What follows belongs to an exercise in optimizing a design on an open flow for small area; a production flow would make more cautious choices. RTL that was checked went through simulation tests only; none was proved equivalent to the original. Not every run is shown, and edits may drop behaviour that the tests do not exercise. Function not checked in run 2: the RTL went through the layout flow alone.

<file path="flow/config.mk">
export PLATFORM = sky130hd
export DESIGN_NAME = poly_fir_stage1
export DESIGN_NICKNAME = poly_fir_stage1
export VERILOG_FILES = /design/flow/design.v
export SDC_FILE = /design/flow/constraint.sdc
export NUM_CORES = 8
export LEC_CHECK = 0
export CAP_MARGIN = 20
export CORE_MARGIN = 2
export CORE_UTILIZATION = 40
export SLEW_MARGIN = 20
</file>
<file path="flow/constraint.sdc">
create_clock -name core_clock -period 10.0 [get_ports {clk}]
set_input_delay 2.0000 -clock core_clock [delete_from_list [all_inputs] [get_ports {clk}]]
set_output_delay 2.0000 -clock core_clock [all_outputs]
set_load 0.01 [all_outputs]
</file>
<file path="flow/design.v">
module poly_fir_stage1 #(
    parameter int DECIMATION_FACTOR = 9,
    parameter int TAP_LEN          = 63,    
    parameter int DATA_WIDTH       = 16,
    parameter int COEF_WIDTH       = 16,
    parameter int BUF_LEN          = 64    
    )(
    input  logic                          clk,
    input  logic                          rst,
    input  logic                          din_valid,
    output logic                          dout_valid,
    input  logic signed [DATA_WIDTH-1:0]  din,
    output logic signed [DATA_WIDTH-1:0]  dout
    );
    function automatic logic signed [COEF_WIDTH-1:0] fir_coef(input logic [6:0] idx);
        case (idx)
            7'd0: fir_coef = 16'd2;
            7'd1: fir_coef = 16'd4;
            7'd2: fir_coef = 16'd8;
            7'd3: fir_coef = 16'd13;
            7'd4: fir_coef = 16'd21;
            7'd5: fir_coef = 16'd31;
            7'd6: fir_coef = 16'd44;
            7'd7: fir_coef = 16'd61;
            7'd8: fir_coef = 16'd82;
            7'd9: fir_coef = 16'd108;
            7'd10: fir_coef = 16'd139;
            7'd11: fir_coef = 16'd176;
            7'd12: fir_coef = 16'd218;
            7'd13: fir_coef = 16'd266;
            7'd14: fir_coef = 16'd320;
            7'd15: fir_coef = 16'd379;
            7'd16: fir_coef = 16'd444;
            7'd17: fir_coef = 16'd513;
            7'd18: fir_coef = 16'd585;
            7'd19: fir_coef = 16'd661;
            7'd20: fir_coef = 16'd738;
            7'd21: fir_coef = 16'd815;
            7'd22: fir_coef = 16'd891;
            7'd23: fir_coef = 16'd964;
            7'd24: fir_coef = 16'd1033;
            7'd25: fir_coef = 16'd1096;
            7'd26: fir_coef = 16'd1153;
            7'd27: fir_coef = 16'd1201;
            7'd28: fir_coef = 16'd1239;
            7'd29: fir_coef = 16'd1268;
            7'd30: fir_coef = 16'd1285;
            7'd31: fir_coef = 16'd1291;
            7'd32: fir_coef = 16'd1285;
            7'd33: fir_coef = 16'd1268;
            7'd34: fir_coef = 16'd1239;
            7'd35: fir_coef = 16'd1201;
            7'd36: fir_coef = 16'd1153;
            7'd37: fir_coef = 16'd1096;
            7'd38: fir_coef = 16'd1033;
            7'd39: fir_coef = 16'd964;
            7'd40: fir_coef = 16'd891;
            7'd41: fir_coef = 16'd815;
            7'd42: fir_coef = 16'd738;
            7'd43: fir_coef = 16'd661;
            7'd44: fir_coef = 16'd585;
            7'd45: fir_coef = 16'd513;
            7'd46: fir_coef = 16'd444;
            7'd47: fir_coef = 16'd379;
            7'd48: fir_coef = 16'd320;
            7'd49: fir_coef = 16'd266;
            7'd50: fir_coef = 16'd218;
            7'd51: fir_coef = 16'd176;
            7'd52: fir_coef = 16'd139;
            7'd53: fir_coef = 16'd108;
            7'd54: fir_coef = 16'd82;
            7'd55: fir_coef = 16'd61;
            7'd56: fir_coef = 16'd44;
            7'd57: fir_coef = 16'd31;
            7'd58: fir_coef = 16'd21;
            7'd59: fir_coef = 16'd13;
            7'd60: fir_coef = 16'd8;
            7'd61: fir_coef = 16'd4;
            7'd62: fir_coef = 16'd2;
            default: fir_coef = '0;
        endcase
    endfunction
    localparam int AW = $clog2(BUF_LEN);
    localparam int acc_width = (DATA_WIDTH + COEF_WIDTH) + $clog2(TAP_LEN);
    localparam signed [DATA_WIDTH-1:0] MAX_VAL = (1 <<< (DATA_WIDTH-1)) - 1;
    localparam signed [DATA_WIDTH-1:0] MIN_VAL = -(1 <<< (DATA_WIDTH-1));
    (* ramstyle = "M9K, no_rw_check" *)
    logic signed [DATA_WIDTH-1:0] sram [0:BUF_LEN-1];
    logic [AW-1:0] wr_ptr;   
    always_ff @(posedge clk) begin : WR_PORT
        if (rst) begin
            wr_ptr <= '0;
        end else if (din_valid) begin
            sram[wr_ptr] <= din;
            wr_ptr <= (wr_ptr == BUF_LEN-1) ? '0 : (wr_ptr + 1);
        end
    end
    logic [$clog2(DECIMATION_FACTOR)-1:0] phase_cnt;
    always_ff @(posedge clk) begin
        if (rst) phase_cnt <= '0;
        else if (din_valid) phase_cnt <= (phase_cnt == DECIMATION_FACTOR-1) ? '0 : (phase_cnt + 1);
    end
    wire base_trigger = (din_valid && (phase_cnt == DECIMATION_FACTOR-1));
    typedef enum logic [1:0] {IDLE, BUSY, DONE} st_t;
    st_t st;
    logic [AW-1:0] rd_addr;
    logic signed [DATA_WIDTH-1:0] sample_q;
    always_ff @(posedge clk) begin
        sample_q <= sram[rd_addr];  
    end
    logic [6:0]    tap_idx;            
    logic [6:0]    tap_done;           
    logic          have_prev;          
    logic signed [acc_width-1:0] acc_total;
    logic signed [DATA_WIDTH-1:0] dout_reg;
    assign dout = dout_reg;
    always_ff @(posedge clk) begin
        if (rst) begin
            st          <= IDLE;
            dout_valid  <= 1'b0;
            dout_reg    <= '0;
            rd_addr     <= '0;
            tap_idx     <= '0;
            tap_done    <= '0;
            have_prev   <= 1'b0;
            acc_total   <= '0;
        end else begin
            dout_valid <= 1'b0;  
            unique case (st)
                IDLE: begin
                    if (base_trigger) begin
                        rd_addr   <= wr_ptr;
                        tap_idx   <= 7'd0;    
                        tap_done  <= 7'd0;
                        have_prev <= 1'b0;    
                        acc_total <= '0;
                        st <= BUSY;
                    end
                end
                BUSY: begin
                    if (have_prev) begin
                        acc_total <= acc_total+(sample_q*(* multstyle = "dsp" *)fir_coef(tap_idx));
                        tap_idx  <= tap_idx + 1;
                        tap_done <= tap_done + 1;
                    end
                    rd_addr   <= (rd_addr == 0) ? (BUF_LEN-1) : (rd_addr - 1);
                    have_prev <= 1'b1;
                    if (have_prev && (tap_done == TAP_LEN-1)) begin
                        st       <= DONE;
                        have_prev<= 1'b0;  
                    end
                end
                DONE: begin
                    logic signed [acc_width-1:0] scaled;
                    logic signed [DATA_WIDTH-1:0] saturated;
                    scaled = acc_total >>> 15;
                    if      (scaled >  MAX_VAL) saturated = MAX_VAL;
                    else if (scaled <  MIN_VAL) saturated = MIN_VAL;
                    else                        saturated = scaled[DATA_WIDTH-1:0];
                    dout_reg   <= saturated;
                    dout_valid <= 1'b1;
                    st         <= IDLE;
                end
                default: st <= IDLE;
            endcase
        end
    end
endmodule
</file>
<file path="flow/run.sh">
#!/bin/bash
# synth_recipe.tcl (not shown) runs the flow's synth.tcl, then flattens the netlist and writes it again
# the make line also repeats each setting of config.mk as NAME=value (left out here)
make -C /OpenROAD-flow-scripts/flow DESIGN_CONFIG=/design/flow/config.mk WORK_HOME=/design/flow/orfs CLKGATE_MAP_FILE= SYNTH_SCRIPT=/design/flow/synth_recipe.tcl finish
</file>
==> impl_metrics.ini, run 1 <==
[synthesis]
synth-edff-count = 1024
syn_nets = 3773
synth_area_leaders = edfxtp_1, mux4_2, fa_1
ys_async_sr_fraction_pct = 0
synthCells = 3413
ys_types = 79
syn_area_per_cell_um2 = 15.9
syn_area_um2 = 54200
ys_seq_area_share_pct = 61.0
synth_seq_cells = 1139
ys.flop_type = edfxtp_1

[die]
core_um2 = 135000
initial_core_util_pct = 40.2
placementRows = 135

[route]
drc_errors = 0
routedWlPerCell_um = 23.6
firstDrtPassIters = 6
drtAntennaViolNets = 0
drtIter0Drc = 2594
drt-vias-per-instance = 5.36

[clock_tree]
cts_root_buf = clkbuf_16
cts_tree = yes
clockBufferDepth = 3
cts_buffers = 116
clock_latency_ns = 0.75
clk_pin_slew_ns = 0.06
post_cts_buffers = 0

[finish]
regMostFlops = sram
final_common_cell = edfxtp_1
fillers = 11684
top_regs = sram x1024, acc_total x38

[grt]
busiest_layer = met2
antenna_found_initial = 6
grt.overflow.total = 0
first_global_vias = 29217
grt_pass1_wl_mm = 191
use_met2_pct = 30.6
use_met3_pct = 2.91

[sta]
slew_headroom_pct = 24.6
setup_viol = 0
rsz0062_at_grt = no
skew_ns = 0.0798
hold_viol = 0
timing.fmax_ghz = 0.126

[status]
status = no timing/DRC/antenna violations

[worst_setup_path]
path_delay_family = adder cells
path_cells = nor2b_1, nand2_1, fa_1, inv_1, fa_1, inv_1, fa_1, inv_1, ha_1, inv_1, fa_1, fa_1, inv_1, ha_1, a21oi_1, nand2_1, o21bai_1, or4_1, o21ai_1, o311ai_1, xnor2_1, o21ai_1
path_max_fanout = 16
setup.worst_path.class = flip-flop to flip-flop
critPathBufInv = 5

[placement]
hpwl_mm = 78.7
place_congestion = 0.833
[run 1: stage by stage]
step | cell area [um2] | hold WS [ns] | worst slack [ns] | util, %
floorplan | 54200 | 0.425 | 3.21 | -
global placement | 56700 | 0.439 | 2.35 | 42.0
detailed placement | 56700 | 0.444 | 2.10 | 42.0
CTS | 60700 | 0.453 | 2.09 | 45.0
global route | 60700 | 0.468 | 1.40 | 45.0
finish | 60700 | 0.449 | 2.09 | 45.0
[run 1: layer usage]
| layer | vias to the layer above | routed length (um) |
|---|---|---|
| met1 | 15015 | 54800 |
| met5 | - | 57 |
| met3 | 210 | 6210 |
| met2 | 732 | 61700 |
| met4 | 10 | 3750 |
| li1 | 12722 | - |
[run 1: cell usage after synthesis (7+ instances only)]
library cell	n
nand4_1	16
mux2i_1	51
o21ai_1	7
o211ai_1	17
a22oi_1	22
nor3_1	14
clkbuf_1	96
edfxtp_1	1024
ha_1	117
o21ai_0	86
xnor2_1	35
inv_1	394
nand3_1	41
buf_4	12
buf_1	18
a31oi_1	11
nor2_1	149
o31ai_1	9
xor2_1	20
a211oi_1	11
mux4_2	294
dfxtp_1	115
a21o_1	21
nor2b_1	22
mux2_2	12
nand2_1	160
a221oi_1	14
nand2b_1	11
buf_2	45
and2_1	123
a21oi_1	117
fa_1	224
[run 1: cell families (layout without fill, tap and decap cells)]
| logic type | after synthesis | after routing | synth area share [%] |
|---|---|---|---|
| DFF | 1139 | 1139 | 61.0 |
| buffers and inverters | 572 | 733 | 4.15 |
| muxes | 357 | 357 | 13.4 |
| adders and majority gates | 343 | 343 | 11.0 |
| AOI/OAI and AO/OA | 365 | 365 | 4.28 |
| and+or+nand+nor | 582 | 582 | 5.32 |
| xor gates and xnor gates | 55 | 55 | 0.888 |
[run 1: final cells by class]
cell class                      instances  area (um2)  area share, %
Sequential cell                      1139       33100           54.4
Multi-Input combinational cell       1702       19000           31.4
Clock buffer                          136        3070           5.05
Tap cell                             1781        2230           3.67
Inverter                              399        1500           2.47
Clock inverter                         81         922           1.52
Timing Repair Buffer                  117         918           1.51
[run 1: worst min-delay path, stage by stage (launching register included)]
cell     delay, ns
dfxtp_1       0.31
nand2_1       0.05
a21oi_1       0.05
[run 1: worst paths after layout]
kind                        end  slack (ns)  depth (start not counted)         start
hold / removal     acc_total[3]        0.45                          2  acc_total[3]
setup / recovery  acc_total[35]        2.09                         22    tap_idx[6]
hold reg to reg    acc_total[3]        0.45                          2  acc_total[3]
setup reg to reg  acc_total[35]        2.09                         22    tap_idx[6]
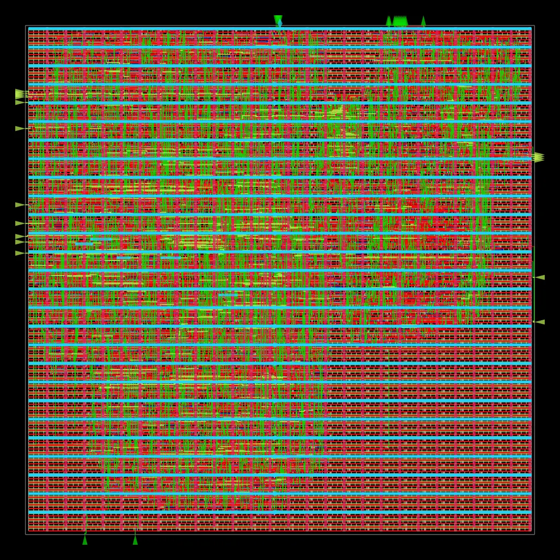
*Finished layout with every layer on, run 1*
Die Wd: 372 um
Non-Filler Instances: 5355
I/O Pins: 36
routed wire length: 127 mm
die area: 139000 um2

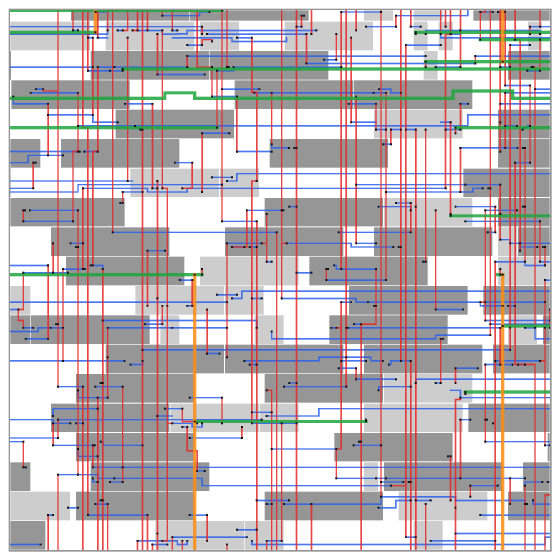
*Zoomed window, run 1*
Region (68, 68) to (118, 118) um. Cells in grey, sequential cells in the stronger grey; small squares are vias.
| colour | layer |
|---|---|
| red | metal 2 |
| blue | metal 1 |
| orange | metal 4 |
| green | metal 3 |
netlist names of flops here include: sram (33)
most frequent: edfxtp_1 (33), mux4_2 (10)
sequential cells in the window: 33
cells with their middle in the window: 63

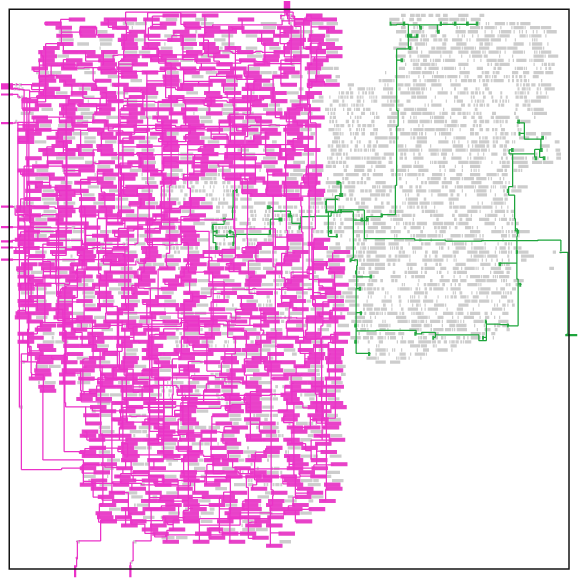
*Wires at chosen ports, followed through buffers, run 1*
Drawn at 1.5 px/um.
| colour | port | bits | direction | edge | end cells | buffers | wire |
|---|---|---|---|---|---|---|---|
| magenta | din | 16 | input | 10 left, 4 top, 2 bottom | 1024 | 30 | 16600 um |
| green | rst | 1 | input | right | 62 | 2 | 1260 um |
port buffer count: 35

### Signal metal coverage by tile, run 1

Drawn at 1 px/um. The die is cut into 37 by 37 equal tiles; dark blue is low, red is high, scaled to the fullest tile. Values are wire area over tile area, all layers added.
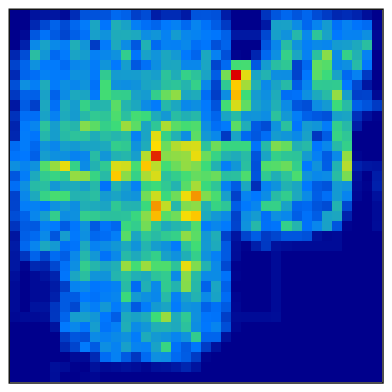

## Run 2: files that changed since run 1, shown whole
==> flow/design.v <==
module poly_fir_stage1 #(
    parameter int DECIMATION_FACTOR = 9,
    parameter int TAP_LEN          = 63,
    parameter int DATA_WIDTH       = 16,
    parameter int COEF_WIDTH       = 16,
    parameter int BUF_LEN          = 64
    )(
    input  logic                          clk,
    input  logic                          rst,
    input  logic                          din_valid,
    output logic                          dout_valid,
    input  logic signed [DATA_WIDTH-1:0]  din,
    output logic signed [DATA_WIDTH-1:0]  dout
    );
    localparam int W = 32;
    wire accept = din_valid & ~rst;
    logic       qs;
    logic [2:0] qm;
    always_ff @(posedge clk) begin
        if (rst) begin
            qs <= 1'b0;
            qm <= 3'd4;
        end else if (accept) begin
            if (qs) begin
                if (qm == 3'd1) begin
                    qs <= 1'b0;
                    qm <= 3'd0;
                end else begin
                    qm <= qm - 3'd1;
                end
            end else begin
                if (qm == 3'd4) qs <= 1'b1;
                else qm <= qm + 3'd1;
            end
        end
    end
    logic       busy;
    logic [1:0] r;
    logic [2:0] j;
    wire last = busy & (j == 3'd6) & (r == 2'd3);
    always_ff @(posedge clk) begin
        if (rst) busy <= 1'b0;
        else if (accept) busy <= 1'b1;
        else if (last) busy <= 1'b0;
        if (accept) begin
            r <= 2'd0;
            j <= 3'd0;
        end else if (j == 3'd6) begin
            r <= r + 2'd1;
            j <= 3'd0;
        end else begin
            j <= j + 3'd1;
        end
    end
    wire blk_end = last & ~qs & (qm == 3'd4);
    logic       ks;
    logic [1:0] km;
    always_ff @(posedge clk) begin
        if (!blk_end) begin
            if (ks) begin
                if (km == 2'd1) begin
                    ks <= 1'b0;
                    km <= 2'd0;
                end else begin
                    km <= km - 2'd1;
                end
            end else begin
                if (km == 2'd3) ks <= 1'b1;
                else km <= km + 2'd1;
            end
        end
    end
    logic [4:0] dg;
    always_comb begin
        case ({qm, ks ^ qs, km, r})
            8'd0: dg = 5'b00100;
            8'd1: dg = 5'b00001;
            8'd2: dg = 5'b11000;
            8'd3: dg = 5'b00100;
            8'd4: dg = 5'b00100;
            8'd5: dg = 5'b10001;
            8'd6: dg = 5'b10010;
            8'd7: dg = 5'b00010;
            8'd8: dg = 5'b00010;
            8'd9: dg = 5'b00001;
            8'd10: dg = 5'b11000;
            8'd11: dg = 5'b00001;
            8'd12: dg = 5'b10100;
            8'd13: dg = 5'b00100;
            8'd14: dg = 5'b00000;
            8'd15: dg = 5'b00000;
            8'd16: dg = 5'b00100;
            8'd17: dg = 5'b00001;
            8'd18: dg = 5'b11000;
            8'd19: dg = 5'b00100;
            8'd20: dg = 5'b00100;
            8'd21: dg = 5'b10001;
            8'd22: dg = 5'b10010;
            8'd23: dg = 5'b00010;
            8'd24: dg = 5'b00010;
            8'd25: dg = 5'b00001;
            8'd26: dg = 5'b11000;
            8'd27: dg = 5'b00001;
            8'd28: dg = 5'b10100;
            8'd29: dg = 5'b00100;
            8'd30: dg = 5'b00000;
            8'd31: dg = 5'b00000;
            8'd32: dg = 5'b10100;
            8'd33: dg = 5'b00001;
            8'd34: dg = 5'b11000;
            8'd35: dg = 5'b00100;
            8'd36: dg = 5'b11000;
            8'd37: dg = 5'b00001;
            8'd38: dg = 5'b10001;
            8'd39: dg = 5'b00010;
            8'd40: dg = 5'b00000;
            8'd41: dg = 5'b00000;
            8'd42: dg = 5'b10100;
            8'd43: dg = 5'b00001;
            8'd44: dg = 5'b10001;
            8'd45: dg = 5'b01000;
            8'd46: dg = 5'b00000;
            8'd47: dg = 5'b00000;
            8'd48: dg = 5'b10100;
            8'd49: dg = 5'b00001;
            8'd50: dg = 5'b11000;
            8'd51: dg = 5'b00100;
            8'd52: dg = 5'b10001;
            8'd53: dg = 5'b10010;
            8'd54: dg = 5'b10100;
            8'd55: dg = 5'b00010;
            8'd56: dg = 5'b00010;
            8'd57: dg = 5'b00100;
            8'd58: dg = 5'b00100;
            8'd59: dg = 5'b00000;
            8'd60: dg = 5'b10100;
            8'd61: dg = 5'b00010;
            8'd62: dg = 5'b00000;
            8'd63: dg = 5'b00000;
            8'd64: dg = 5'b11000;
            8'd65: dg = 5'b10001;
            8'd66: dg = 5'b01000;
            8'd67: dg = 5'b00010;
            8'd68: dg = 5'b00001;
            8'd69: dg = 5'b00001;
            8'd70: dg = 5'b00000;
            8'd71: dg = 5'b00010;
            8'd72: dg = 5'b00100;
            8'd73: dg = 5'b10001;
            8'd74: dg = 5'b10010;
            8'd75: dg = 5'b00001;
            8'd76: dg = 5'b11000;
            8'd77: dg = 5'b10010;
            8'd78: dg = 5'b00001;
            8'd79: dg = 5'b00000;
            8'd80: dg = 5'b11000;
            8'd81: dg = 5'b10001;
            8'd82: dg = 5'b01000;
            8'd83: dg = 5'b00010;
            8'd84: dg = 5'b00010;
            8'd85: dg = 5'b11000;
            8'd86: dg = 5'b01000;
            8'd87: dg = 5'b00001;
            8'd88: dg = 5'b00000;
            8'd89: dg = 5'b10010;
            8'd90: dg = 5'b00100;
            8'd91: dg = 5'b00000;
            8'd92: dg = 5'b00000;
            8'd93: dg = 5'b00001;
            8'd94: dg = 5'b00000;
            8'd95: dg = 5'b00000;
            8'd96: dg = 5'b10001;
            8'd97: dg = 5'b00100;
            8'd98: dg = 5'b00100;
            8'd99: dg = 5'b00010;
            8'd100: dg = 5'b00000;
            8'd101: dg = 5'b00001;
            8'd102: dg = 5'b00001;
            8'd103: dg = 5'b00010;
            8'd104: dg = 5'b11000;
            8'd105: dg = 5'b00000;
            8'd106: dg = 5'b10001;
            8'd107: dg = 5'b00001;
            8'd108: dg = 5'b10100;
            8'd109: dg = 5'b00000;
            8'd110: dg = 5'b00001;
            8'd111: dg = 5'b00000;
            8'd112: dg = 5'b10001;
            8'd113: dg = 5'b00100;
            8'd114: dg = 5'b00100;
            8'd115: dg = 5'b00010;
            8'd116: dg = 5'b10100;
            8'd117: dg = 5'b00100;
            8'd118: dg = 5'b00010;
            8'd119: dg = 5'b00001;
            8'd120: dg = 5'b00100;
            8'd121: dg = 5'b00001;
            8'd122: dg = 5'b00010;
            8'd123: dg = 5'b00000;
            8'd124: dg = 5'b11000;
            8'd125: dg = 5'b00001;
            8'd126: dg = 5'b00000;
            8'd127: dg = 5'b00000;
            8'd128: dg = 5'b00001;
            8'd129: dg = 5'b10010;
            8'd130: dg = 5'b00100;
            8'd131: dg = 5'b00010;
            8'd132: dg = 5'b00001;
            8'd133: dg = 5'b00000;
            8'd134: dg = 5'b00010;
            8'd135: dg = 5'b00010;
            8'd136: dg = 5'b00001;
            8'd137: dg = 5'b00000;
            8'd138: dg = 5'b00000;
            8'd139: dg = 5'b00001;
            8'd140: dg = 5'b00010;
            8'd141: dg = 5'b00010;
            8'd142: dg = 5'b00001;
            8'd143: dg = 5'b00000;
            8'd144: dg = 5'b00001;
            8'd145: dg = 5'b10010;
            8'd146: dg = 5'b00100;
            8'd147: dg = 5'b00010;
            8'd148: dg = 5'b00001;
            8'd149: dg = 5'b00001;
            8'd150: dg = 5'b00001;
            8'd151: dg = 5'b00001;
            8'd152: dg = 5'b11000;
            8'd153: dg = 5'b10010;
            8'd154: dg = 5'b00010;
            8'd155: dg = 5'b00000;
            8'd156: dg = 5'b00010;
            8'd157: dg = 5'b00000;
            8'd158: dg = 5'b00000;
            8'd159: dg = 5'b00000;
            default: dg = 5'd0;
        endcase
    end
    wire       neg = dg[4];
    wire [3:0] sel = dg[3:0] & {4{busy}};
    logic signed [15:0] x;
    always_ff @(posedge clk) begin
        if (accept) x <= din;
    end
    logic [17:0] x3;
    logic [16:0] c3;
    assign x3[0] = x[0];
    assign c3[0] = 1'b0;
    genvar gi;
    generate
        for (gi = 1; gi < 17; gi++) begin : g_x3
            wire aa = (gi < 16) ? x[gi] : x[15];
            wire bb = x[gi-1];
            assign x3[gi] = aa ^ bb ^ c3[gi-1];
            assign c3[gi] = (aa & bb) | (aa & c3[gi-1]) | (bb & c3[gi-1]);
        end
    endgenerate
    assign x3[17] = x[15] ^ x[15] ^ c3[16];
    wire [18:0] xe = {{3{x[15]}}, x};
    wire [18:0] mx = ({19{sel[0]}} & xe)
                   | ({19{sel[1]}} & {xe[17:0], 1'b0})
                   | ({19{sel[2]}} & {x3[17], x3})
                   | ({19{sel[3]}} & {xe[16:0], 2'b00});
    wire [18:0] mn = mx ^ {19{neg}};
    logic [W-1:0] term;
    always_comb begin
        case (r)
            2'd0: term = {{13{mn[18]}}, mn};
            2'd1: term = {{10{mn[18]}}, mn, {3{neg}}};
            2'd2: term = {{7{mn[18]}}, mn, {6{neg}}};
            default: term = {{4{mn[18]}}, mn, {9{neg}}};
        endcase
    end
    logic [W-1:0] ring [0:6];
    wire clr = busy & qs & (qm == 3'd4) & ~ks & (km == 2'd3) & (r == 2'd0);
    wire fin = busy & ~qs & (qm == 3'd4) & ks & (km == 2'd3) & (r == 2'd3);
    wire [W-1:0] a = ring[6] & {W{~clr}};
    logic [W-1:0] sum;
    logic [W:0] c;
    assign c[0] = neg;
    generate
        for (gi = 0; gi < W; gi++) begin : g_add
            assign sum[gi] = a[gi] ^ term[gi] ^ c[gi];
            assign c[gi+1] = (a[gi] & term[gi]) | (a[gi] & c[gi]) | (term[gi] & c[gi]);
        end
    endgenerate
    always_ff @(posedge clk) begin
        ring[0] <= sum;
        for (int i = 1; i < 7; i++) ring[i] <= ring[i-1];
    end
    always_ff @(posedge clk) begin
        if (rst) dout_valid <= 1'b0;
        else dout_valid <= fin;
    end
    wire [1:0] top = ring[0][31:30];
    assign dout = (top == 2'b01) ? 16'sh7fff :
                  (top == 2'b10) ? 16'sh8000 : ring[0][30:15];
endmodule
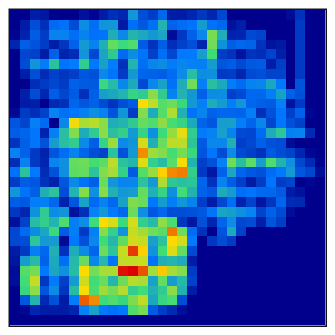
*Signal metal coverage by tile, run 2*
Drawn at 2 px/um. The die is cut into 32 by 32 equal tiles; dark blue is low, red is high, scaled to the fullest tile. Values are wire area over tile area, all layers added.
mean over tiles: 0.12
nearly empty tiles: 23%
fullest tile: 0.51
densest ninth of the die: centre
emptiest ninth of the die: lower right
Total GRT Usage: 15.7%
Via Count: 6206

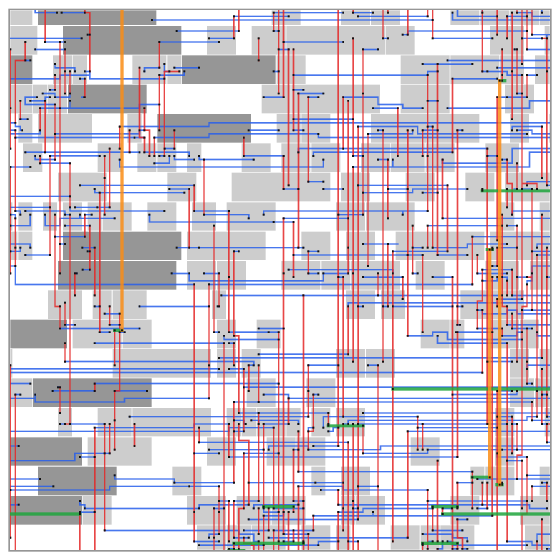
*Zoomed window, run 2*
Region (14, 14) to (64, 64) um. Cells in grey, sequential cells in the stronger grey; small squares are vias.
| colour | layer |
|---|---|
| green | metal 3 |
| blue | metal 1 |
| red | metal 2 |
| orange | metal 4 |
cells with their middle in the window: 156
sequential cells in the window: 12
netlist names of flops here include: qm (3), km (2), r (2)
most frequent: buf_4 (52)

==> run 2 against run 1 <==
Compared with the run above:
- the layout now fails its checks (setup timing)
- global-route usage down 2.8 points
- sequential share of layout area down 11 points
- hold slack worse by 0.14 ns
- wire length down 85%
- flip-flop and latch count down 885
- area after synthesis down 83%
- critical path type unchanged
- critical endpoint is now ring[0][31]
==> impl_metrics.ini, run 2 <==
[grt]
grt_pass1_wl_mm = 31.3
grt.overflow.total = 0
first_global_vias = 6032

[synthesis]
synthCells = 820
synth_area_leaders = dfxtp_1, fa_1, edfxtp_1
syn_nets = 901
syn_area_per_cell_um2 = 11.5
ys_seq_area_share_pct = 55.8
yosys-top-cells-count = dfxtp_1, nand2_1, inv_1
ys_async_sr_fraction_pct = 0
ys.flop_type = dfxtp_1
ys_types = 69

[hold_path]
min-delay-start = ring[4][23]
holdPathEnd = ring[5][23]

[sta]
hold_viol = 0
slew_headroom_pct = 36.2
setup_viol = 11
setup_ws_ns = -3.49
rsz0062_at_grt = yes
timing.fmax_ghz = 0.0741

[route]
drtIter0Drc = 342
drc_errors = 0
drtAntennaViolNets = 0

[clock_tree]
clk_pin_slew_ns = 0.07
clock_latency_ns = 0.51

[worst_setup_path]
setup.worst_path.class = flip-flop to flip-flop
reg2regPathDepth = 42

[die]
initial_core_util_pct = 40.5
die_width_um = 158
ios = 36
placementRows = 56
die_area_um2 = 24900

[finish]
fillers = 2072
multi_input_area_um2 = 3820
regMostFlops = ring
fin_util_pct = 51.6
layoutNonFillerInstCount = 1319
final_common_cell = dfxtp_1

[placement]
hpwl_mm = 13.9
place_congestion = 0.857
place.port_buffers = 35

[status]
status = complete, but fails checks
failed_checks = setup timing
run 2: changes by cell type in the layout (fill, tap and decap cells not counted), moves of 86 or more:
cell and delta:
mux4_2 -292, a21oi_1 -92, fa_1 -212, nand2_1 -86, edfxtp_1 -1005, clkbuf_16 -95
and2_1 -123, inv_1 -342, dfxtp_1 +122, ha_1 -100
run 2: logic make-up (layout without fill, tap and decap cells):
| kind of cell | Yosys count | count (layout) | synth area share [%] |
|---|---|---|---|
| simple gates | 169 | 169 | 7.89 |
| compound gates | 174 | 174 | 14.3 |
| mux | 20 | 20 | 2.46 |
| flops | 254 | 254 | 55.8 |
| xor+xnor | 27 | 27 | 2.66 |
| fa+ha+maj | 62 | 62 | 11.6 |
| buf+inv | 114 | 294 | 5.20 |
run 2: per-layer routing:
metal  global-route usage (%)  vias to the layer above  wire length (um)
met1                     24.6                     2920              9920
met4                     3.12                        0               307
li1                         -                     3136                 -
met2                     23.0                      125              7970
met5                        0                        -                 0
met3                     2.35                       25               739
run 2: stage by stage:
| step | TNS, ns | hold WS [ns] |
|---|---|---|
| after floorplan | -22.63 | 0.310 |
| after global placement | -20.66 | 0.309 |
| after detailed placement | -21.65 | 0.312 |
| after CTS | -22.06 | 0.309 |
| after global routing | -25.57 | 0.310 |
| final | -21.87 | 0.309 |
run 2: area by class of cell:
class / count / share of cell area [%]
sequential: 254 / 43.9
multi-input combinational: 452 / 31.8
timing repair buffer: 187 / 12.6
clock buffer: 31 / 5.29
tap: 319 / 3.32
inverter: 65 / 2.09
clock inverter: 11 / 1.06
run 2: worst max path at each step:
| stage | to | slack [ns] |
|---|---|---|
| after floorplan | ring[0][31] | -3.50 |
| after global placement | ring[0][31] | -3.35 |
| after detailed placement | ring[0][31] | -3.47 |
| after CTS | ring[0][31] | -3.51 |
| after global routing | ring[0][31] | -3.84 |
| final | ring[0][31] | -3.49 |
run 2: worst max-delay path: cells and delay by family (launching register included):
kind | cells | cell delay, ns
compound gates | 4 | 0.87
xor+xnor | 2 | 0.27
fa+ha+maj | 31 | 10.61
buf+inv | 1 | 0.04
flops | 1 | 0.36
mux | 2 | 0.72
simple gates | 2 | 0.45
run 2: what timing repair did:
item | in CTS | in global routing
gates resized for setup | 0 | 12
endpoints found under the setup margin | 11 | 12
buffers inserted | 2 | 1
pin swaps | 1 | 3
hold buffers | 0 | 0
### Wires at chosen ports, followed through buffers, run 2

Drawn at 4 px/um.
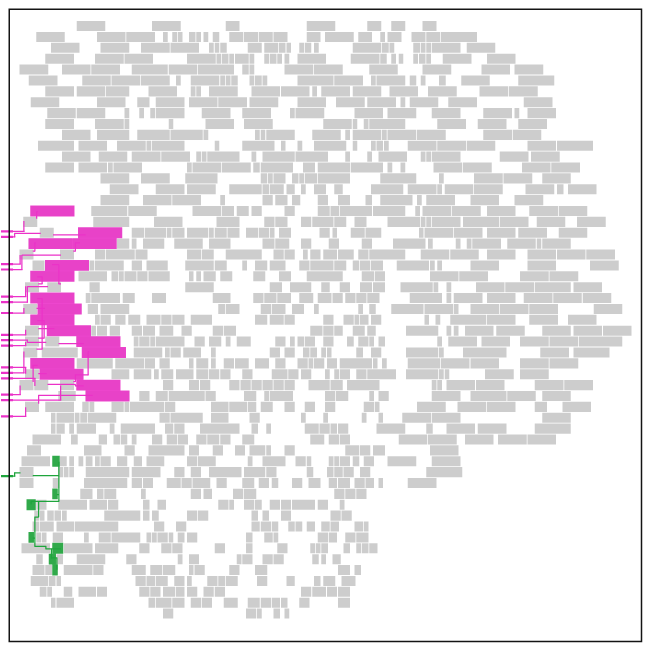

## Run 3: files that changed since run 2, shown whole
==> flow/design.v <==
module poly_fir_stage1 #(
    parameter int DECIMATION_FACTOR = 9,
    parameter int TAP_LEN          = 63,
    parameter int DATA_WIDTH       = 16,
    parameter int COEF_WIDTH       = 16,
    parameter int BUF_LEN          = 64
    )(
    input  logic                          clk,
    input  logic                          rst,
    input  logic                          din_valid,
    output logic                          dout_valid,
    input  logic signed [DATA_WIDTH-1:0]  din,
    output logic signed [DATA_WIDTH-1:0]  dout
    );
    localparam int LW = 20;           
    localparam int HW = 32 - LW;      
    wire accept = din_valid & ~rst;
    logic       qs;
    logic [2:0] qm;
    always_ff @(posedge clk) begin
        if (rst) begin
            qs <= 1'b0;
            qm <= 3'd4;
        end else if (accept) begin
            if (qs) begin
                if (qm == 3'd1) begin
                    qs <= 1'b0;
                    qm <= 3'd0;
                end else begin
                    qm <= qm - 3'd1;
                end
            end else begin
                if (qm == 3'd4) qs <= 1'b1;
                else qm <= qm + 3'd1;
            end
        end
    end
    logic       go;
    logic       busy;
    logic [1:0] r;
    logic [2:0] j;
    wire last = busy & (j == 3'd6) & (r == 2'd3);
    wire       busy_n = rst ? 1'b0 : (go | (busy & ~last));
    wire [2:0] j_n = (go | (j == 3'd6)) ? 3'd0 : j + 3'd1;
    wire [1:0] r_n = go ? 2'd0 : ((j == 3'd6) ? r + 2'd1 : r);
    always_ff @(posedge clk) begin
        go   <= accept;
        busy <= busy_n;
        j    <= j_n;
        r    <= r_n;
    end
    wire blk_end = last & ~qs & (qm == 3'd4);
    logic       ks, ks_n;
    logic [1:0] km, km_n;
    always_comb begin
        ks_n = ks;
        km_n = km;
        if (!blk_end) begin
            if (ks) begin
                if (km == 2'd1) begin
                    ks_n = 1'b0;
                    km_n = 2'd0;
                end else begin
                    km_n = km - 2'd1;
                end
            end else begin
                if (km == 2'd3) ks_n = 1'b1;
                else km_n = km + 2'd1;
            end
        end
    end
    always_ff @(posedge clk) begin
        ks <= ks_n;
        km <= km_n;
    end
    logic [4:0] rom;
    always_comb begin
        case ({qm, ks_n ^ qs, km_n, r_n})
            8'd0: rom = 5'b00100;
            8'd1: rom = 5'b00001;
            8'd2: rom = 5'b11000;
            8'd3: rom = 5'b00100;
            8'd4: rom = 5'b00100;
            8'd5: rom = 5'b10001;
            8'd6: rom = 5'b10010;
            8'd7: rom = 5'b00010;
            8'd8: rom = 5'b00010;
            8'd9: rom = 5'b00001;
            8'd10: rom = 5'b11000;
            8'd11: rom = 5'b00001;
            8'd12: rom = 5'b10100;
            8'd13: rom = 5'b00100;
            8'd14: rom = 5'b00000;
            8'd15: rom = 5'b00000;
            8'd16: rom = 5'b00100;
            8'd17: rom = 5'b00001;
            8'd18: rom = 5'b11000;
            8'd19: rom = 5'b00100;
            8'd20: rom = 5'b00100;
            8'd21: rom = 5'b10001;
            8'd22: rom = 5'b10010;
            8'd23: rom = 5'b00010;
            8'd24: rom = 5'b00010;
            8'd25: rom = 5'b00001;
            8'd26: rom = 5'b11000;
            8'd27: rom = 5'b00001;
            8'd28: rom = 5'b10100;
            8'd29: rom = 5'b00100;
            8'd30: rom = 5'b00000;
            8'd31: rom = 5'b00000;
            8'd32: rom = 5'b10100;
            8'd33: rom = 5'b00001;
            8'd34: rom = 5'b11000;
            8'd35: rom = 5'b00100;
            8'd36: rom = 5'b11000;
            8'd37: rom = 5'b00001;
            8'd38: rom = 5'b10001;
            8'd39: rom = 5'b00010;
            8'd40: rom = 5'b00000;
            8'd41: rom = 5'b00000;
            8'd42: rom = 5'b10100;
            8'd43: rom = 5'b00001;
            8'd44: rom = 5'b10001;
            8'd45: rom = 5'b01000;
            8'd46: rom = 5'b00000;
            8'd47: rom = 5'b00000;
            8'd48: rom = 5'b10100;
            8'd49: rom = 5'b00001;
            8'd50: rom = 5'b11000;
            8'd51: rom = 5'b00100;
            8'd52: rom = 5'b10001;
            8'd53: rom = 5'b10010;
            8'd54: rom = 5'b10100;
            8'd55: rom = 5'b00010;
            8'd56: rom = 5'b00010;
            8'd57: rom = 5'b00100;
            8'd58: rom = 5'b00100;
            8'd59: rom = 5'b00000;
            8'd60: rom = 5'b10100;
            8'd61: rom = 5'b00010;
            8'd62: rom = 5'b00000;
            8'd63: rom = 5'b00000;
            8'd64: rom = 5'b11000;
            8'd65: rom = 5'b10001;
            8'd66: rom = 5'b01000;
            8'd67: rom = 5'b00010;
            8'd68: rom = 5'b00001;
            8'd69: rom = 5'b00001;
            8'd70: rom = 5'b00000;
            8'd71: rom = 5'b00010;
            8'd72: rom = 5'b00100;
            8'd73: rom = 5'b10001;
            8'd74: rom = 5'b10010;
            8'd75: rom = 5'b00001;
            8'd76: rom = 5'b11000;
            8'd77: rom = 5'b10010;
            8'd78: rom = 5'b00001;
            8'd79: rom = 5'b00000;
            8'd80: rom = 5'b11000;
            8'd81: rom = 5'b10001;
            8'd82: rom = 5'b01000;
            8'd83: rom = 5'b00010;
            8'd84: rom = 5'b00010;
            8'd85: rom = 5'b11000;
            8'd86: rom = 5'b01000;
            8'd87: rom = 5'b00001;
            8'd88: rom = 5'b00000;
            8'd89: rom = 5'b10010;
            8'd90: rom = 5'b00100;
            8'd91: rom = 5'b00000;
            8'd92: rom = 5'b00000;
            8'd93: rom = 5'b00001;
            8'd94: rom = 5'b00000;
            8'd95: rom = 5'b00000;
            8'd96: rom = 5'b10001;
            8'd97: rom = 5'b00100;
            8'd98: rom = 5'b00100;
            8'd99: rom = 5'b00010;
            8'd100: rom = 5'b00000;
            8'd101: rom = 5'b00001;
            8'd102: rom = 5'b00001;
            8'd103: rom = 5'b00010;
            8'd104: rom = 5'b11000;
            8'd105: rom = 5'b00000;
            8'd106: rom = 5'b10001;
            8'd107: rom = 5'b00001;
            8'd108: rom = 5'b10100;
            8'd109: rom = 5'b00000;
            8'd110: rom = 5'b00001;
            8'd111: rom = 5'b00000;
            8'd112: rom = 5'b10001;
            8'd113: rom = 5'b00100;
            8'd114: rom = 5'b00100;
            8'd115: rom = 5'b00010;
            8'd116: rom = 5'b10100;
            8'd117: rom = 5'b00100;
            8'd118: rom = 5'b00010;
            8'd119: rom = 5'b00001;
            8'd120: rom = 5'b00100;
            8'd121: rom = 5'b00001;
            8'd122: rom = 5'b00010;
            8'd123: rom = 5'b00000;
            8'd124: rom = 5'b11000;
            8'd125: rom = 5'b00001;
            8'd126: rom = 5'b00000;
            8'd127: rom = 5'b00000;
            8'd128: rom = 5'b00001;
            8'd129: rom = 5'b10010;
            8'd130: rom = 5'b00100;
            8'd131: rom = 5'b00010;
            8'd132: rom = 5'b00001;
            8'd133: rom = 5'b00000;
            8'd134: rom = 5'b00010;
            8'd135: rom = 5'b00010;
            8'd136: rom = 5'b00001;
            8'd137: rom = 5'b00000;
            8'd138: rom = 5'b00000;
            8'd139: rom = 5'b00001;
            8'd140: rom = 5'b00010;
            8'd141: rom = 5'b00010;
            8'd142: rom = 5'b00001;
            8'd143: rom = 5'b00000;
            8'd144: rom = 5'b00001;
            8'd145: rom = 5'b10010;
            8'd146: rom = 5'b00100;
            8'd147: rom = 5'b00010;
            8'd148: rom = 5'b00001;
            8'd149: rom = 5'b00001;
            8'd150: rom = 5'b00001;
            8'd151: rom = 5'b00001;
            8'd152: rom = 5'b11000;
            8'd153: rom = 5'b10010;
            8'd154: rom = 5'b00010;
            8'd155: rom = 5'b00000;
            8'd156: rom = 5'b00010;
            8'd157: rom = 5'b00000;
            8'd158: rom = 5'b00000;
            8'd159: rom = 5'b00000;
            default: rom = 5'd0;
        endcase
    end
    logic [4:0] dg;
    always_ff @(posedge clk) begin
        dg <= rom & {5{busy_n}};
    end
    wire       neg = dg[4];
    wire [3:0] sel = dg[3:0];
    logic signed [15:0] x;
    always_ff @(posedge clk) begin
        if (accept) x <= din;
    end
    logic [17:0] x3;
    logic [17:0] c3;
    logic        c9;
    assign x3[0] = x[0];
    assign c3[1] = 1'b0;
    genvar gi;
    generate
        for (gi = 1; gi < 17; gi++) begin : g_x3
            wire aa = (gi < 16) ? x[gi] : x[15];
            wire bb = x[gi-1];
            wire ci = (gi == 9) ? c9 : c3[gi];
            assign x3[gi] = aa ^ bb ^ ci;
            assign c3[gi+1] = (aa & bb) | (aa & ci) | (bb & ci);
        end
    endgenerate
    assign x3[17] = x[15];
    always_ff @(posedge clk) begin
        c9 <= c3[9];
    end
    wire [18:0] xe = {{3{x[15]}}, x};
    wire [18:0] mx = ({19{sel[0]}} & xe)
                   | ({19{sel[1]}} & {xe[17:0], 1'b0})
                   | ({19{sel[2]}} & {x3[17], x3})
                   | ({19{sel[3]}} & {xe[16:0], 2'b00});
    wire [18:0] mn = mx ^ {19{neg}};
    logic [31:0] term;
    always_comb begin
        case (r)
            2'd0: term = {{13{mn[18]}}, mn};
            2'd1: term = {{10{mn[18]}}, mn, {3{neg}}};
            2'd2: term = {{7{mn[18]}}, mn, {6{neg}}};
            default: term = {{4{mn[18]}}, mn, {9{neg}}};
        endcase
    end
    logic [32:0] ring [0:6];
    wire clr = busy & qs & (qm == 3'd4) & ~ks & (km == 2'd3) & (r == 2'd0);
    wire fin = busy & ~qs & (qm == 3'd4) & ks & (km == 2'd3) & (r == 2'd1);
    wire [32:0] a = ring[6] & {33{~clr}};
    logic [LW-1:0] lsum;
    logic [LW:0]   lc;
    logic [HW-1:0] hsum;
    logic [HW:0]   hc;
    assign lc[0] = neg;
    assign hc[0] = a[LW];
    generate
        for (gi = 0; gi < LW; gi++) begin : g_lo
            assign lsum[gi] = a[gi] ^ term[gi] ^ lc[gi];
            assign lc[gi+1] = (a[gi] & term[gi]) | (a[gi] & lc[gi]) | (term[gi] & lc[gi]);
        end
        for (gi = 0; gi < HW; gi++) begin : g_hi
            wire aa = a[LW+1+gi];
            wire tt = term[LW+gi];
            assign hsum[gi] = aa ^ tt ^ hc[gi];
            assign hc[gi+1] = (aa & tt) | (aa & hc[gi]) | (tt & hc[gi]);
        end
    endgenerate
    always_ff @(posedge clk) begin
        ring[0] <= {hsum, lc[LW], lsum};
        for (int i = 1; i < 7; i++) ring[i] <= ring[i-1];
    end
    always_ff @(posedge clk) begin
        if (rst) dout_valid <= 1'b0;
        else dout_valid <= fin;
    end
    wire [31:0] acc = {ring[0][32:LW+1], ring[0][LW-1:0]};
    wire [1:0] top = acc[31:30];
    assign dout = (top == 2'b01) ? 16'sh7fff :
                  (top == 2'b10) ? 16'sh8000 : acc[30:15];
endmodule
==> flow/config.mk <==
export PLATFORM = sky130hd
export DESIGN_NAME = poly_fir_stage1
export DESIGN_NICKNAME = poly_fir_stage1
export VERILOG_FILES = /design/flow/design.v
export SDC_FILE = /design/flow/constraint.sdc
export NUM_CORES = 8
export LEC_CHECK = 0
export CAP_MARGIN = 20
export CORE_MARGIN = 2
export CORE_UTILIZATION = 60
export CTS_BUF_LIST = sky130_fd_sc_hd__clkbuf_4
export SLEW_MARGIN = 20
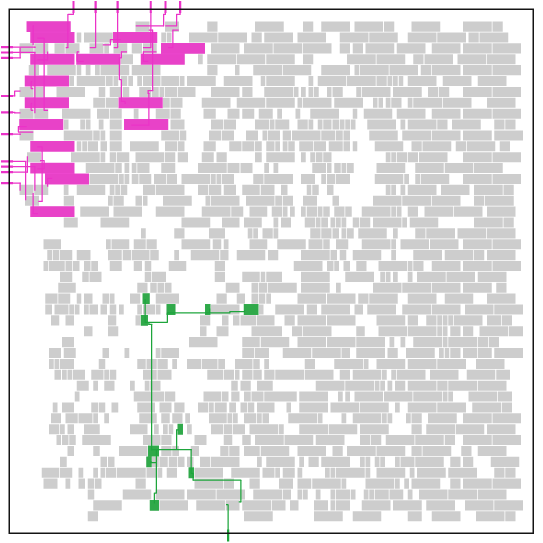
*Wires at chosen ports, followed through buffers, run 3*
Drawn at 4 px/um.
| colour | port | bits | direction | edge | end cells | buffers | wire |
|---|---|---|---|---|---|---|---|
| magenta | din | 16 | input | 10 left, 6 top | 16 | 16 | 278 um |
| green | rst | 1 | input | bottom | 10 | 1 | 131 um |

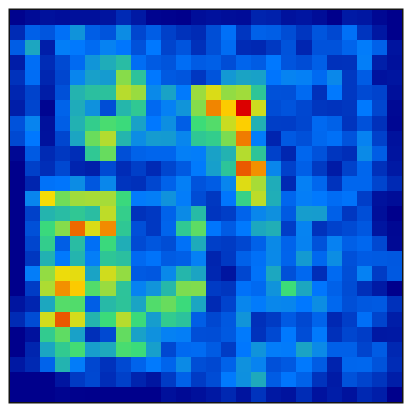
*Signal metal coverage by tile, run 3*
Drawn at 3 px/um. The die is cut into 26 by 26 equal tiles; dark blue is low, red is high, scaled to the fullest tile. Values are wire area over tile area, all layers added.
fullest tile: 0.78
mean over tiles: 0.19
emptiest ninth of the die: upper right
nearly empty tiles: 6.2%
tiles over half the peak: 9.3%
Total GRT Usage: 23.3%
routed wire length: 19.4 mm
Wirelength per Cell: 16.6 um
Via Count: 6394

==> run 3 against run 2 <==
Compared with the run above:
- the run now finishes clean
- non-clock buffer count is 142 lower
- via count grew 3.0%
- clock skew up 0.014 ns
- register-to-register slack improved by 3.9 ns
- critical path type unchanged
==> impl_metrics.ini, run 3 <==
[sta]
timing.fmax_ghz = 0.105
setup_viol = 0

[synthesis]
ys_async_sr_fraction_pct = 0
syn_area_um2 = 9620
yosys-top-cells-count = dfxtp_1, nand2_1, inv_1
syn_area_per_cell_um2 = 11.3
syn_nets = 937
ys.flop_type = dfxtp_1

[clock_tree]
clockBufferDepth = 3

[die]
die_area_um2 = 17100
placementRows = 46
initial_core_util_pct = 61.0
core_um2 = 15800

[route]
drt-vias-per-instance = 5.45
firstDrtPassIters = 8
drtAntennaViolNets = 0

[grt]
busiest_layer = met2
met1_usage_pct = 30.6
use_met3_pct = 5.21

[worst_setup_path]
path_max_fanout = 10
worst-r2r-setup-slack_ns = 0.43

[finish]
multi_input_area_um2 = 3610
final_common_cell = dfxtp_1
fillers = 1194

[placement]
place.port_buffers = 35
hpwl_mm = 13.5

[status]
status = no timing/DRC/antenna violations
==> run 3: cell types whose count changed in the layout (fill, tap and decap cells not counted), moves of 9 or more <==
cell | previous run | this run
clkbuf_16 | 24 | 0
fa_2 | 31 | 0
a221oi_2 | 9 | 0
a221oi_1 | 2 | 16
clkbuf_4 | 0 | 91
buf_4 | 150 | 9
fa_1 | 12 | 43
o32ai_1 | 16 | 0
dfxtp_1 | 233 | 251
inv_1 | 52 | 64
nand2_1 | 74 | 90
==> run 3: how the worst max path moves through the flow <==
stage	start	to	slack, ns	cells past startpoint
6_report	qm[0]	ring[0][19]	0.43	29
4_1_cts	qm[1]	ring[0][19]	0.35	28
3_5_place_dp	qm[1]	ring[0][19]	0.43	28
3_3_place_gp	qm[1]	ring[0][19]	0.55	28
2_1_floorplan	qm[0]	ring[0][19]	0.56	30
5_1_grt	qm[0]	ring[0][19]	0.07	29
==> run 3: layer usage <==
| metal | share of wire (%) | up-vias |
|---|---|---|
| met5 | 0 | - |
| met4 | 2.7 | 0 |
| met3 | 6.5 | 36 |
| met2 | 47 | 271 |
| met1 | 44 | 3055 |
| li1 | - | 3032 |
==> run 3: cell type report <==
class	count	share of cell area (%)
flip-flops and latches	268	50.9
multi-input cells	470	33.3
clock buffers	91	6.30
clock inverters	14	0.623
inverters	68	2.39
repair buffers	45	3.95
diodes	1	0.0231
well taps	216	2.49
==> run 3: kinds of logic after synthesis <==
kind of cell,after synthesis,share of synthesized area [%]
flip-flops,268,57.4
AND/OR/NAND/NOR,203,9.78
buffers and inverters,114,5.03
adder cells (fa/ha/maj),66,11.9
multiplexers,9,1.11
AO/OA/AOI/OAI,167,12.5
XOR/XNOR,25,2.28
==> run 3: worst max-delay path, delay by kind of cell, from the launching register on <==
family	cells	cell delay (ns)
fa+ha+maj	21	8.08
buf+inv	4	0.44
simple gates	4	0.51
flops	1	0.39
==> run 3: what timing repair did <==
action / 4_1_cts / 5_1_grt
endpoints found under the setup margin: 0 / 1
buffers inserted: 0 / 0
resized for setup: 0 / 3
==> run 3: through the flow <==
stage,instance area (um2),hold slack [ns],utilization [%]
2_1_floorplan,9620,0.310,-
3_5_place_dp,10100,0.312,64.0
3_3_place_gp,10100,0.310,64.0
5_1_grt,10900,0.301,68.8
4_1_cts,10800,0.303,68.7
6_report,10900,0.298,68.8
### Signal wires on met2, run 3

Drawn at 4 px/um.
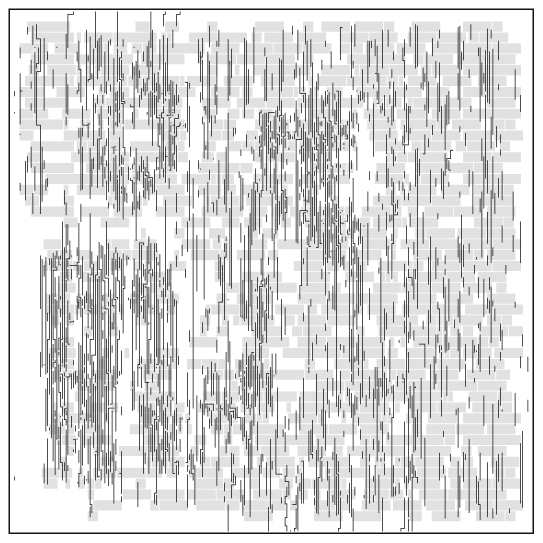

## Run 4: what changed since run 3
--- a/flow/config.mk
+++ b/flow/config.mk
@@ -8,5 +8,4 @@
 export CAP_MARGIN = 20
 export CORE_MARGIN = 2
-export CORE_UTILIZATION = 60
-export CTS_BUF_LIST = sky130_fd_sc_hd__clkbuf_4
+export CORE_UTILIZATION = 40
 export SLEW_MARGIN = 20
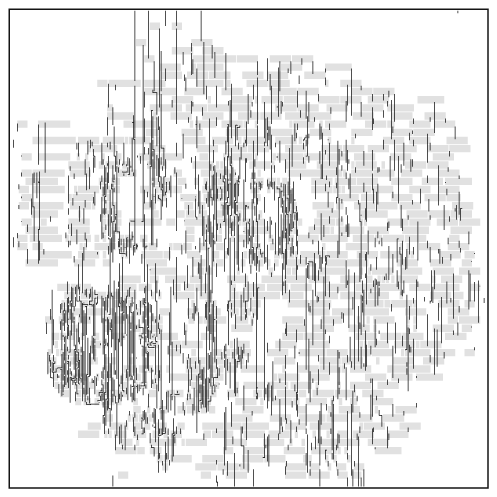
*Signal wires on met2, run 4*
Drawn at 3 px/um.
main direction: vertical
nets with wire on the layer: 792
longest straight run: 58.8 um
met2 usage: 20.3%
routed wire length: 18.1 mm

==> run 4 against run 3 <==
Compared with the run above:
- count of clock-buffer cells in the layout fell by 56
- hold slack improved by 0.023 ns
- utilization fell by 22 points
- first-iteration DRC count rose by 20%
==> impl_metrics.ini, run 4 <==
[status]
status = no timing/DRC/antenna violations

[clock_tree]
clock_latency_ns = 0.53
post_cts_buffers = 0
cts_buffers = 26

[grt]
antenna_found_initial = 0
grt_pass1_wl_mm = 29.7
first_global_vias = 5600

[worst_setup_path]
path_max_fanout = 9
setup.worst_path.class = flip-flop to flip-flop
path_delay_family = adder cells

[synthesis]
ys_types = 76
ys.flop_type = dfxtp_1
synth_seq_cells = 268
synthCells = 852
ys_seq_area_share_pct = 57.4
syn_nets = 937
ys_async_sr_fraction_pct = 0
post-synth-top-count-cell = dfxtp_1
synth-edff-count = 16

[sta]
skew_ns = 0.00750
rsz0062_at_grt = no
hold_viol = 0
fin_setup_tns_ns = 0
timing.fmax_ghz = 0.106
slew_headroom_pct = 43.6

[die]
placementRows = 56
die_width_um = 159
die_area_um2 = 25300
core_um2 = 23500
initial_core_util_pct = 40.9

[finish]
seq_area_um2 = 5530
regMostFlops = ring
top_regs = ring x231, x x16, dg x5

[placement]
hpwl_mm = 12.4

[route]
drtAntennaViolNets = 0
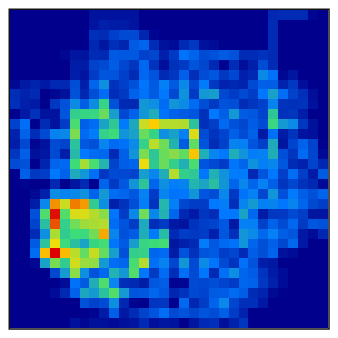
*Signal metal coverage by tile, run 4*
Drawn at 2 px/um. The die is cut into 32 by 32 equal tiles; dark blue is low, red is high, scaled to the fullest tile. Values are wire area over tile area, all layers added.
fullest tile: 0.68
tiles over half the peak: 6.4%
nearly empty tiles: 25%
Total GRT Usage: 14.2%
Wirelength per Cell: 14.8 um

## run 4: cell counts after synthesis
Identical to the previous run, type by type.
## run 4: cell families (layout without fill, tap and decap cells)
logic type	after synthesis	in the layout	synth area share, %
mux	9	9	1.11
xor+xnor	25	25	2.28
compound gates	167	167	12.5
buf+inv	114	166	5.03
fa+ha+maj	66	66	11.9
simple gates	203	203	9.78
flops	268	268	57.4
## run 4: layer usage
metal	routed length [um]	GRT usage (%)	vias to the layer above
li1	-	-	2946
met1	9180	22.0	2835
met2	7460	20.3	190
met3	1000	2.76	38
met4	412	3.43	0
met5	0	0	-
## run 4: worst paths after layout
check | startpoint | slack [ns] | depth (start not counted) | end
max | r[0] | 0.60 | 28 | ring[0][19]
min | ring[3][2] | 0.32 | 0 | ring[4][2]
max reg2reg | r[0] | 0.60 | 28 | ring[0][19]
min reg2reg | ring[3][2] | 0.32 | 0 | ring[4][2]
## run 4: layout make-up
type,count,share of cell area (%)
clock buffer,35,6.51
clock inverter,11,1.21
inverter,68,2.29
multi-input combinational,470,32.5
sequential,268,49.6
tap,319,3.59
timing repair buffer,52,4.29
## run 4: per-stage QoR
step | instances | utilization, % | setup slack (ns) | cell area (um2)
after floorplan | 852 | - | 0.562 | 9620
after global placement | 1177 | 43.6 | 0.733 | 10300
after detailed placement | 1177 | 43.6 | 0.674 | 10300
after CTS | 1223 | 47.3 | 0.616 | 11100
after global routing | 1223 | 47.3 | 0.204 | 11100
final | 1223 | 47.3 | 0.602 | 11100
### Wires at chosen ports, followed through buffers, run 4

Drawn at 4 px/um.
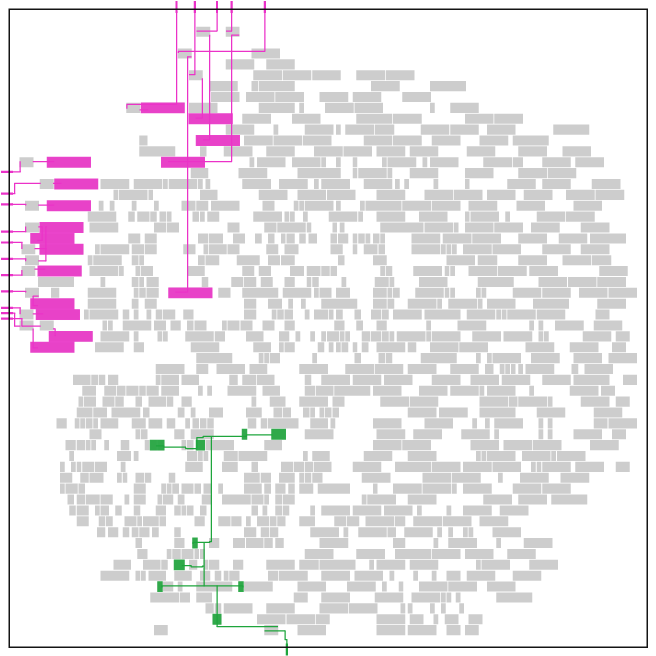

## Run 5: what changed since run 4
==> flow/flow/run.sh (new file) <==
#!/bin/bash
set -euo pipefail
export BUFFER_PORTS_ARGS="-buffer_cell sky130_fd_sc_hd__buf_1"
export CTS_ARGS="-sink_clustering_enable -repair_clock_nets -sink_clustering_size ${CTS_SIZE:-24} -sink_clustering_max_diameter ${CTS_DIAM:-60} -buf_list sky130_fd_sc_hd__clkbuf_16 -dont_use_dummy_load"
bash standard.sh finish > make_flow.log 2>&1
==> flow/standard.sh (new file) <==
#!/bin/bash
# synth_recipe.tcl (not shown) runs the flow's synth.tcl, then flattens the netlist and writes it again
# the make line also repeats each setting of config.mk as NAME=value (left out here)
make -C /OpenROAD-flow-scripts/flow DESIGN_CONFIG=/design/flow/config.mk WORK_HOME=/design/flow/orfs CLKGATE_MAP_FILE= SYNTH_SCRIPT=/design/flow/synth_recipe.tcl "${@:-finish}"
--- a/flow/config.mk
+++ b/flow/config.mk
@@ -8,4 +8,4 @@
 export CAP_MARGIN = 20
 export CORE_MARGIN = 2
-export CORE_UTILIZATION = 40
+export CORE_UTILIZATION = 60
 export SLEW_MARGIN = 20
removed: flow/run.sh
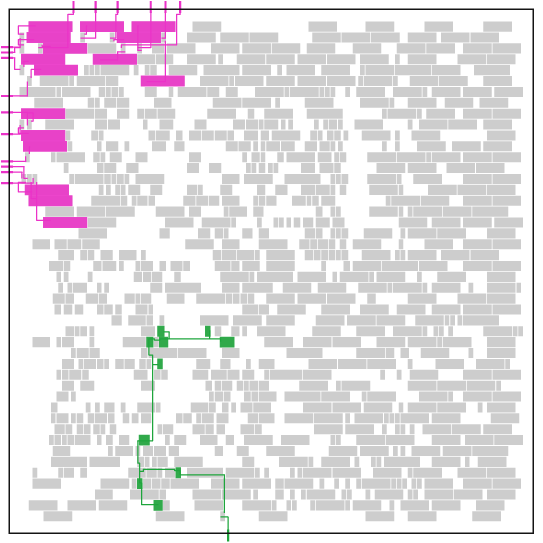
*Wires at chosen ports, followed through buffers, run 5*
Drawn at 4 px/um.
| colour | port | bits | direction | edge | end cells | buffers | wire |
|---|---|---|---|---|---|---|---|
| magenta | din | 16 | input | 10 left, 6 top | 16 | 16 | 230 um |
| green | rst | 1 | input | bottom | 10 | 1 | 115 um |

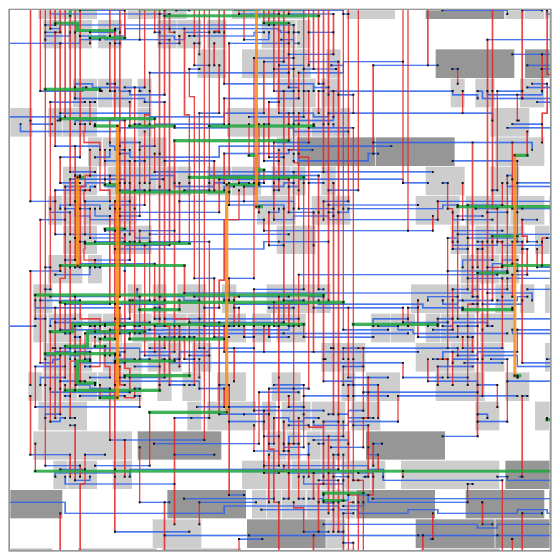
*Zoomed window, run 5*
Region (8, 8) to (58, 58) um. Cells in grey, sequential cells in the stronger grey; small squares are vias.
| colour | layer |
|---|---|
| green | metal 3 |
| orange | metal 4 |
| blue | metal 1 |
| red | metal 2 |
netlist names of flops here include: ring (6), km (2), qm (2)
most frequent: a21oi_1 (18), nand2_1 (18), dfxtp_1 (12)
cells with their middle in the window: 161
sequential cells in the window: 13

==> run 5 against run 4 <==
Compared with the run above:
- first-iteration DRC count is 1.4% lower
- cell area down 7.6%
- sequential share of layout area up 4.1 points
- wire length grew 1.5%
- maximum frequency shrank 2.4%
- flip-flop and latch count unchanged
- register-to-register slack worse by 0.23 ns
==> impl_metrics.ini, run 5 <==
[route]
drtAntennaViolNets = 0
routedWlPerCell_um = 16.9
drt-vias-per-instance = 5.55
drtIter0Drc = 503

[die]
core_um2 = 15800
die_area_um2 = 17100
die_width_um = 131

[worst_setup_path]
setup.worst_path.class = flip-flop to flip-flop
path_max_fanout = 18

[finish]
regMostFlops = ring
antennaDiodeCount = 0
final_common_cell = dfxtp_1
layoutNonFillerInstCount = 1083

[synthesis]
ys.flop_type = dfxtp_1
synth_seq_cells = 268
ys_types = 76
yosys-top-cells-count = dfxtp_1, nand2_1, inv_1
synth-edff-count = 16
synth_area_leaders = dfxtp_1, fa_1, edfxtp_1
ys_async_sr_fraction_pct = 0
post-synth-top-count-cell = dfxtp_1

[placement]
place_congestion = 0.953

[grt]
grt_util_all_layers_pct = 22.1
grt.overflow.total = 0
grt_pass1_wl_mm = 30.1

[clock_tree]
clockBufferDepth = 3
cts_root_buf = clkbuf_16

[status]
status = no timing/DRC/antenna violations

[sta]
hold_viol = 0
skew_ns = 0.0575
[run 5: logic make-up (layout without fill, tap and decap cells)]
family | count (synthesis) | after routing | share of synthesized area (%)
flops | 268 | 268 | 57.4
simple gates | 203 | 203 | 9.78
fa+ha+maj | 66 | 66 | 11.9
compound gates | 167 | 167 | 12.5
buf+inv | 114 | 129 | 5.03
mux | 9 | 9 | 1.11
xor+xnor | 25 | 25 | 2.28
[run 5: layout make-up]
class / count / area [um2] / area share, %
Sequential cell: 268 / 5530 / 53.7
Timing Repair Buffer: 44 / 199 / 1.93
Tap cell: 216 / 270 / 2.63
Clock buffer: 17 / 425 / 4.13
Inverter: 68 / 255 / 2.48
Multi-Input combinational cell: 470 / 3610 / 35.1
[run 5: path summary, 6_finish.rpt]
path               start          end  slack [ns]  depth (start not counted)
min          ring[4][32]  ring[5][32]        0.29                          0
max                dg[0]  ring[0][19]        0.37                         27
max reg2reg        dg[0]  ring[0][19]        0.37                         27
min reg2reg  ring[4][32]  ring[5][32]        0.29                          0
[run 5: per-layer routing]
| layer | GRT usage [%] | wire [um] | vias up | share of wire (%) |
|---|---|---|---|---|
| li1 | - | - | 2897 | - |
| met1 | 31.4 | 8440 | 2859 | 46 |
| met2 | 35.5 | 8360 | 226 | 46 |
| met3 | 3.62 | 1150 | 33 | 6.3 |
| met4 | 5.94 | 374 | 0 | 2.0 |
| met5 | 0 | 0 | - | 0 |
[run 5: metrics by stage]
stage	utilization, %	worst slack, ns	TNS (ns)	instance area (um2)
after detailed placement	62.5	0.378	0	9860
after floorplan	-	0.562	0	9620
final	65.2	0.367	0	10300
after CTS	65.2	0.365	0	10300
after global routing	65.2	-0.00760	-0.00760	10300
after global placement	62.5	0.540	0	9860
[run 5: timing repair]
item	in CTS	in global routing
setup endpoints to repair	0	1
endpoints found under the hold margin	0	0
resized for setup	0	1
[run 5: worst max-delay path: stages, from the launching register on]
cell and delay [ns]:
dfxtp_1 0.66, o21ai_0 0.23, xnor2_1 0.37, a221o_1 0.21
nand2_1 0.07, fa_1 0.38, inv_1 0.08, fa_1 0.17
inv_1 0.06, fa_1 0.39, fa_1 0.41, fa_1 0.43
fa_1 0.41, fa_1 0.41, fa_1 0.40, fa_1 0.39
fa_1 0.39, fa_1 0.40, fa_1 0.40, fa_1 0.39
fa_1 0.39, fa_1 0.39, fa_1 0.39, fa_1 0.40
fa_1 0.43, fa_1 0.42, inv_1 0.08, fa_1 0.39
### Signal metal coverage by tile, run 5

Drawn at 3 px/um. The die is cut into 26 by 26 equal tiles; dark blue is low, red is high, scaled to the fullest tile. Values are wire area over tile area, all layers added.
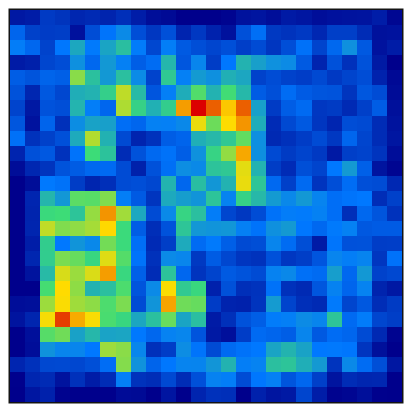

## Run 6: what changed since run 5
==> flow/flow/run.sh (replaced) <==
#!/bin/bash
set -euo pipefail
export BUFFER_PORTS_ARGS="-buffer_cell sky130_fd_sc_hd__buf_1"
export CTS_ARGS="-sink_clustering_enable -repair_clock_nets -sink_clustering_size ${CTS_SIZE:-28} -sink_clustering_max_diameter ${CTS_DIAM:-100} -buf_list sky130_fd_sc_hd__clkbuf_16 -dont_use_dummy_load"
bash standard.sh finish > make_flow.log 2>&1
--- a/flow/config.mk
+++ b/flow/config.mk
@@ -8,4 +8,5 @@
 export CAP_MARGIN = 20
 export CORE_MARGIN = 2
-export CORE_UTILIZATION = 60
+export CORE_UTILIZATION = 75
+export PLACE_DENSITY = 0.85
 export SLEW_MARGIN = 20
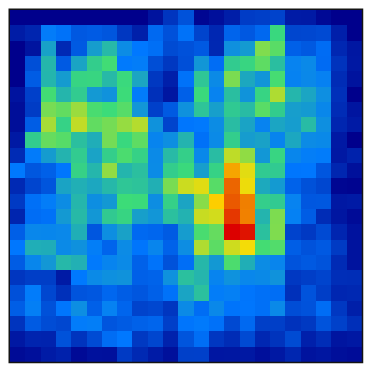
*Signal metal coverage by tile, run 6*
Drawn at 3 px/um. The die is cut into 23 by 23 equal tiles; dark blue is low, red is high, scaled to the fullest tile. Values are wire area over tile area, all layers added.
densest ninth of the die: centre
tiles over half the peak: 11%
nearly empty tiles: 4.0%
fullest tile: 0.96
emptiest ninth of the die: lower right
routed wire length: 21.5 mm
Total GRT Usage: 32.5%
Wirelength per Cell: 20.7 um
Via Count: 6448

==> run 6 against run 5 <==
Compared with the run above:
- hold slack better by 0.0032 ns
- maximum frequency decreased by 1.2%
- non-clock buffer count is 4 higher
==> impl_metrics.ini, run 6 <==
[status]
status = no timing/DRC/antenna violations

[clock_tree]
clockBufferDepth = 3
cts_buffers = 13
clk_pin_slew_ns = 0.10
clock_latency_ns = 0.47

[synthesis]
synth_seq_cells = 268
yosys-top-cells-count = dfxtp_1, nand2_1, inv_1
post-synth-top-count-cell = dfxtp_1

[finish]
fillers = 661
layoutNonFillerInstCount = 1039
top_regs = ring x231, x x16, dg x5

[worst_setup_path]
path_delay_family = adder cells
critPathMostFrequentCell = fa_1
cp.depth = 29
slowest_delay_ns = 0.46
setup.worst_path.class = flip-flop to flip-flop

[sta]
fin_setup_tns_ns = 0
setup_viol = 0

[route]
drtIter0Drc = 722
drt-vias-per-instance = 6.21

[grt]
first_global_vias = 6563
antenna_found_initial = 0
grt_pass1_wl_mm = 34.2

[die]
initial_core_util_pct = 76.6
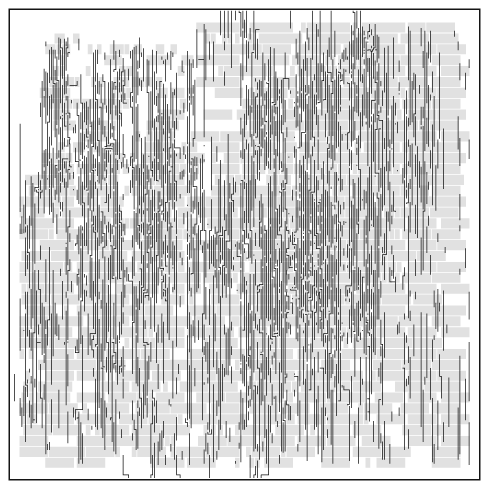
*Signal wires on met2, run 6*
Drawn at 4 px/um.
wire length on this layer: 10700 um
share of all routed wire: 50%
main direction: vertical
nets with wire on the layer: 850
longest straight run: 34.3 um
met2 usage: 55.8%

run 6: changes by cell type in the layout (fill, tap and decap cells not counted), sizes merged:
| cell | change |
|---|---|
| buf | +4 |
| clkbuf | -4 |
| clkinv | -1 |
| clkinvlp | +1 |
run 6: cell type report:
type	count	area, um2	share of cell area, %
well taps	172	215	2.11
multi-input cells	470	3630	35.6
clock buffers	13	325	3.19
flip-flops and latches	268	5530	54.2
repair buffers	48	233	2.28
inverters	68	259	2.54
run 6: worst paths after layout:
| kind | startpoint | endpoint |
|---|---|---|
| hold / removal | ring[5][27] | ring[6][27] |
| hold reg to reg | ring[5][27] | ring[6][27] |
| setup reg to reg | qm[1] | ring[0][19] |
| setup / recovery | qm[1] | ring[0][19] |
run 6: routing by layer:
metal	routed length [um]	up-vias	GRT usage (%)
li1	-	2891	-
met3	1470	110	4.38
met2	10700	392	55.8
met4	1050	0	13.7
met5	0	-	0
met1	8280	3055	41.6
run 6: repair_timing:
action	CTS	global route
endpoints found under the setup margin	0	1
resized for setup	0	7
setup buffers	0	2
run 6: per-stage QoR:
| stage | worst slack, ns | hold slack (ns) |
|---|---|---|
| CTS | 0.149 | 0.296 |
| detailed placement | 0.372 | 0.312 |
| global route | 0.0243 | 0.296 |
| floorplan | 0.562 | 0.310 |
| global placement | 0.701 | 0.310 |
| finish | 0.246 | 0.292 |
run 6: kinds of logic after synthesis:
group | share of synthesized area [%]
AOI/OAI and AO/OA | 12.5
xor gates and xnor gates | 2.28
adders and majority gates | 11.9
buffers and inverters | 5.03
DFF | 57.4
muxes | 1.11
and+or+nand+nor | 9.78
### Zoomed window, run 6

Region (4, 4) to (54, 54) um. Cells in grey, sequential cells in the stronger grey; small squares are vias.
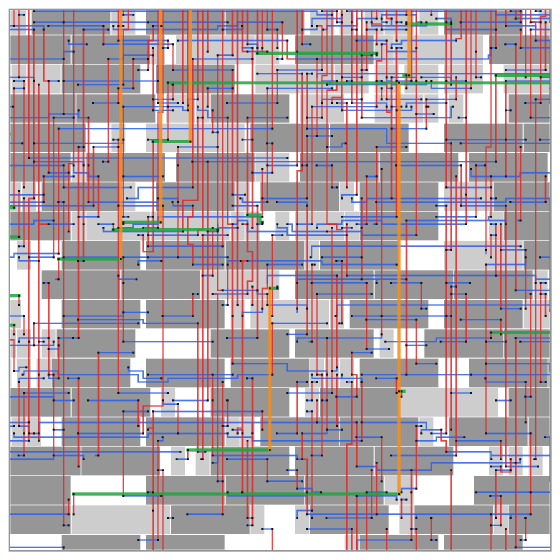

## Run 7: what changed since run 6
==> flow/flow/run.sh (replaced) <==
#!/bin/bash
# Own layout flow: the standard flow (standard.sh) with changes that only affect how the
# layout is built:
#  - synthesis: flow/synth.tcl (the standard flow's synthesis script with an area-oriented ABC mapping;
#    same registers, names and cell types),
#  - port buffers use the smallest buffer cell,
#  - clock tree synthesis builds one level of large clock buffers without dummy loads,
set -euo pipefail
here=$(pwd)
export OWN_ABC_SCRIPT="$here/flow/area.abc"
export BUFFER_PORTS_ARGS="-buffer_cell sky130_fd_sc_hd__buf_1"
export CTS_ARGS="-sink_clustering_enable -repair_clock_nets -sink_clustering_size 24 -sink_clustering_max_diameter 60 -buf_list sky130_fd_sc_hd__clkbuf_16 -dont_use_dummy_load"
sed "s#SYNTH_SCRIPT=[^ ]*#SYNTH_SCRIPT=$here/flow/synth.tcl#" standard.sh > own_standard.sh
bash own_standard.sh finish > make_flow.log 2>&1
==> flow/flow/area.abc (new file) <==
strash
 &get -n
 &fraig -x
 &put
 scorr
 dc2
 strash
 &get -n
 &dch -f
 &nf -a
 &put
==> flow/flow/synth.tcl (new file) <==
# The standard synthesis (synth_recipe.tcl) with two changes to the combinational mapping only:
# Yosys's synth runs without its internal quick ABC pass (so full adders are extracted from the
# RTL's own adder structure), and the final ABC mapping uses flow/area.abc. Register inference,
# flip-flop mapping, flattening and renaming are unchanged.
proc synth {args} { yosys synth -nofsm -noshare -noabc {*}$args }
proc abc {args} {
  set i [lsearch -exact $args -script]
  if {$i >= 0} { lset args [expr {$i+1}] $::env(OWN_ABC_SCRIPT) }
  yosys abc {*}$args
}
source $::env(SCRIPTS_DIR)/synth.tcl
# left out here: clear keep_hierarchy, flatten, clean up, hide names made inside functions, write 1_2_yosys.v
--- a/flow/config.mk
+++ b/flow/config.mk
@@ -8,5 +8,4 @@
 export CAP_MARGIN = 20
 export CORE_MARGIN = 2
-export CORE_UTILIZATION = 75
-export PLACE_DENSITY = 0.85
+export CORE_UTILIZATION = 60
 export SLEW_MARGIN = 20
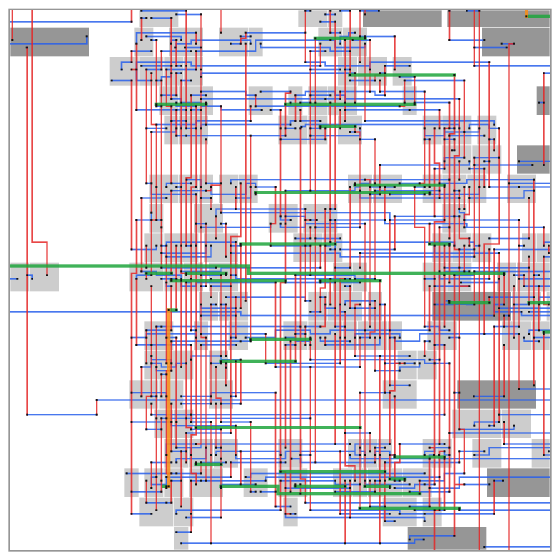
*Zoomed window, run 7*
Region (6, 6) to (56, 56) um. Cells in grey, sequential cells in the stronger grey; small squares are vias.
| colour | layer |
|---|---|
| blue | metal 1 |
| orange | metal 4 |
| red | metal 2 |
| green | metal 3 |
cells with their middle in the window: 135
netlist names of flops here include: km (2), qm (2), x (2)
most frequent: nand3_1 (12), a21oi_1 (12)
sequential cells in the window: 8

==> run 7 against run 6 <==
Compared with the run above:
- setup slack gained 0.32 ns
- highest routed layer unchanged
- still clean on timing, DRC and antenna
- largest cell class unchanged
- flip-flop and latch count is the same
- via count down 15%
- die area is 15% higher
==> impl_metrics.ini, run 7 <==
[clock_tree]
clk_pin_slew_ns = 0.08
clock_latency_ns = 0.47
post_cts_buffers = 0
cts_buffers = 15
cts_root_buf = clkbuf_16
cts_tree = yes
hold_buffers = 0
cts_resized = 0
clockBufferDepth = 3

[status]
status = no timing/DRC/antenna violations

[finish]
fillers = 1090
antennaDiodeCount = 0
top_regs = ring x231, x x16, dg x5
seq_area_um2 = 5530
fin_util_pct = 66.9
regMostFlops = ring
layoutNonFillerInstCount = 959
multi_input_area_um2 = 3310
final_common_cell = dfxtp_1

[worst_setup_path]
path_max_fanout = 13
cp-start-kind = flip-flop
setup.worst_path.class = flip-flop to flip-flop

[synthesis]
post-synth-top-count-cell = dfxtp_1
ys_async_sr_fraction_pct = 0
synth_seq_cells = 268
yosysWarnings = 2
synthCells = 715
syn_area_per_cell_um2 = 12.4
synth_area_leaders = dfxtp_1, fa_1, edfxtp_1
ys_seq_area_share_pct = 62.1
syn_area_um2 = 8900
syn_nets = 792
synth-edff-count = 16
yosys-top-cells-count = dfxtp_1, nand2_1, fa_1

[route]
routedWlPerCell_um = 17.5
drt-vias-per-instance = 5.70
drc_errors = 0
firstDrtPassIters = 7

[die]
initial_core_util_pct = 61.2
core_um2 = 14500
ios = 36
die_area_um2 = 15800
placementRows = 44

[sta]
hold_viol = 0
fin_setup_tns_ns = 0
skew_ns = 0.0404
setup_viol = 0
timing.fmax_ghz = 0.106

[grt]
grt.overflow.total = 0
grt_util_all_layers_pct = 22.0
antenna_found_initial = 0
grt_pass1_wl_mm = 28.0
first_global_vias = 5395

[placement]
dp.cells = 944
place.port_buffers = 35
hpwl_mm = 11.4
place_congestion = 0.852
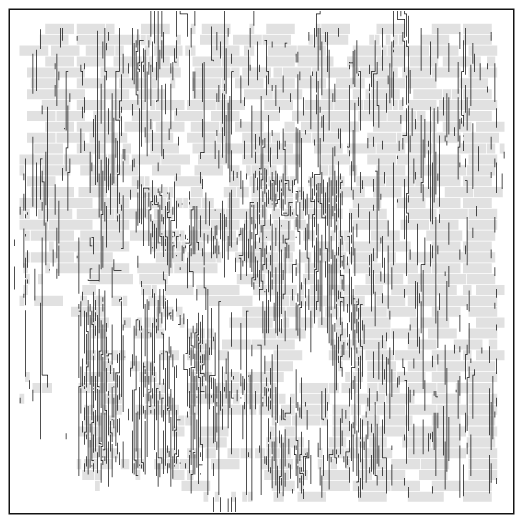
*Signal wires on met2, run 7*
Drawn at 4 px/um.
wire length on this layer: 7840 um
longest straight run: 51.3 um
main direction: vertical
share of all routed wire: 47%
Via Count: 5471
met2 usage: 35.3%
routed wire length: 16.8 mm

## run 7: cell types whose count changed in the layout (fill, tap and decap cells not counted), sizes merged, moves of 10 or more
cell	change
xor2	+16
xnor2	-15
a221oi	-16
inv	-67
ha	-10
o21ai	-17
a222oi	+17
nor2	-35
clkinv	+19
nor2b	+31
## run 7: path summary, 6_finish.rpt
kind / from / to / slack [ns] / depth (start not counted)
setup / recovery: qm[1] / ring[0][19] / 0.57 / 25
hold / removal: ring[3][19] / ring[4][19] / 0.29 / 0
setup reg to reg: qm[1] / ring[0][19] / 0.57 / 25
hold reg to reg: ring[3][19] / ring[4][19] / 0.29 / 0
## run 7: worst max-delay path: stages, from the launching register on
cell	delay (ns)
dfxtp_1	0.45
clkinv_1	0.26
ha_1	0.25
nand2_1	0.13
nor3_4	0.26
nor2b_1	0.09
fa_1	0.45
fa_1	0.39
fa_1	0.39
fa_1	0.39
fa_1	0.39
fa_1	0.39
fa_1	0.39
fa_1	0.40
fa_1	0.39
fa_1	0.39
fa_1	0.39
fa_1	0.39
fa_1	0.38
fa_1	0.39
fa_1	0.39
fa_1	0.39
fa_1	0.38
fa_1	0.38
fa_1	0.38
fa_1	0.43
## run 7: final cells by class
cell class / instances / area share [%]
multi-input combinational: 427 / 34.0
sequential: 268 / 56.8
inverter: 19 / 0.733
clock buffer: 15 / 3.86
timing repair buffer: 46 / 2.20
tap: 184 / 2.37
## run 7: cell families after synthesis
| logic type | Yosys count | synth area share (%) |
|---|---|---|
| compound gates | 145 | 11.7 |
| xor+xnor | 26 | 2.56 |
| fa+ha+maj | 58 | 12.0 |
| buf+inv | 20 | 0.844 |
| flops | 268 | 62.1 |
| mux | 3 | 0.338 |
| simple gates | 195 | 10.5 |
## run 7: per-layer routing
metal  track usage, %  vias up  wire (um)
li1                 -     2643          -
met1             32.7     2613       7890
met2             35.3      190       7840
met3             2.89       25        811
met4             4.14        0        281
met5                0        -          0
## run 7: through the flow
step	setup slack, ns	hold WS (ns)	area, um2
final	0.570	0.293	9720
after global routing	0.152	0.303	9720
after CTS	0.577	0.289	9720
after detailed placement	0.525	0.312	9350
after global placement	0.678	0.310	9350
after floorplan	0.0181	0.310	8900
### Signal metal coverage by tile, run 7

Drawn at 3 px/um. The die is cut into 25 by 25 equal tiles; dark blue is low, red is high, scaled to the fullest tile. Values are wire area over tile area, all layers added.
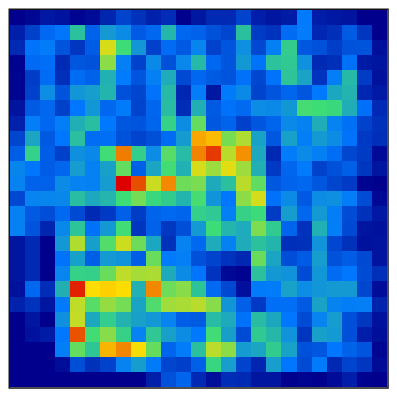

## Run 8: what changed since run 7
--- a/flow/design.v
+++ b/flow/design.v
@@ -284,12 +284,17 @@
         endcase
     end
-    logic [32:0] ring [0:6];
-    wire clr = busy & qs & (qm == 3'd4) & ~ks & (km == 2'd3) & (r == 2'd0);
-    wire fin = busy & ~qs & (qm == 3'd4) & ks & (km == 2'd3) & (r == 2'd1);
-    wire [32:0] a = ring[6] & {33{~clr}};
+    localparam int UW = HW - 1;       
+    logic [LW+UW:0] ring [0:6];
+    wire clr  = busy & qs & (qm == 3'd4) & ~ks & (km == 2'd3) & (r == 2'd0);
+    wire fin  = busy & ~qs & (qm == 3'd4) & ks & (km == 2'd3) & (r == 2'd1);
+    wire role0 = ks & (km == 2'd3);
+    wire [LW+UW:0] a = ring[6] & {(LW+UW+1){~clr}};
+    logic e31, e31v;
+    wire  a31 = e31v ? e31 : a[LW+UW];
     logic [LW-1:0] lsum;
     logic [LW:0]   lc;
     logic [HW-1:0] hsum;
     logic [HW:0]   hc;
+    wire  [HW-1:0] ah = {a31, a[LW+UW:LW+1]};
     assign lc[0] = neg;
     assign hc[0] = a[LW];
@@ -300,13 +305,14 @@
         end
         for (gi = 0; gi < HW; gi++) begin : g_hi
-            wire aa = a[LW+1+gi];
-            wire tt = term[LW+gi];
-            assign hsum[gi] = aa ^ tt ^ hc[gi];
-            assign hc[gi+1] = (aa & tt) | (aa & hc[gi]) | (tt & hc[gi]);
+            assign hsum[gi] = ah[gi] ^ term[LW+gi] ^ hc[gi];
+            assign hc[gi+1] = (ah[gi] & term[LW+gi]) | (ah[gi] & hc[gi]) | (term[LW+gi] & hc[gi]);
         end
     endgenerate
     always_ff @(posedge clk) begin
-        ring[0] <= {hsum, lc[LW], lsum};
+        ring[0] <= {hsum[UW-1:0], lc[LW], lsum};
         for (int i = 1; i < 7; i++) ring[i] <= ring[i-1];
+        if (role0) e31 <= hsum[HW-1];
+        if (blk_end) e31v <= 1'b0;
+        else if (role0) e31v <= 1'b1;
     end
     always_ff @(posedge clk) begin
@@ -314,6 +320,6 @@
         else dout_valid <= fin;
     end
-    wire [31:0] acc = {ring[0][32:LW+1], ring[0][LW-1:0]};
-    wire [1:0] top = acc[31:30];
+    wire [30:0] acc = {ring[0][LW+UW:LW+1], ring[0][LW-1:0]};
+    wire [1:0] top = {e31, acc[30]};
     assign dout = (top == 2'b01) ? 16'sh7fff :
                   (top == 2'b10) ? 16'sh8000 : acc[30:15];
--- a/flow/flow/run.sh
+++ b/flow/flow/run.sh
@@ -10,5 +10,5 @@
 export OWN_ABC_SCRIPT="$here/flow/area.abc"
 export BUFFER_PORTS_ARGS="-buffer_cell sky130_fd_sc_hd__buf_1"
-export CTS_ARGS="-sink_clustering_enable -repair_clock_nets -sink_clustering_size 24 -sink_clustering_max_diameter 60 -buf_list sky130_fd_sc_hd__clkbuf_16 -dont_use_dummy_load"
+export CTS_ARGS="-sink_clustering_enable -repair_clock_nets -sink_clustering_size 32 -sink_clustering_max_diameter 100 -buf_list sky130_fd_sc_hd__clkbuf_16 -dont_use_dummy_load"
 sed "s#SYNTH_SCRIPT=[^ ]*#SYNTH_SCRIPT=$here/flow/synth.tcl#" standard.sh > own_standard.sh
 bash own_standard.sh finish > make_flow.log 2>&1
--- a/flow/config.mk
+++ b/flow/config.mk
@@ -8,4 +8,4 @@
 export CAP_MARGIN = 20
 export CORE_MARGIN = 2
-export CORE_UTILIZATION = 60
+export CORE_UTILIZATION = 65
 export SLEW_MARGIN = 20
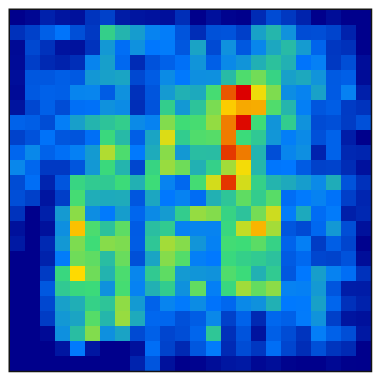
*Signal metal coverage by tile, run 8*
Drawn at 3 px/um. The die is cut into 24 by 24 equal tiles; dark blue is low, red is high, scaled to the fullest tile. Values are wire area over tile area, all layers added.
nearly empty tiles: 8.7%
tiles over half the peak: 14%
densest ninth of the die: centre
mean over tiles: 0.22
Via Count: 5778
Total GRT Usage: 27.6%
Wirelength per Cell: 20.4 um
routed wire length: 19.3 mm

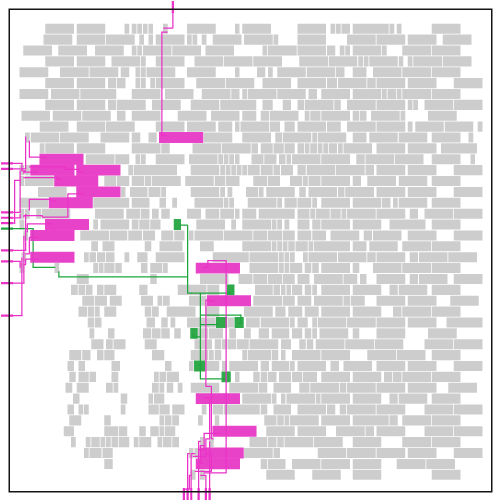
*Wires at chosen ports, followed through buffers, run 8*
Drawn at 4 px/um.
| colour | port | bits | direction | edge | end cells | buffers | wire |
|---|---|---|---|---|---|---|---|
| green | rst | 1 | input | left | 7 | 1 | 132 um |
| magenta | din | 16 | input | 9 left, 6 bottom, 1 top | 16 | 16 | 421 um |

==> run 8 against run 7 <==
Compared with the run above:
- utilization increased by 5.2 points
- count of clock-buffer cells in the layout decreased by 3
- cell area decreased by 1.9%
- sequential share of layout area increased by 0.14 points
- die area decreased by 8.5%
- cell count decreased by 1.7%
- clock skew increased by 0.013 ns
- synthesized cell count decreased by 0.70%
- largest cell class unchanged
==> impl_metrics.ini, run 8 <==
[finish]
top_regs = ring x224, x x16, dg x5
fin_util_pct = 72.1
antennaDiodeCount = 0
seq_area_um2 = 5440
final_common_cell = dfxtp_1
fillers = 838
multi_input_area_um2 = 3300

[synthesis]
synthCells = 710
ys_seq_area_share_pct = 61.8
synth-edff-count = 17
synth_area_leaders = dfxtp_1, fa_1, edfxtp_1
ys.flop_type = dfxtp_1
ys_types = 50
post-synth-top-count-cell = dfxtp_1
syn_area_um2 = 8790
syn_nets = 787
synth_seq_cells = 263
ys_async_sr_fraction_pct = 0
yosysWarnings = 2
syn_area_per_cell_um2 = 12.4

[clock_tree]
clockBufferDepth = 3
cts_root_buf = clkbuf_16
cts_resized = 0
hold_buffers = 0
post_cts_buffers = 0
cts_tree = yes

[status]
status = no timing/DRC/antenna violations

[grt]
grt_pass1_wl_mm = 31.2
antenna_found_initial = 0
first_global_vias = 5853

[die]
placementRows = 42
ios = 36
initial_core_util_pct = 66.4
die_area_um2 = 14500

[sta]
timing.fmax_ghz = 0.103
hold_viol = 0
setup_ws_ns = 0.281
rsz0062_at_grt = no
fin_setup_tns_ns = 0
slew_headroom_pct = 31.6

[placement]
hpwl_mm = 12.8
place.port_buffers = 35
place_congestion = 0.833
dpl_worst_slack_ns = 0.560

[route]
drtAntennaViolNets = 0
firstDrtPassIters = 7
drtIter0Drc = 672
drt-vias-per-instance = 6.13

[worst_setup_path]
crit_required_ns = 10.36
cp-start-kind = flip-flop
setup.worst_path.class = flip-flop to flip-flop
path_max_fanout = 31
endpoint_kind = flip-flop
==> run 8: worst max-delay path, stage by stage, from the launching register on <==
cell and delay (ns):
dfxtp_1 0.50, clkinv_1 0.19, ha_1 0.24, nand2_1 0.14, nor3_4 0.25, buf_4 0.36
nor2b_1 0.15, fa_1 0.47, fa_1 0.40, fa_1 0.41, fa_1 0.41, fa_1 0.40
fa_1 0.40, fa_1 0.40, fa_1 0.40, fa_1 0.41, fa_1 0.40, fa_1 0.39
fa_1 0.43, fa_1 0.42, fa_1 0.40, fa_1 0.40, fa_1 0.39, fa_1 0.40
fa_1 0.41, fa_1 0.46
==> run 8: per-layer routing <==
metal	GRT usage, %	wire length [um]	vias to the layer above
met5	0	0	-
met1	37.5	7980	2808
li1	-	-	2630
met3	3.30	1090	64
met4	8.36	743	0
met2	46.9	9460	276
==> run 8: cell type report <==
type                    count  share of cell area, %
repair buffers             46                   2.24
multi-input cells         426                   34.6
flip-flops and latches    263                   57.0
well taps                 176                   2.31
inverters                  20                  0.787
clock buffers              12                   3.15
==> run 8: through the flow <==
step / area (um2) / hold slack [ns] / std cells
2_1_floorplan: 8790 / 0.310 / 710
3_3_place_gp: 9240 / 0.310 / 931
3_5_place_dp: 9240 / 0.312 / 931
4_1_cts: 9540 / 0.329 / 943
5_1_grt: 9540 / 0.336 / 943
6_report: 9540 / 0.329 / 943
==> run 8: final timing paths <==
kind | start | endpoint | slack [ns] | cells after the start
setup / recovery | qm[1] | ring[0][19] | 0.28 | 25
setup reg to reg | qm[1] | ring[0][19] | 0.28 | 25
hold reg to reg | ring[2][18] | ring[3][18] | 0.33 | 0
hold / removal | ring[2][18] | ring[3][18] | 0.33 | 0
==> run 8: kinds of logic (layout without fill, tap and decap cells) <==
group,Yosys count,after routing,share of synthesized area (%)
AOI/OAI and AO/OA,147,147,12.0
muxes,3,3,0.342
DFF,263,263,61.8
buffers and inverters,21,78,0.897
adders and majority gates,58,58,12.1
and+or+nand+nor,195,195,10.5
xor gates and xnor gates,23,23,2.29
### Signal wires on met2, run 8

Drawn at 4 px/um.
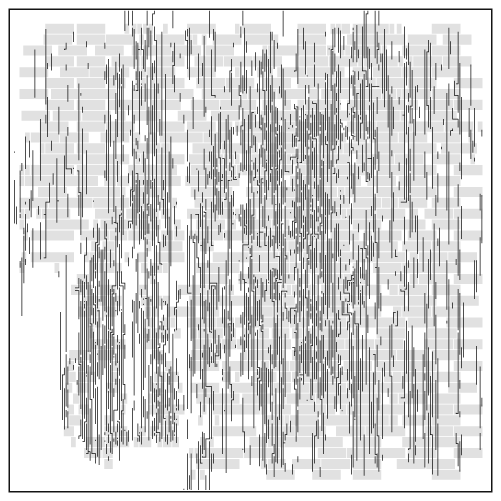

## Run 9: what changed since run 8
--- a/flow/flow/run.sh
+++ b/flow/flow/run.sh
@@ -10,5 +10,5 @@
 export OWN_ABC_SCRIPT="$here/flow/area.abc"
 export BUFFER_PORTS_ARGS="-buffer_cell sky130_fd_sc_hd__buf_1"
-export CTS_ARGS="-sink_clustering_enable -repair_clock_nets -sink_clustering_size 32 -sink_clustering_max_diameter 100 -buf_list sky130_fd_sc_hd__clkbuf_16 -dont_use_dummy_load"
+export CTS_ARGS="-sink_clustering_enable -repair_clock_nets -sink_clustering_size 36 -sink_clustering_max_diameter 120 -buf_list sky130_fd_sc_hd__clkbuf_16 -dont_use_dummy_load"
 sed "s#SYNTH_SCRIPT=[^ ]*#SYNTH_SCRIPT=$here/flow/synth.tcl#" standard.sh > own_standard.sh
 bash own_standard.sh finish > make_flow.log 2>&1
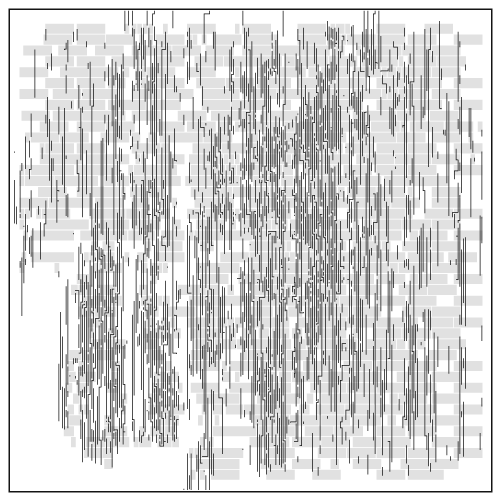
*Signal wires on met2, run 9*
Drawn at 4 px/um.
longest straight run: 40.8 um
main direction: vertical
routed wire length: 19.4 mm
met2 usage: 46.9%
Via Count: 5760

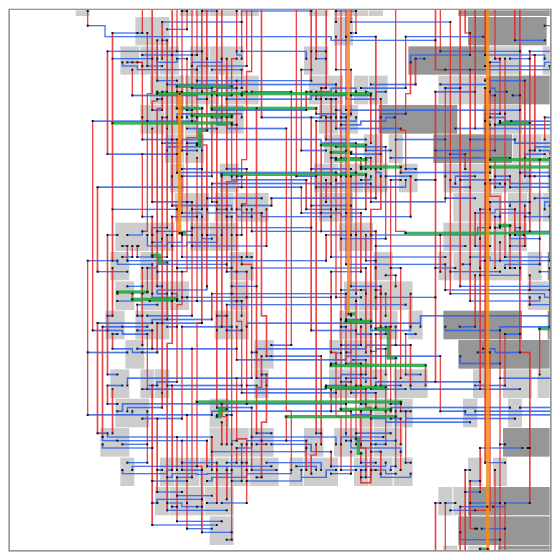
*Zoomed window, run 9*
Region (5, 5) to (55, 55) um. Cells in grey, sequential cells in the stronger grey; small squares are vias.
| colour | layer |
|---|---|
| red | metal 2 |
| green | metal 3 |
| orange | metal 4 |
| blue | metal 1 |
sequential cells in the window: 9
most frequent: a21oi_1 (17), nand2_1 (11), clkinv_1 (9)
netlist names of flops here include: x (4), dg (3), qm (2)
cells with their middle in the window: 133

==> run 9 against run 8 <==
Compared with the run above:
- count of clock-buffer cells in the layout decreased by 1
- utilization down 0.19 points
- first-iteration DRC count shrank 6.4%
- cell count down 0.11%
- flip-flop and latch count unchanged
- register-to-register slack improved by 0.06 ns
- highest routed layer unchanged
==> impl_metrics.ini, run 9 <==
[finish]
fin_area_um2 = 9520
regMostFlops = ring
seq_area_um2 = 5440
fin_util_pct = 71.9
antennaDiodeCount = 0
final_common_cell = dfxtp_1
multi_input_area_um2 = 3300

[synthesis]
syn_area_per_cell_um2 = 12.4
syn_area_um2 = 8790
post-synth-top-count-cell = dfxtp_1
yosysWarnings = 2
ys_async_sr_fraction_pct = 0
ys_seq_area_share_pct = 61.8
yosys-top-cells-count = dfxtp_1, nand2_1, fa_1
synth_area_leaders = dfxtp_1, fa_1, edfxtp_1
syn_nets = 787
synth_seq_cells = 263

[clock_tree]
clockBufferDepth = 3
hold_buffers = 0
clk_pin_slew_ns = 0.12
clock_latency_ns = 0.48
cts_buffers = 11
post_cts_buffers = 0

[grt]
grt_util_all_layers_pct = 27.5
grt_pass1_wl_mm = 31.1
first_global_vias = 5796
antenna_found_initial = 0

[sta]
setup_viol = 0
fin_setup_tns_ns = 0
skew_ns = 0.0365
slew_headroom_pct = 31.0
rsz0062_at_grt = no
holdWs_ns = 0.307
hold_viol = 0

[route]
drtIter0Drc = 629
drtAntennaViolNets = 0
firstDrtPassIters = 8
drt-vias-per-instance = 6.11

[die]
die_width_um = 120
die_area_um2 = 14500
core_um2 = 13200
ios = 36
initial_core_util_pct = 66.4
placementRows = 42

[placement]
hpwl_mm = 12.8
place_congestion = 0.833
place.port_buffers = 35

[worst_setup_path]
path_max_fanout = 31
endpoint_kind = flip-flop
cp-start-kind = flip-flop
crit_required_ns = 10.36

[hold_path]
hold_depth = 0

[status]
status = no timing/DRC/antenna violations
-- run 9: cell count changes in the layout (fill, tap and decap cells not counted), sizes merged --
cell / change
clkbuf: -1
-- run 9: worst paths after layout --
check,end,from
setup reg to reg,ring[0][19],qm[1]
setup / recovery,ring[0][19],qm[1]
hold / removal,ring[6][31],ring[5][31]
hold reg to reg,ring[6][31],ring[5][31]
-- run 9: cell families (layout without fill, tap and decap cells) --
family,after synthesis,after routing,synth area share (%)
DFF,263,263,61.8
muxes,3,3,0.342
adders and majority gates,58,58,12.1
and+or+nand+nor,195,195,10.5
xor gates and xnor gates,23,23,2.29
buffers and inverters,21,77,0.897
AOI/OAI and AO/OA,147,147,12.0
-- run 9: worst max-delay path, cell delays in order, from the launching register on --
cell,delay (ns)
dfxtp_1,0.51
clkinv_1,0.19
ha_1,0.24
nand2_1,0.14
nor3_4,0.24
buf_4,0.36
nor2b_1,0.14
fa_1,0.46
fa_1,0.39
fa_1,0.41
fa_1,0.40
fa_1,0.42
fa_1,0.40
fa_1,0.39
fa_1,0.42
fa_1,0.39
fa_1,0.39
fa_1,0.40
fa_1,0.40
fa_1,0.41
fa_1,0.41
fa_1,0.40
fa_1,0.40
fa_1,0.41
fa_1,0.39
fa_1,0.45
-- run 9: layout make-up --
type	instances	share of cell area (%)
clock buffers	11	2.89
inverters	20	0.789
multi-input cells	426	34.6
flip-flops and latches	263	57.1
well taps	176	2.31
repair buffers	46	2.25
-- run 9: metal layers --
metal	track usage [%]	wire length (um)	part of all wire [%]	vias to the layer above
met5	0	0	0	-
met2	46.9	9580	49	287
li1	-	-	-	2625
met4	8.72	587	3.0	0
met1	37.5	8060	42	2800
met3	2.97	1160	6.0	48
-- run 9: per-stage QoR --
| stage | cells | setup slack, ns |
|---|---|---|
| floorplan | 710 | 0.0386 |
| global placement | 931 | 0.731 |
| detailed placement | 931 | 0.560 |
| CTS | 942 | 0.435 |
| global route | 942 | 0.139 |
| finish | 942 | 0.344 |
### Finished layout with every layer on, run 9

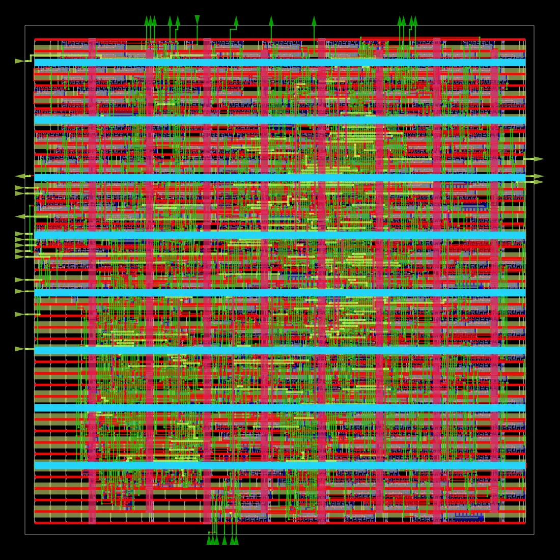

## Run 10: what changed since run 9
--- a/flow/flow/run.sh
+++ b/flow/flow/run.sh
@@ -10,5 +10,5 @@
 export OWN_ABC_SCRIPT="$here/flow/area.abc"
 export BUFFER_PORTS_ARGS="-buffer_cell sky130_fd_sc_hd__buf_1"
-export CTS_ARGS="-sink_clustering_enable -repair_clock_nets -sink_clustering_size 36 -sink_clustering_max_diameter 120 -buf_list sky130_fd_sc_hd__clkbuf_16 -dont_use_dummy_load"
+export CTS_ARGS="-sink_clustering_enable -repair_clock_nets -sink_clustering_size 32 -sink_clustering_max_diameter 100 -buf_list sky130_fd_sc_hd__clkbuf_16 -dont_use_dummy_load -distance_between_buffers 1000 -branching_point_buffers_distance 1000"
 sed "s#SYNTH_SCRIPT=[^ ]*#SYNTH_SCRIPT=$here/flow/synth.tcl#" standard.sh > own_standard.sh
 bash own_standard.sh finish > make_flow.log 2>&1
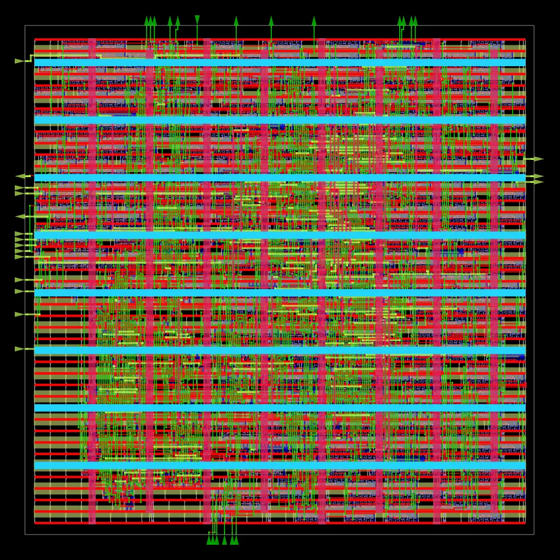
*Finished layout with every layer on, run 10*
final instance area: 9540 um2
routed wire length: 19.3 mm
FP Rows: 42
die area: 14500 um2

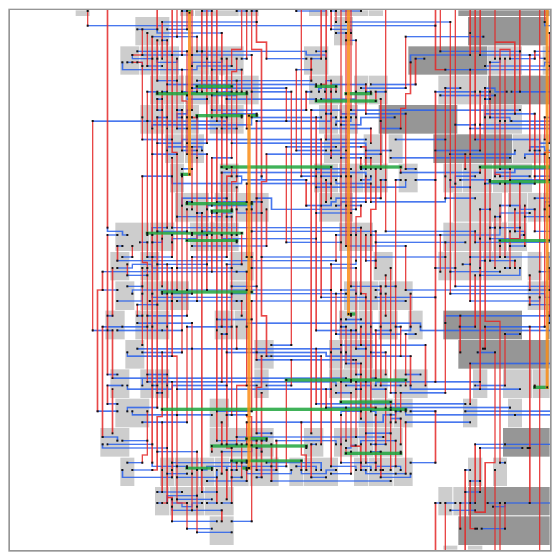
*Zoomed window, run 10*
Region (5, 5) to (55, 55) um. Cells in grey, sequential cells in the stronger grey; small squares are vias.
| colour | layer |
|---|---|
| orange | metal 4 |
| red | metal 2 |
| green | metal 3 |
| blue | metal 1 |
netlist names of flops here include: x (4), dg (3), qm (2)
most frequent: a21oi_1 (17), nand2_1 (11), clkinv_1 (9)
cells with their middle in the window: 133
sequential cells in the window: 9

==> run 10 against run 9 <==
Compared with the run above:
- flip-flop and latch count unchanged
- critical endpoint unchanged
- utilization rose by 0.19 points
- cell count increased by 0.11%
- setup slack got worse by 0.063 ns
- synthesized cell count is the same
- register-to-register slack worse by 0.06 ns
- hold slack improved by 0.023 ns
- clock skew rose by 0.016 ns
==> impl_metrics.ini, run 10 <==
[die]
ios = 36
die_width_um = 120
initial_core_util_pct = 66.4
core_um2 = 13200

[sta]
slew_headroom_pct = 31.6
skew_ns = 0.0530
rsz0062_at_grt = no
timing.fmax_ghz = 0.103
fin_setup_tns_ns = 0

[finish]
regMostFlops = ring
final_common_cell = dfxtp_1
top_regs = ring x224, x x16, dg x5
antennaDiodeCount = 0
fillers = 838

[worst_setup_path]
slowest_stage = dfxtp_1
path_max_fanout = 31
path_delay_family = adder cells
endpoint_kind = flip-flop
setup.worst_path.class = flip-flop to flip-flop
cp-start-kind = flip-flop
slowest_delay_ns = 0.50
critPathBufInv = 2

[route]
drtAntennaViolNets = 0
routedWlPerCell_um = 20.4
drtIter0Drc = 672
firstDrtPassIters = 7
drt-vias-per-instance = 6.13

[clock_tree]
clockBufferDepth = 3
hold_buffers = 0
cts_root_buf = clkbuf_16
cts_resized = 0
clk_pin_slew_ns = 0.12
clock_latency_ns = 0.48

[synthesis]
ys_types = 50
yosys-top-cells-count = dfxtp_1, nand2_1, fa_1
syn_area_um2 = 8790
ys_async_sr_fraction_pct = 0
syn_nets = 787
synth_area_leaders = dfxtp_1, fa_1, edfxtp_1
post-synth-top-count-cell = dfxtp_1
ys_seq_area_share_pct = 61.8
yosysWarnings = 2

[grt]
grt_pass1_wl_mm = 31.2
first_global_vias = 5853
antenna_found_initial = 0
grt_util_all_layers_pct = 27.6

[status]
status = no timing/DRC/antenna violations

[placement]
placed_area_um2 = 9240
place.port_buffers = 35
hpwl_mm = 12.8
## run 10: cell families (layout without fill, tap and decap cells)
logic type	Yosys count	after routing	synth area share, %
AOI/OAI and AO/OA	147	147	12.0
xor gates and xnor gates	23	23	2.29
adders and majority gates	58	58	12.1
buffers and inverters	21	78	0.897
DFF	263	263	61.8
muxes	3	3	0.342
and+or+nand+nor	195	195	10.5
## run 10: area by class of cell
type                            count  area [um2]  area share, %
Clock buffer                       12         300           3.15
Inverter                           20        75.1          0.787
Multi-Input combinational cell    426        3300           34.6
Sequential cell                   263        5440           57.0
Tap cell                          176         220           2.31
Timing Repair Buffer               46         214           2.24
## run 10: routing by layer
metal	part of all wire, %	vias up	global-route usage, %
met2	49	276	46.9
met4	3.9	0	8.36
li1	-	2630	-
met5	0	-	0
met3	5.6	64	3.30
met1	41	2808	37.5
## run 10: worst paths after layout
check           endpoint  cells after the start  slack (ns)   startpoint
max          ring[0][19]                     25        0.28        qm[1]
max reg2reg  ring[0][19]                     25        0.28        qm[1]
min          ring[3][18]                      0        0.33  ring[2][18]
min reg2reg  ring[3][18]                      0        0.33  ring[2][18]
## run 10: metrics by stage
stage / std cells / hold slack, ns / setup slack [ns] / util [%]
after global placement: 931 / 0.310 / 0.731 / 69.8
after global routing: 943 / 0.336 / 0.0740 / 72.1
after CTS: 943 / 0.329 / 0.439 / 72.1
after detailed placement: 931 / 0.312 / 0.560 / 69.8
final: 943 / 0.329 / 0.281 / 72.1
after floorplan: 710 / 0.310 / 0.0386 / -
## run 10: worst register-to-register path, stage by stage (launching register included)
cell,delay [ns]
dfxtp_1,0.50
clkinv_1,0.19
ha_1,0.24
nand2_1,0.14
nor3_4,0.25
buf_4,0.36
nor2b_1,0.16
fa_1,0.47
fa_1,0.40
fa_1,0.41
fa_1,0.41
fa_1,0.40
fa_1,0.40
fa_1,0.40
fa_1,0.40
fa_1,0.41
fa_1,0.40
fa_1,0.39
fa_1,0.43
fa_1,0.42
fa_1,0.40
fa_1,0.40
fa_1,0.39
fa_1,0.40
fa_1,0.41
fa_1,0.46
## Run 11: what changed since run 10
--- a/flow/flow/run.sh
+++ b/flow/flow/run.sh
@@ -10,5 +10,5 @@
 export OWN_ABC_SCRIPT="$here/flow/area.abc"
 export BUFFER_PORTS_ARGS="-buffer_cell sky130_fd_sc_hd__buf_1"
-export CTS_ARGS="-sink_clustering_enable -repair_clock_nets -sink_clustering_size 32 -sink_clustering_max_diameter 100 -buf_list sky130_fd_sc_hd__clkbuf_16 -dont_use_dummy_load -distance_between_buffers 1000 -branching_point_buffers_distance 1000"
+export CTS_ARGS="-sink_clustering_enable -repair_clock_nets -sink_clustering_size 32 -sink_clustering_max_diameter 100 -buf_list sky130_fd_sc_hd__clkbuf_16 -dont_use_dummy_load -root_buf sky130_fd_sc_hd__clkbuf_8 -tree_buf sky130_fd_sc_hd__clkbuf_8"
 sed "s#SYNTH_SCRIPT=[^ ]*#SYNTH_SCRIPT=$here/flow/synth.tcl#" standard.sh > own_standard.sh
 bash own_standard.sh finish > make_flow.log 2>&1
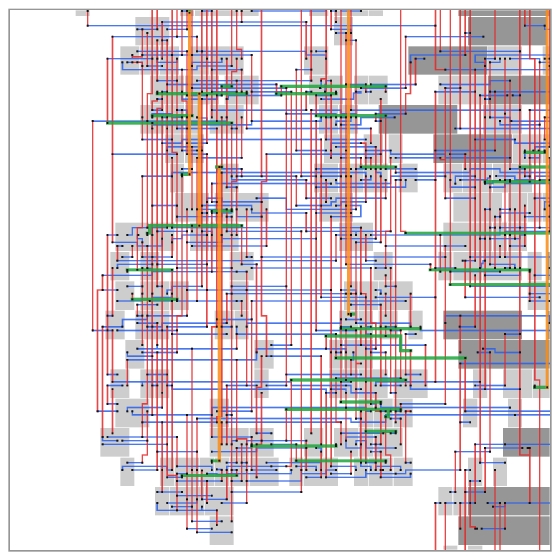
*Zoomed window, run 11*
Region (5, 5) to (55, 55) um. Cells in grey, sequential cells in the stronger grey; small squares are vias.
| colour | layer |
|---|---|
| orange | metal 4 |
| red | metal 2 |
| green | metal 3 |
| blue | metal 1 |
most frequent: a21oi_1 (17), nand2_1 (11), clkinv_1 (9)
cells with their middle in the window: 133
sequential cells in the window: 9
netlist names of flops here include: x (4), dg (3), qm (2)

==> run 11 against run 10 <==
Compared with the run above:
- setup slack gained 0.0086 ns
- synthesized cell count stayed put
- flip-flop and latch count stayed put
- die area unchanged
- utilization shrank 0.26 points
- clock skew is 0.012 ns higher
- critical path type unchanged
==> impl_metrics.ini, run 11 <==
[sta]
setup_ws_ns = 0.289
timing.fmax_ghz = 0.103
rsz0062_at_grt = no

[worst_setup_path]
critPathBufInv = 0
slowest_delay_ns = 0.48
path_max_fanout = 5
cp-start-kind = flip-flop
slowest_stage = edfxtp_1
path_delay_family = adder cells

[clock_tree]
cts_resized = 0
hold_buffers = 0
cts_buffers = 12
clockBufferDepth = 3
clock_latency_ns = 0.52

[route]
drtIter0Drc = 698
drc_errors = 0

[synthesis]
ys_seq_area_share_pct = 61.8
synth_seq_cells = 263
ys.flop_type = dfxtp_1
synth_area_leaders = dfxtp_1, fa_1, edfxtp_1

[die]
die_width_um = 120
placementRows = 42

[placement]
place_congestion = 0.833
place.port_buffers = 35
dp.cells = 931
placed_area_um2 = 9240

[status]
status = no timing/DRC/antenna violations
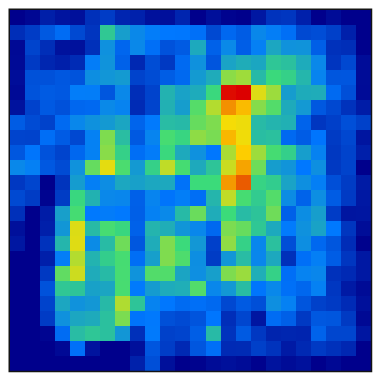
*Signal metal coverage by tile, run 11*
Drawn at 3 px/um. The die is cut into 24 by 24 equal tiles; dark blue is low, red is high, scaled to the fullest tile. Values are wire area over tile area, all layers added.
nearly empty tiles: 9.4%
densest ninth of the die: centre
mean over tiles: 0.22
emptiest ninth of the die: lower right
fullest tile: 0.85
tiles over half the peak: 12%
Via Count: 5731
Wirelength per Cell: 20.5 um
Total GRT Usage: 27.7%

-- run 11: cell counts after synthesis --
Identical to the previous run, type by type.
-- run 11: cells by family after synthesis --
kind of cell	after synthesis	synth area share (%)
xor+xnor	23	2.29
compound gates	147	12.0
flops	263	61.8
fa+ha+maj	58	12.1
mux	3	0.342
simple gates	195	10.5
buf+inv	21	0.897
-- run 11: metal layers --
metal	up-vias	routed length [um]	track usage, %
li1	2628	-	-
met1	2755	8060	37.6
met2	287	9360	47.0
met3	61	1170	3.25
met4	0	738	8.72
met5	-	0	0
-- run 11: layout make-up --
| class | instances | area (um2) | area share (%) |
|---|---|---|---|
| Sequential cell | 263 | 5440 | 57.2 |
| Multi-Input combinational cell | 426 | 3300 | 34.7 |
| Clock buffer | 12 | 267 | 2.80 |
| Tap cell | 176 | 220 | 2.32 |
| Timing Repair Buffer | 46 | 214 | 2.25 |
| Inverter | 20 | 75.1 | 0.790 |
-- run 11: path summary, 6_finish.rpt --
check,from,endpoint,slack (ns),cells past startpoint
max reg2reg,x[1],ring[0][19],0.29,25
min reg2reg,ring[1][24],ring[2][24],0.32,0
max,x[1],ring[0][19],0.29,25
min,ring[1][24],ring[2][24],0.32,0
### Wires at chosen ports, followed through buffers, run 11

Drawn at 4 px/um.
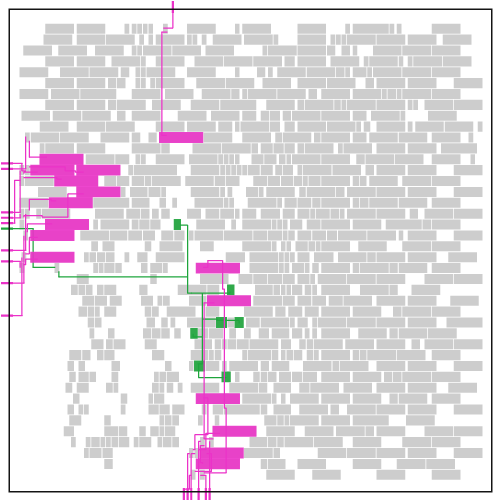

## Run 12: what changed since run 11
==> flow/flow/area.abc (replaced) <==
strash
 &get -n
 &fraig -x
 &put
 scorr
 dc2
 strash
 &get -n
 &deepsyn -J 300
 &synch2
 &dch -f
 &nf -a -R 1000
 &put
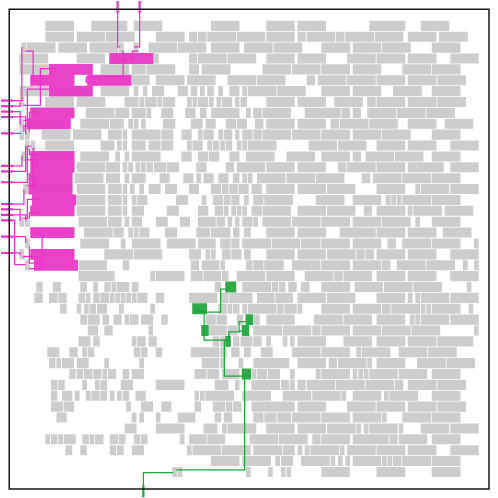
*Wires at chosen ports, followed through buffers, run 12*
Drawn at 4 px/um.
| colour | port | bits | direction | edge | end cells | buffers | wire |
|---|---|---|---|---|---|---|---|
| green | rst | 1 | input | bottom | 8 | 1 | 108 um |
| magenta | din | 16 | input | 14 left, 2 top | 16 | 16 | 262 um |

==> run 12 against run 11 <==
Compared with the run above:
- wire length fell by 11%
- sequential share of layout area is 0.65 points higher
- register-to-register slack gained 0.07 ns
- flip-flop and latch count is the same
- global-route usage fell by 2.7 points
- utilization is 0.24 points lower
- still clean on timing, DRC and antenna
- synthesized cell count down 0.85%
- cell count decreased by 0.53%
- first-iteration DRC count down 10%
- area after synthesis down 1.2%
==> impl_metrics.ini, run 12 <==
[worst_setup_path]
reg2regPathDepth = 24
path_delay_family = adder cells
critPathMostFrequentCell = fa_1
cp.depth = 24
crit_path_start = x[1]
path_max_fanout = 5
critPathBufInv = 1
setup.worst_path.class = flip-flop to flip-flop
r2r_start = x[1]

[sta]
timing.fmax_ghz = 0.104
slew_headroom_pct = 24.5
rsz0062_at_grt = no
setup_ws_ns = 0.364
skew_ns = 0.0529
hold_viol = 0
holdWs_ns = 0.299
fin_setup_tns_ns = 0

[placement]
dpl_worst_slack_ns = 0.476
place_congestion = 0.887
hpwl_mm = 11.5

[synthesis]
syn_area_um2 = 8680
syn_area_per_cell_um2 = 12.3
ys_async_sr_fraction_pct = 0
ys_types = 42
synth_seq_cells = 263
ys.flop_type = dfxtp_1
ys_seq_area_share_pct = 62.6
synth-edff-count = 17
synthCells = 704

[grt]
first_global_vias = 5335
antenna_found_initial = 0

[clock_tree]
cts_buffers = 12
cts_root_buf = clkbuf_8
post_cts_buffers = 0
clock_latency_ns = 0.52
clk_pin_slew_ns = 0.11
clockBufferDepth = 3
hold_buffers = 0

[finish]
seq_area_um2 = 5440
antennaDiodeCount = 0
fillers = 875
regMostFlops = ring
multi_input_area_um2 = 3190
final_common_cell = dfxtp_1

[die]
initial_core_util_pct = 66.1
placementRows = 42
ios = 36
die_area_um2 = 14300

[status]
status = no timing/DRC/antenna violations

[route]
drtAntennaViolNets = 0
drtIter0Drc = 625
firstDrtPassIters = 6
drt-vias-per-instance = 5.73

[hold_path]
min-delay-start = ring[2][25]
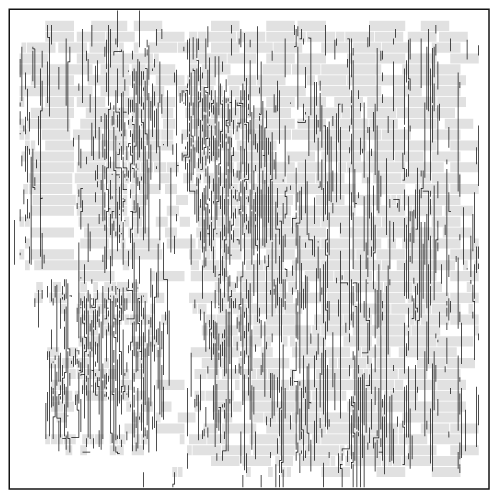
*Signal wires on met2, run 12*
Drawn at 4 px/um.
main direction: vertical
longest straight run: 41.8 um
nets with wire on the layer: 735
routed wire length: 17.2 mm
Via Count: 5376

[run 12: area by class of cell]
| class | instances | share of cell area [%] |
|---|---|---|
| Clock buffer | 12 | 2.83 |
| Inverter | 18 | 0.719 |
| Multi-Input combinational cell | 422 | 33.9 |
| Sequential cell | 263 | 57.8 |
| Tap cell | 176 | 2.34 |
| Timing Repair Buffer | 47 | 2.36 |
[run 12: stage by stage]
step	area, um2	instances
global placement	9130	926
CTS	9400	938
detailed placement	9130	926
finish	9400	938
floorplan	8690	704
global route	9400	938
[run 12: final timing paths]
| path | end | slack [ns] |
|---|---|---|
| worst min register to register | ring[3][25] | 0.30 |
| worst max-delay path | ring[0][19] | 0.36 |
| worst max register to register | ring[0][19] | 0.36 |
| worst min-delay path | ring[3][25] | 0.30 |
[run 12: cells by family after synthesis]
logic type	count (synthesis)	synth area share (%)
flops	263	62.6
mux	4	0.461
compound gates	132	10.5
xor+xnor	26	2.62
fa+ha+maj	58	12.3
buf+inv	19	0.821
simple gates	202	10.8
[run 12: layer usage]
layer / track usage [%] / wire length [um]
met1: 35.6 / 7790
met2: 42.0 / 8370
met3: 2.76 / 757
met4: 4.78 / 310
met5: 0 / 0
[run 12: worst register-to-register path, cell delays in order, from the launching register on]
cell and delay (ns):
edfxtp_1 0.49, ha_1 0.33, a222oi_1 0.46, xnor2_1 0.24, clkinv_1 0.07, o21ai_0 0.15, fa_1 0.50, fa_1 0.41
fa_1 0.41, fa_1 0.40, fa_1 0.40, fa_1 0.40, fa_1 0.38, fa_1 0.42, fa_1 0.40, fa_1 0.43
fa_1 0.42, fa_1 0.39, fa_1 0.41, fa_1 0.39, fa_1 0.39, fa_1 0.39, fa_1 0.40, fa_1 0.42
fa_1 0.45

==> gallery <==
Finished layout with every layer on.
picture 1
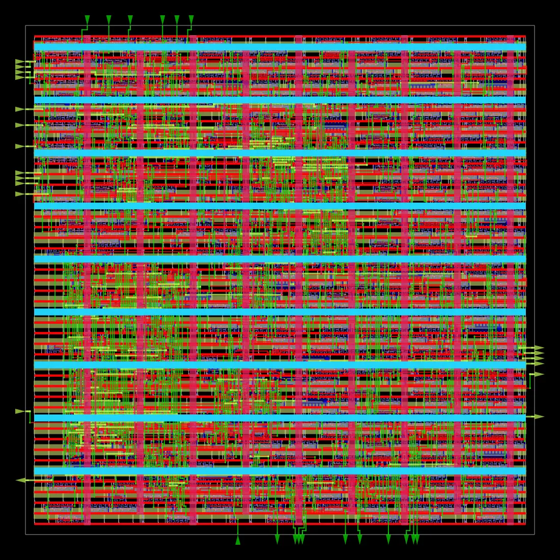
picture 2
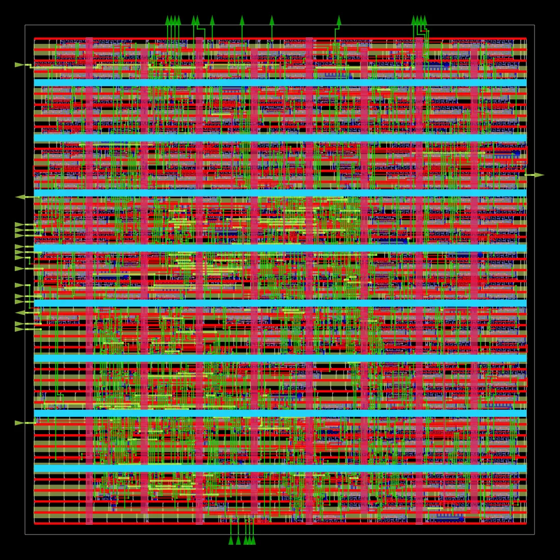
picture 3
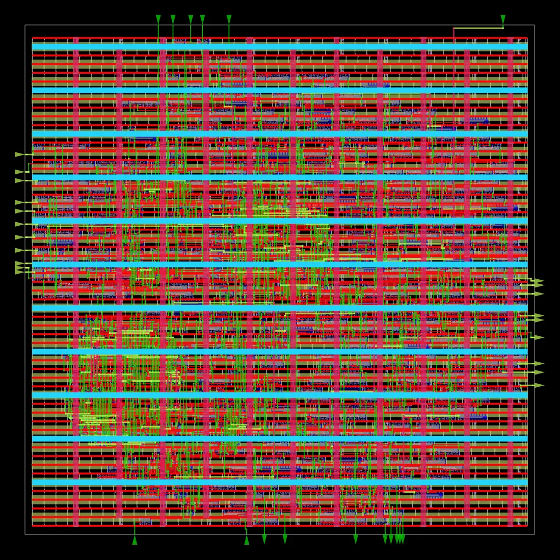
picture 4
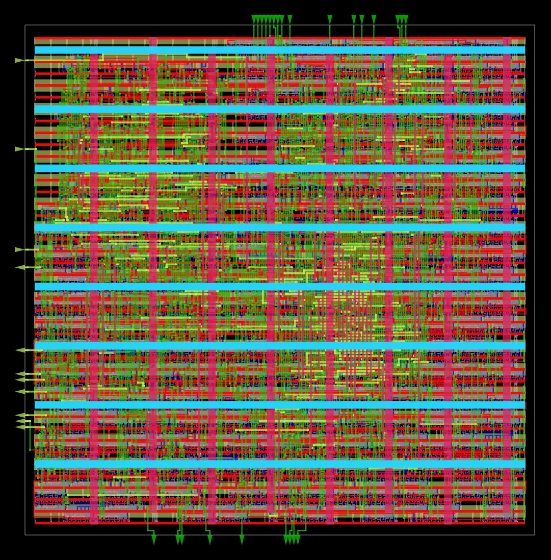
picture 5
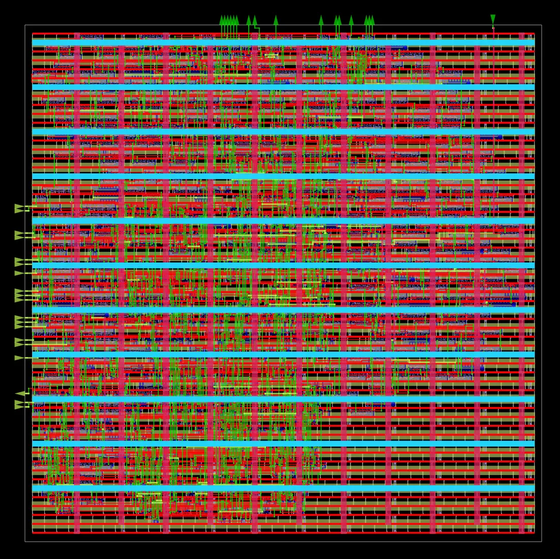
Run 6 is picture 4.
Run 4 is picture 3.
Run 2 is picture 5.
Run 5 is picture 1.
Run 7 is picture 2.
The one with the smallest die is picture 4.


==> layout pictures side by side <==
Wires at chosen ports, followed through buffers.
Drawn at 4 px/um.
(a)
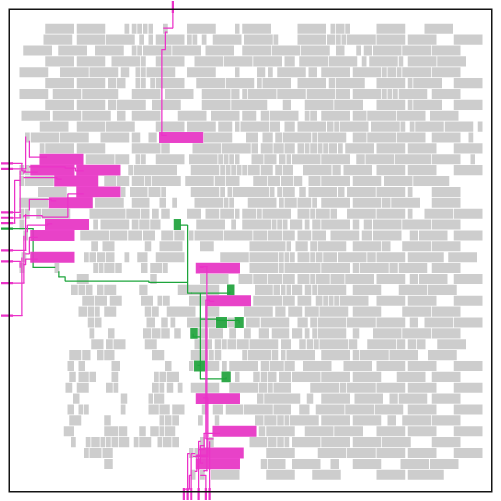
(b)
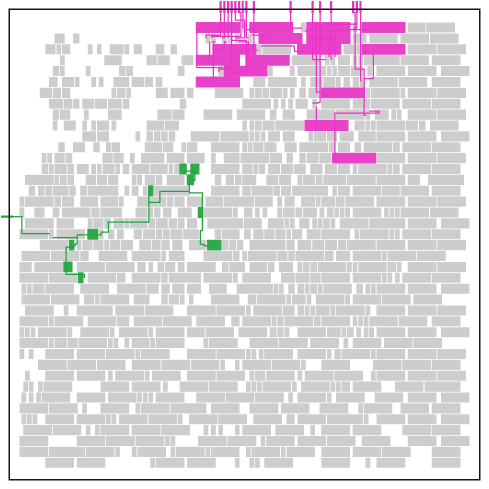
For run 6, see (b).
For run 9, see (a).

## afterwards: timing with drivers on the ports
The results above use ideal ports. As a check the final layouts listed here were re-extracted and re-timed, cells and wires unchanged. Step 1, drivers: a clkbuf_16 drives clk and a buf_2 each remaining input, both assumed. Step 2 adds t to the input delays and takes it off the output delays; t is the mean of the earliest and latest rising clock arrival at the registers after step 1. Input paths then give back, and output paths get back, about the clock's delay inside the block. Three values: no drivers, after step 1, after step 2; two values: the first two.
run | shift t [ns] | slack for setup (ns) | worst setup path after step 2 | latest minus earliest clock arrival (ns) | worst register clock-pin slew, ns
run 1 | 0.784 | 2.088 / 2.088 / 2.088 | register to register | 0.081 / 0.082 | 0.08 / 0.08
run 2 | 0.547 | -3.488 / -3.488 / -3.488 | register to register | 0.020 / 0.020 | 0.07 / 0.07
run 3 | 0.671 | 0.434 / 0.434 / 0.434 | register to register | 0.034 / 0.034 | 0.08 / 0.08
run 4 | 0.568 | 0.602 / 0.602 / 0.602 | register to register | 0.010 / 0.010 | 0.07 / 0.07
run 5 | 0.502 | 0.367 / 0.367 / 0.367 | register to register | 0.084 / 0.084 | 0.09 / 0.09
run 6 | 0.494 | 0.246 / 0.246 / 0.246 | register to register | 0.037 / 0.037 | 0.10 / 0.10
run 7 | 0.495 | 0.570 / 0.570 / 0.570 | register to register | 0.040 / 0.041 | 0.09 / 0.09
run 8 | 0.497 | 0.281 / 0.281 / 0.281 | register to register | 0.054 / 0.054 | 0.12 / 0.12
run 9 | 0.501 | 0.344 / 0.344 / 0.344 | register to register | 0.039 / 0.038 | 0.12 / 0.12
run 10 | 0.497 | 0.281 / 0.281 / 0.281 | register to register | 0.054 / 0.054 | 0.12 / 0.12
run 11 | 0.526 | 0.289 / 0.289 / 0.289 | register to register | 0.065 / 0.065 | 0.11 / 0.11
run 12 | 0.528 | 0.364 / 0.364 / 0.364 | register to register | 0.053 / 0.054 | 0.11 / 0.11
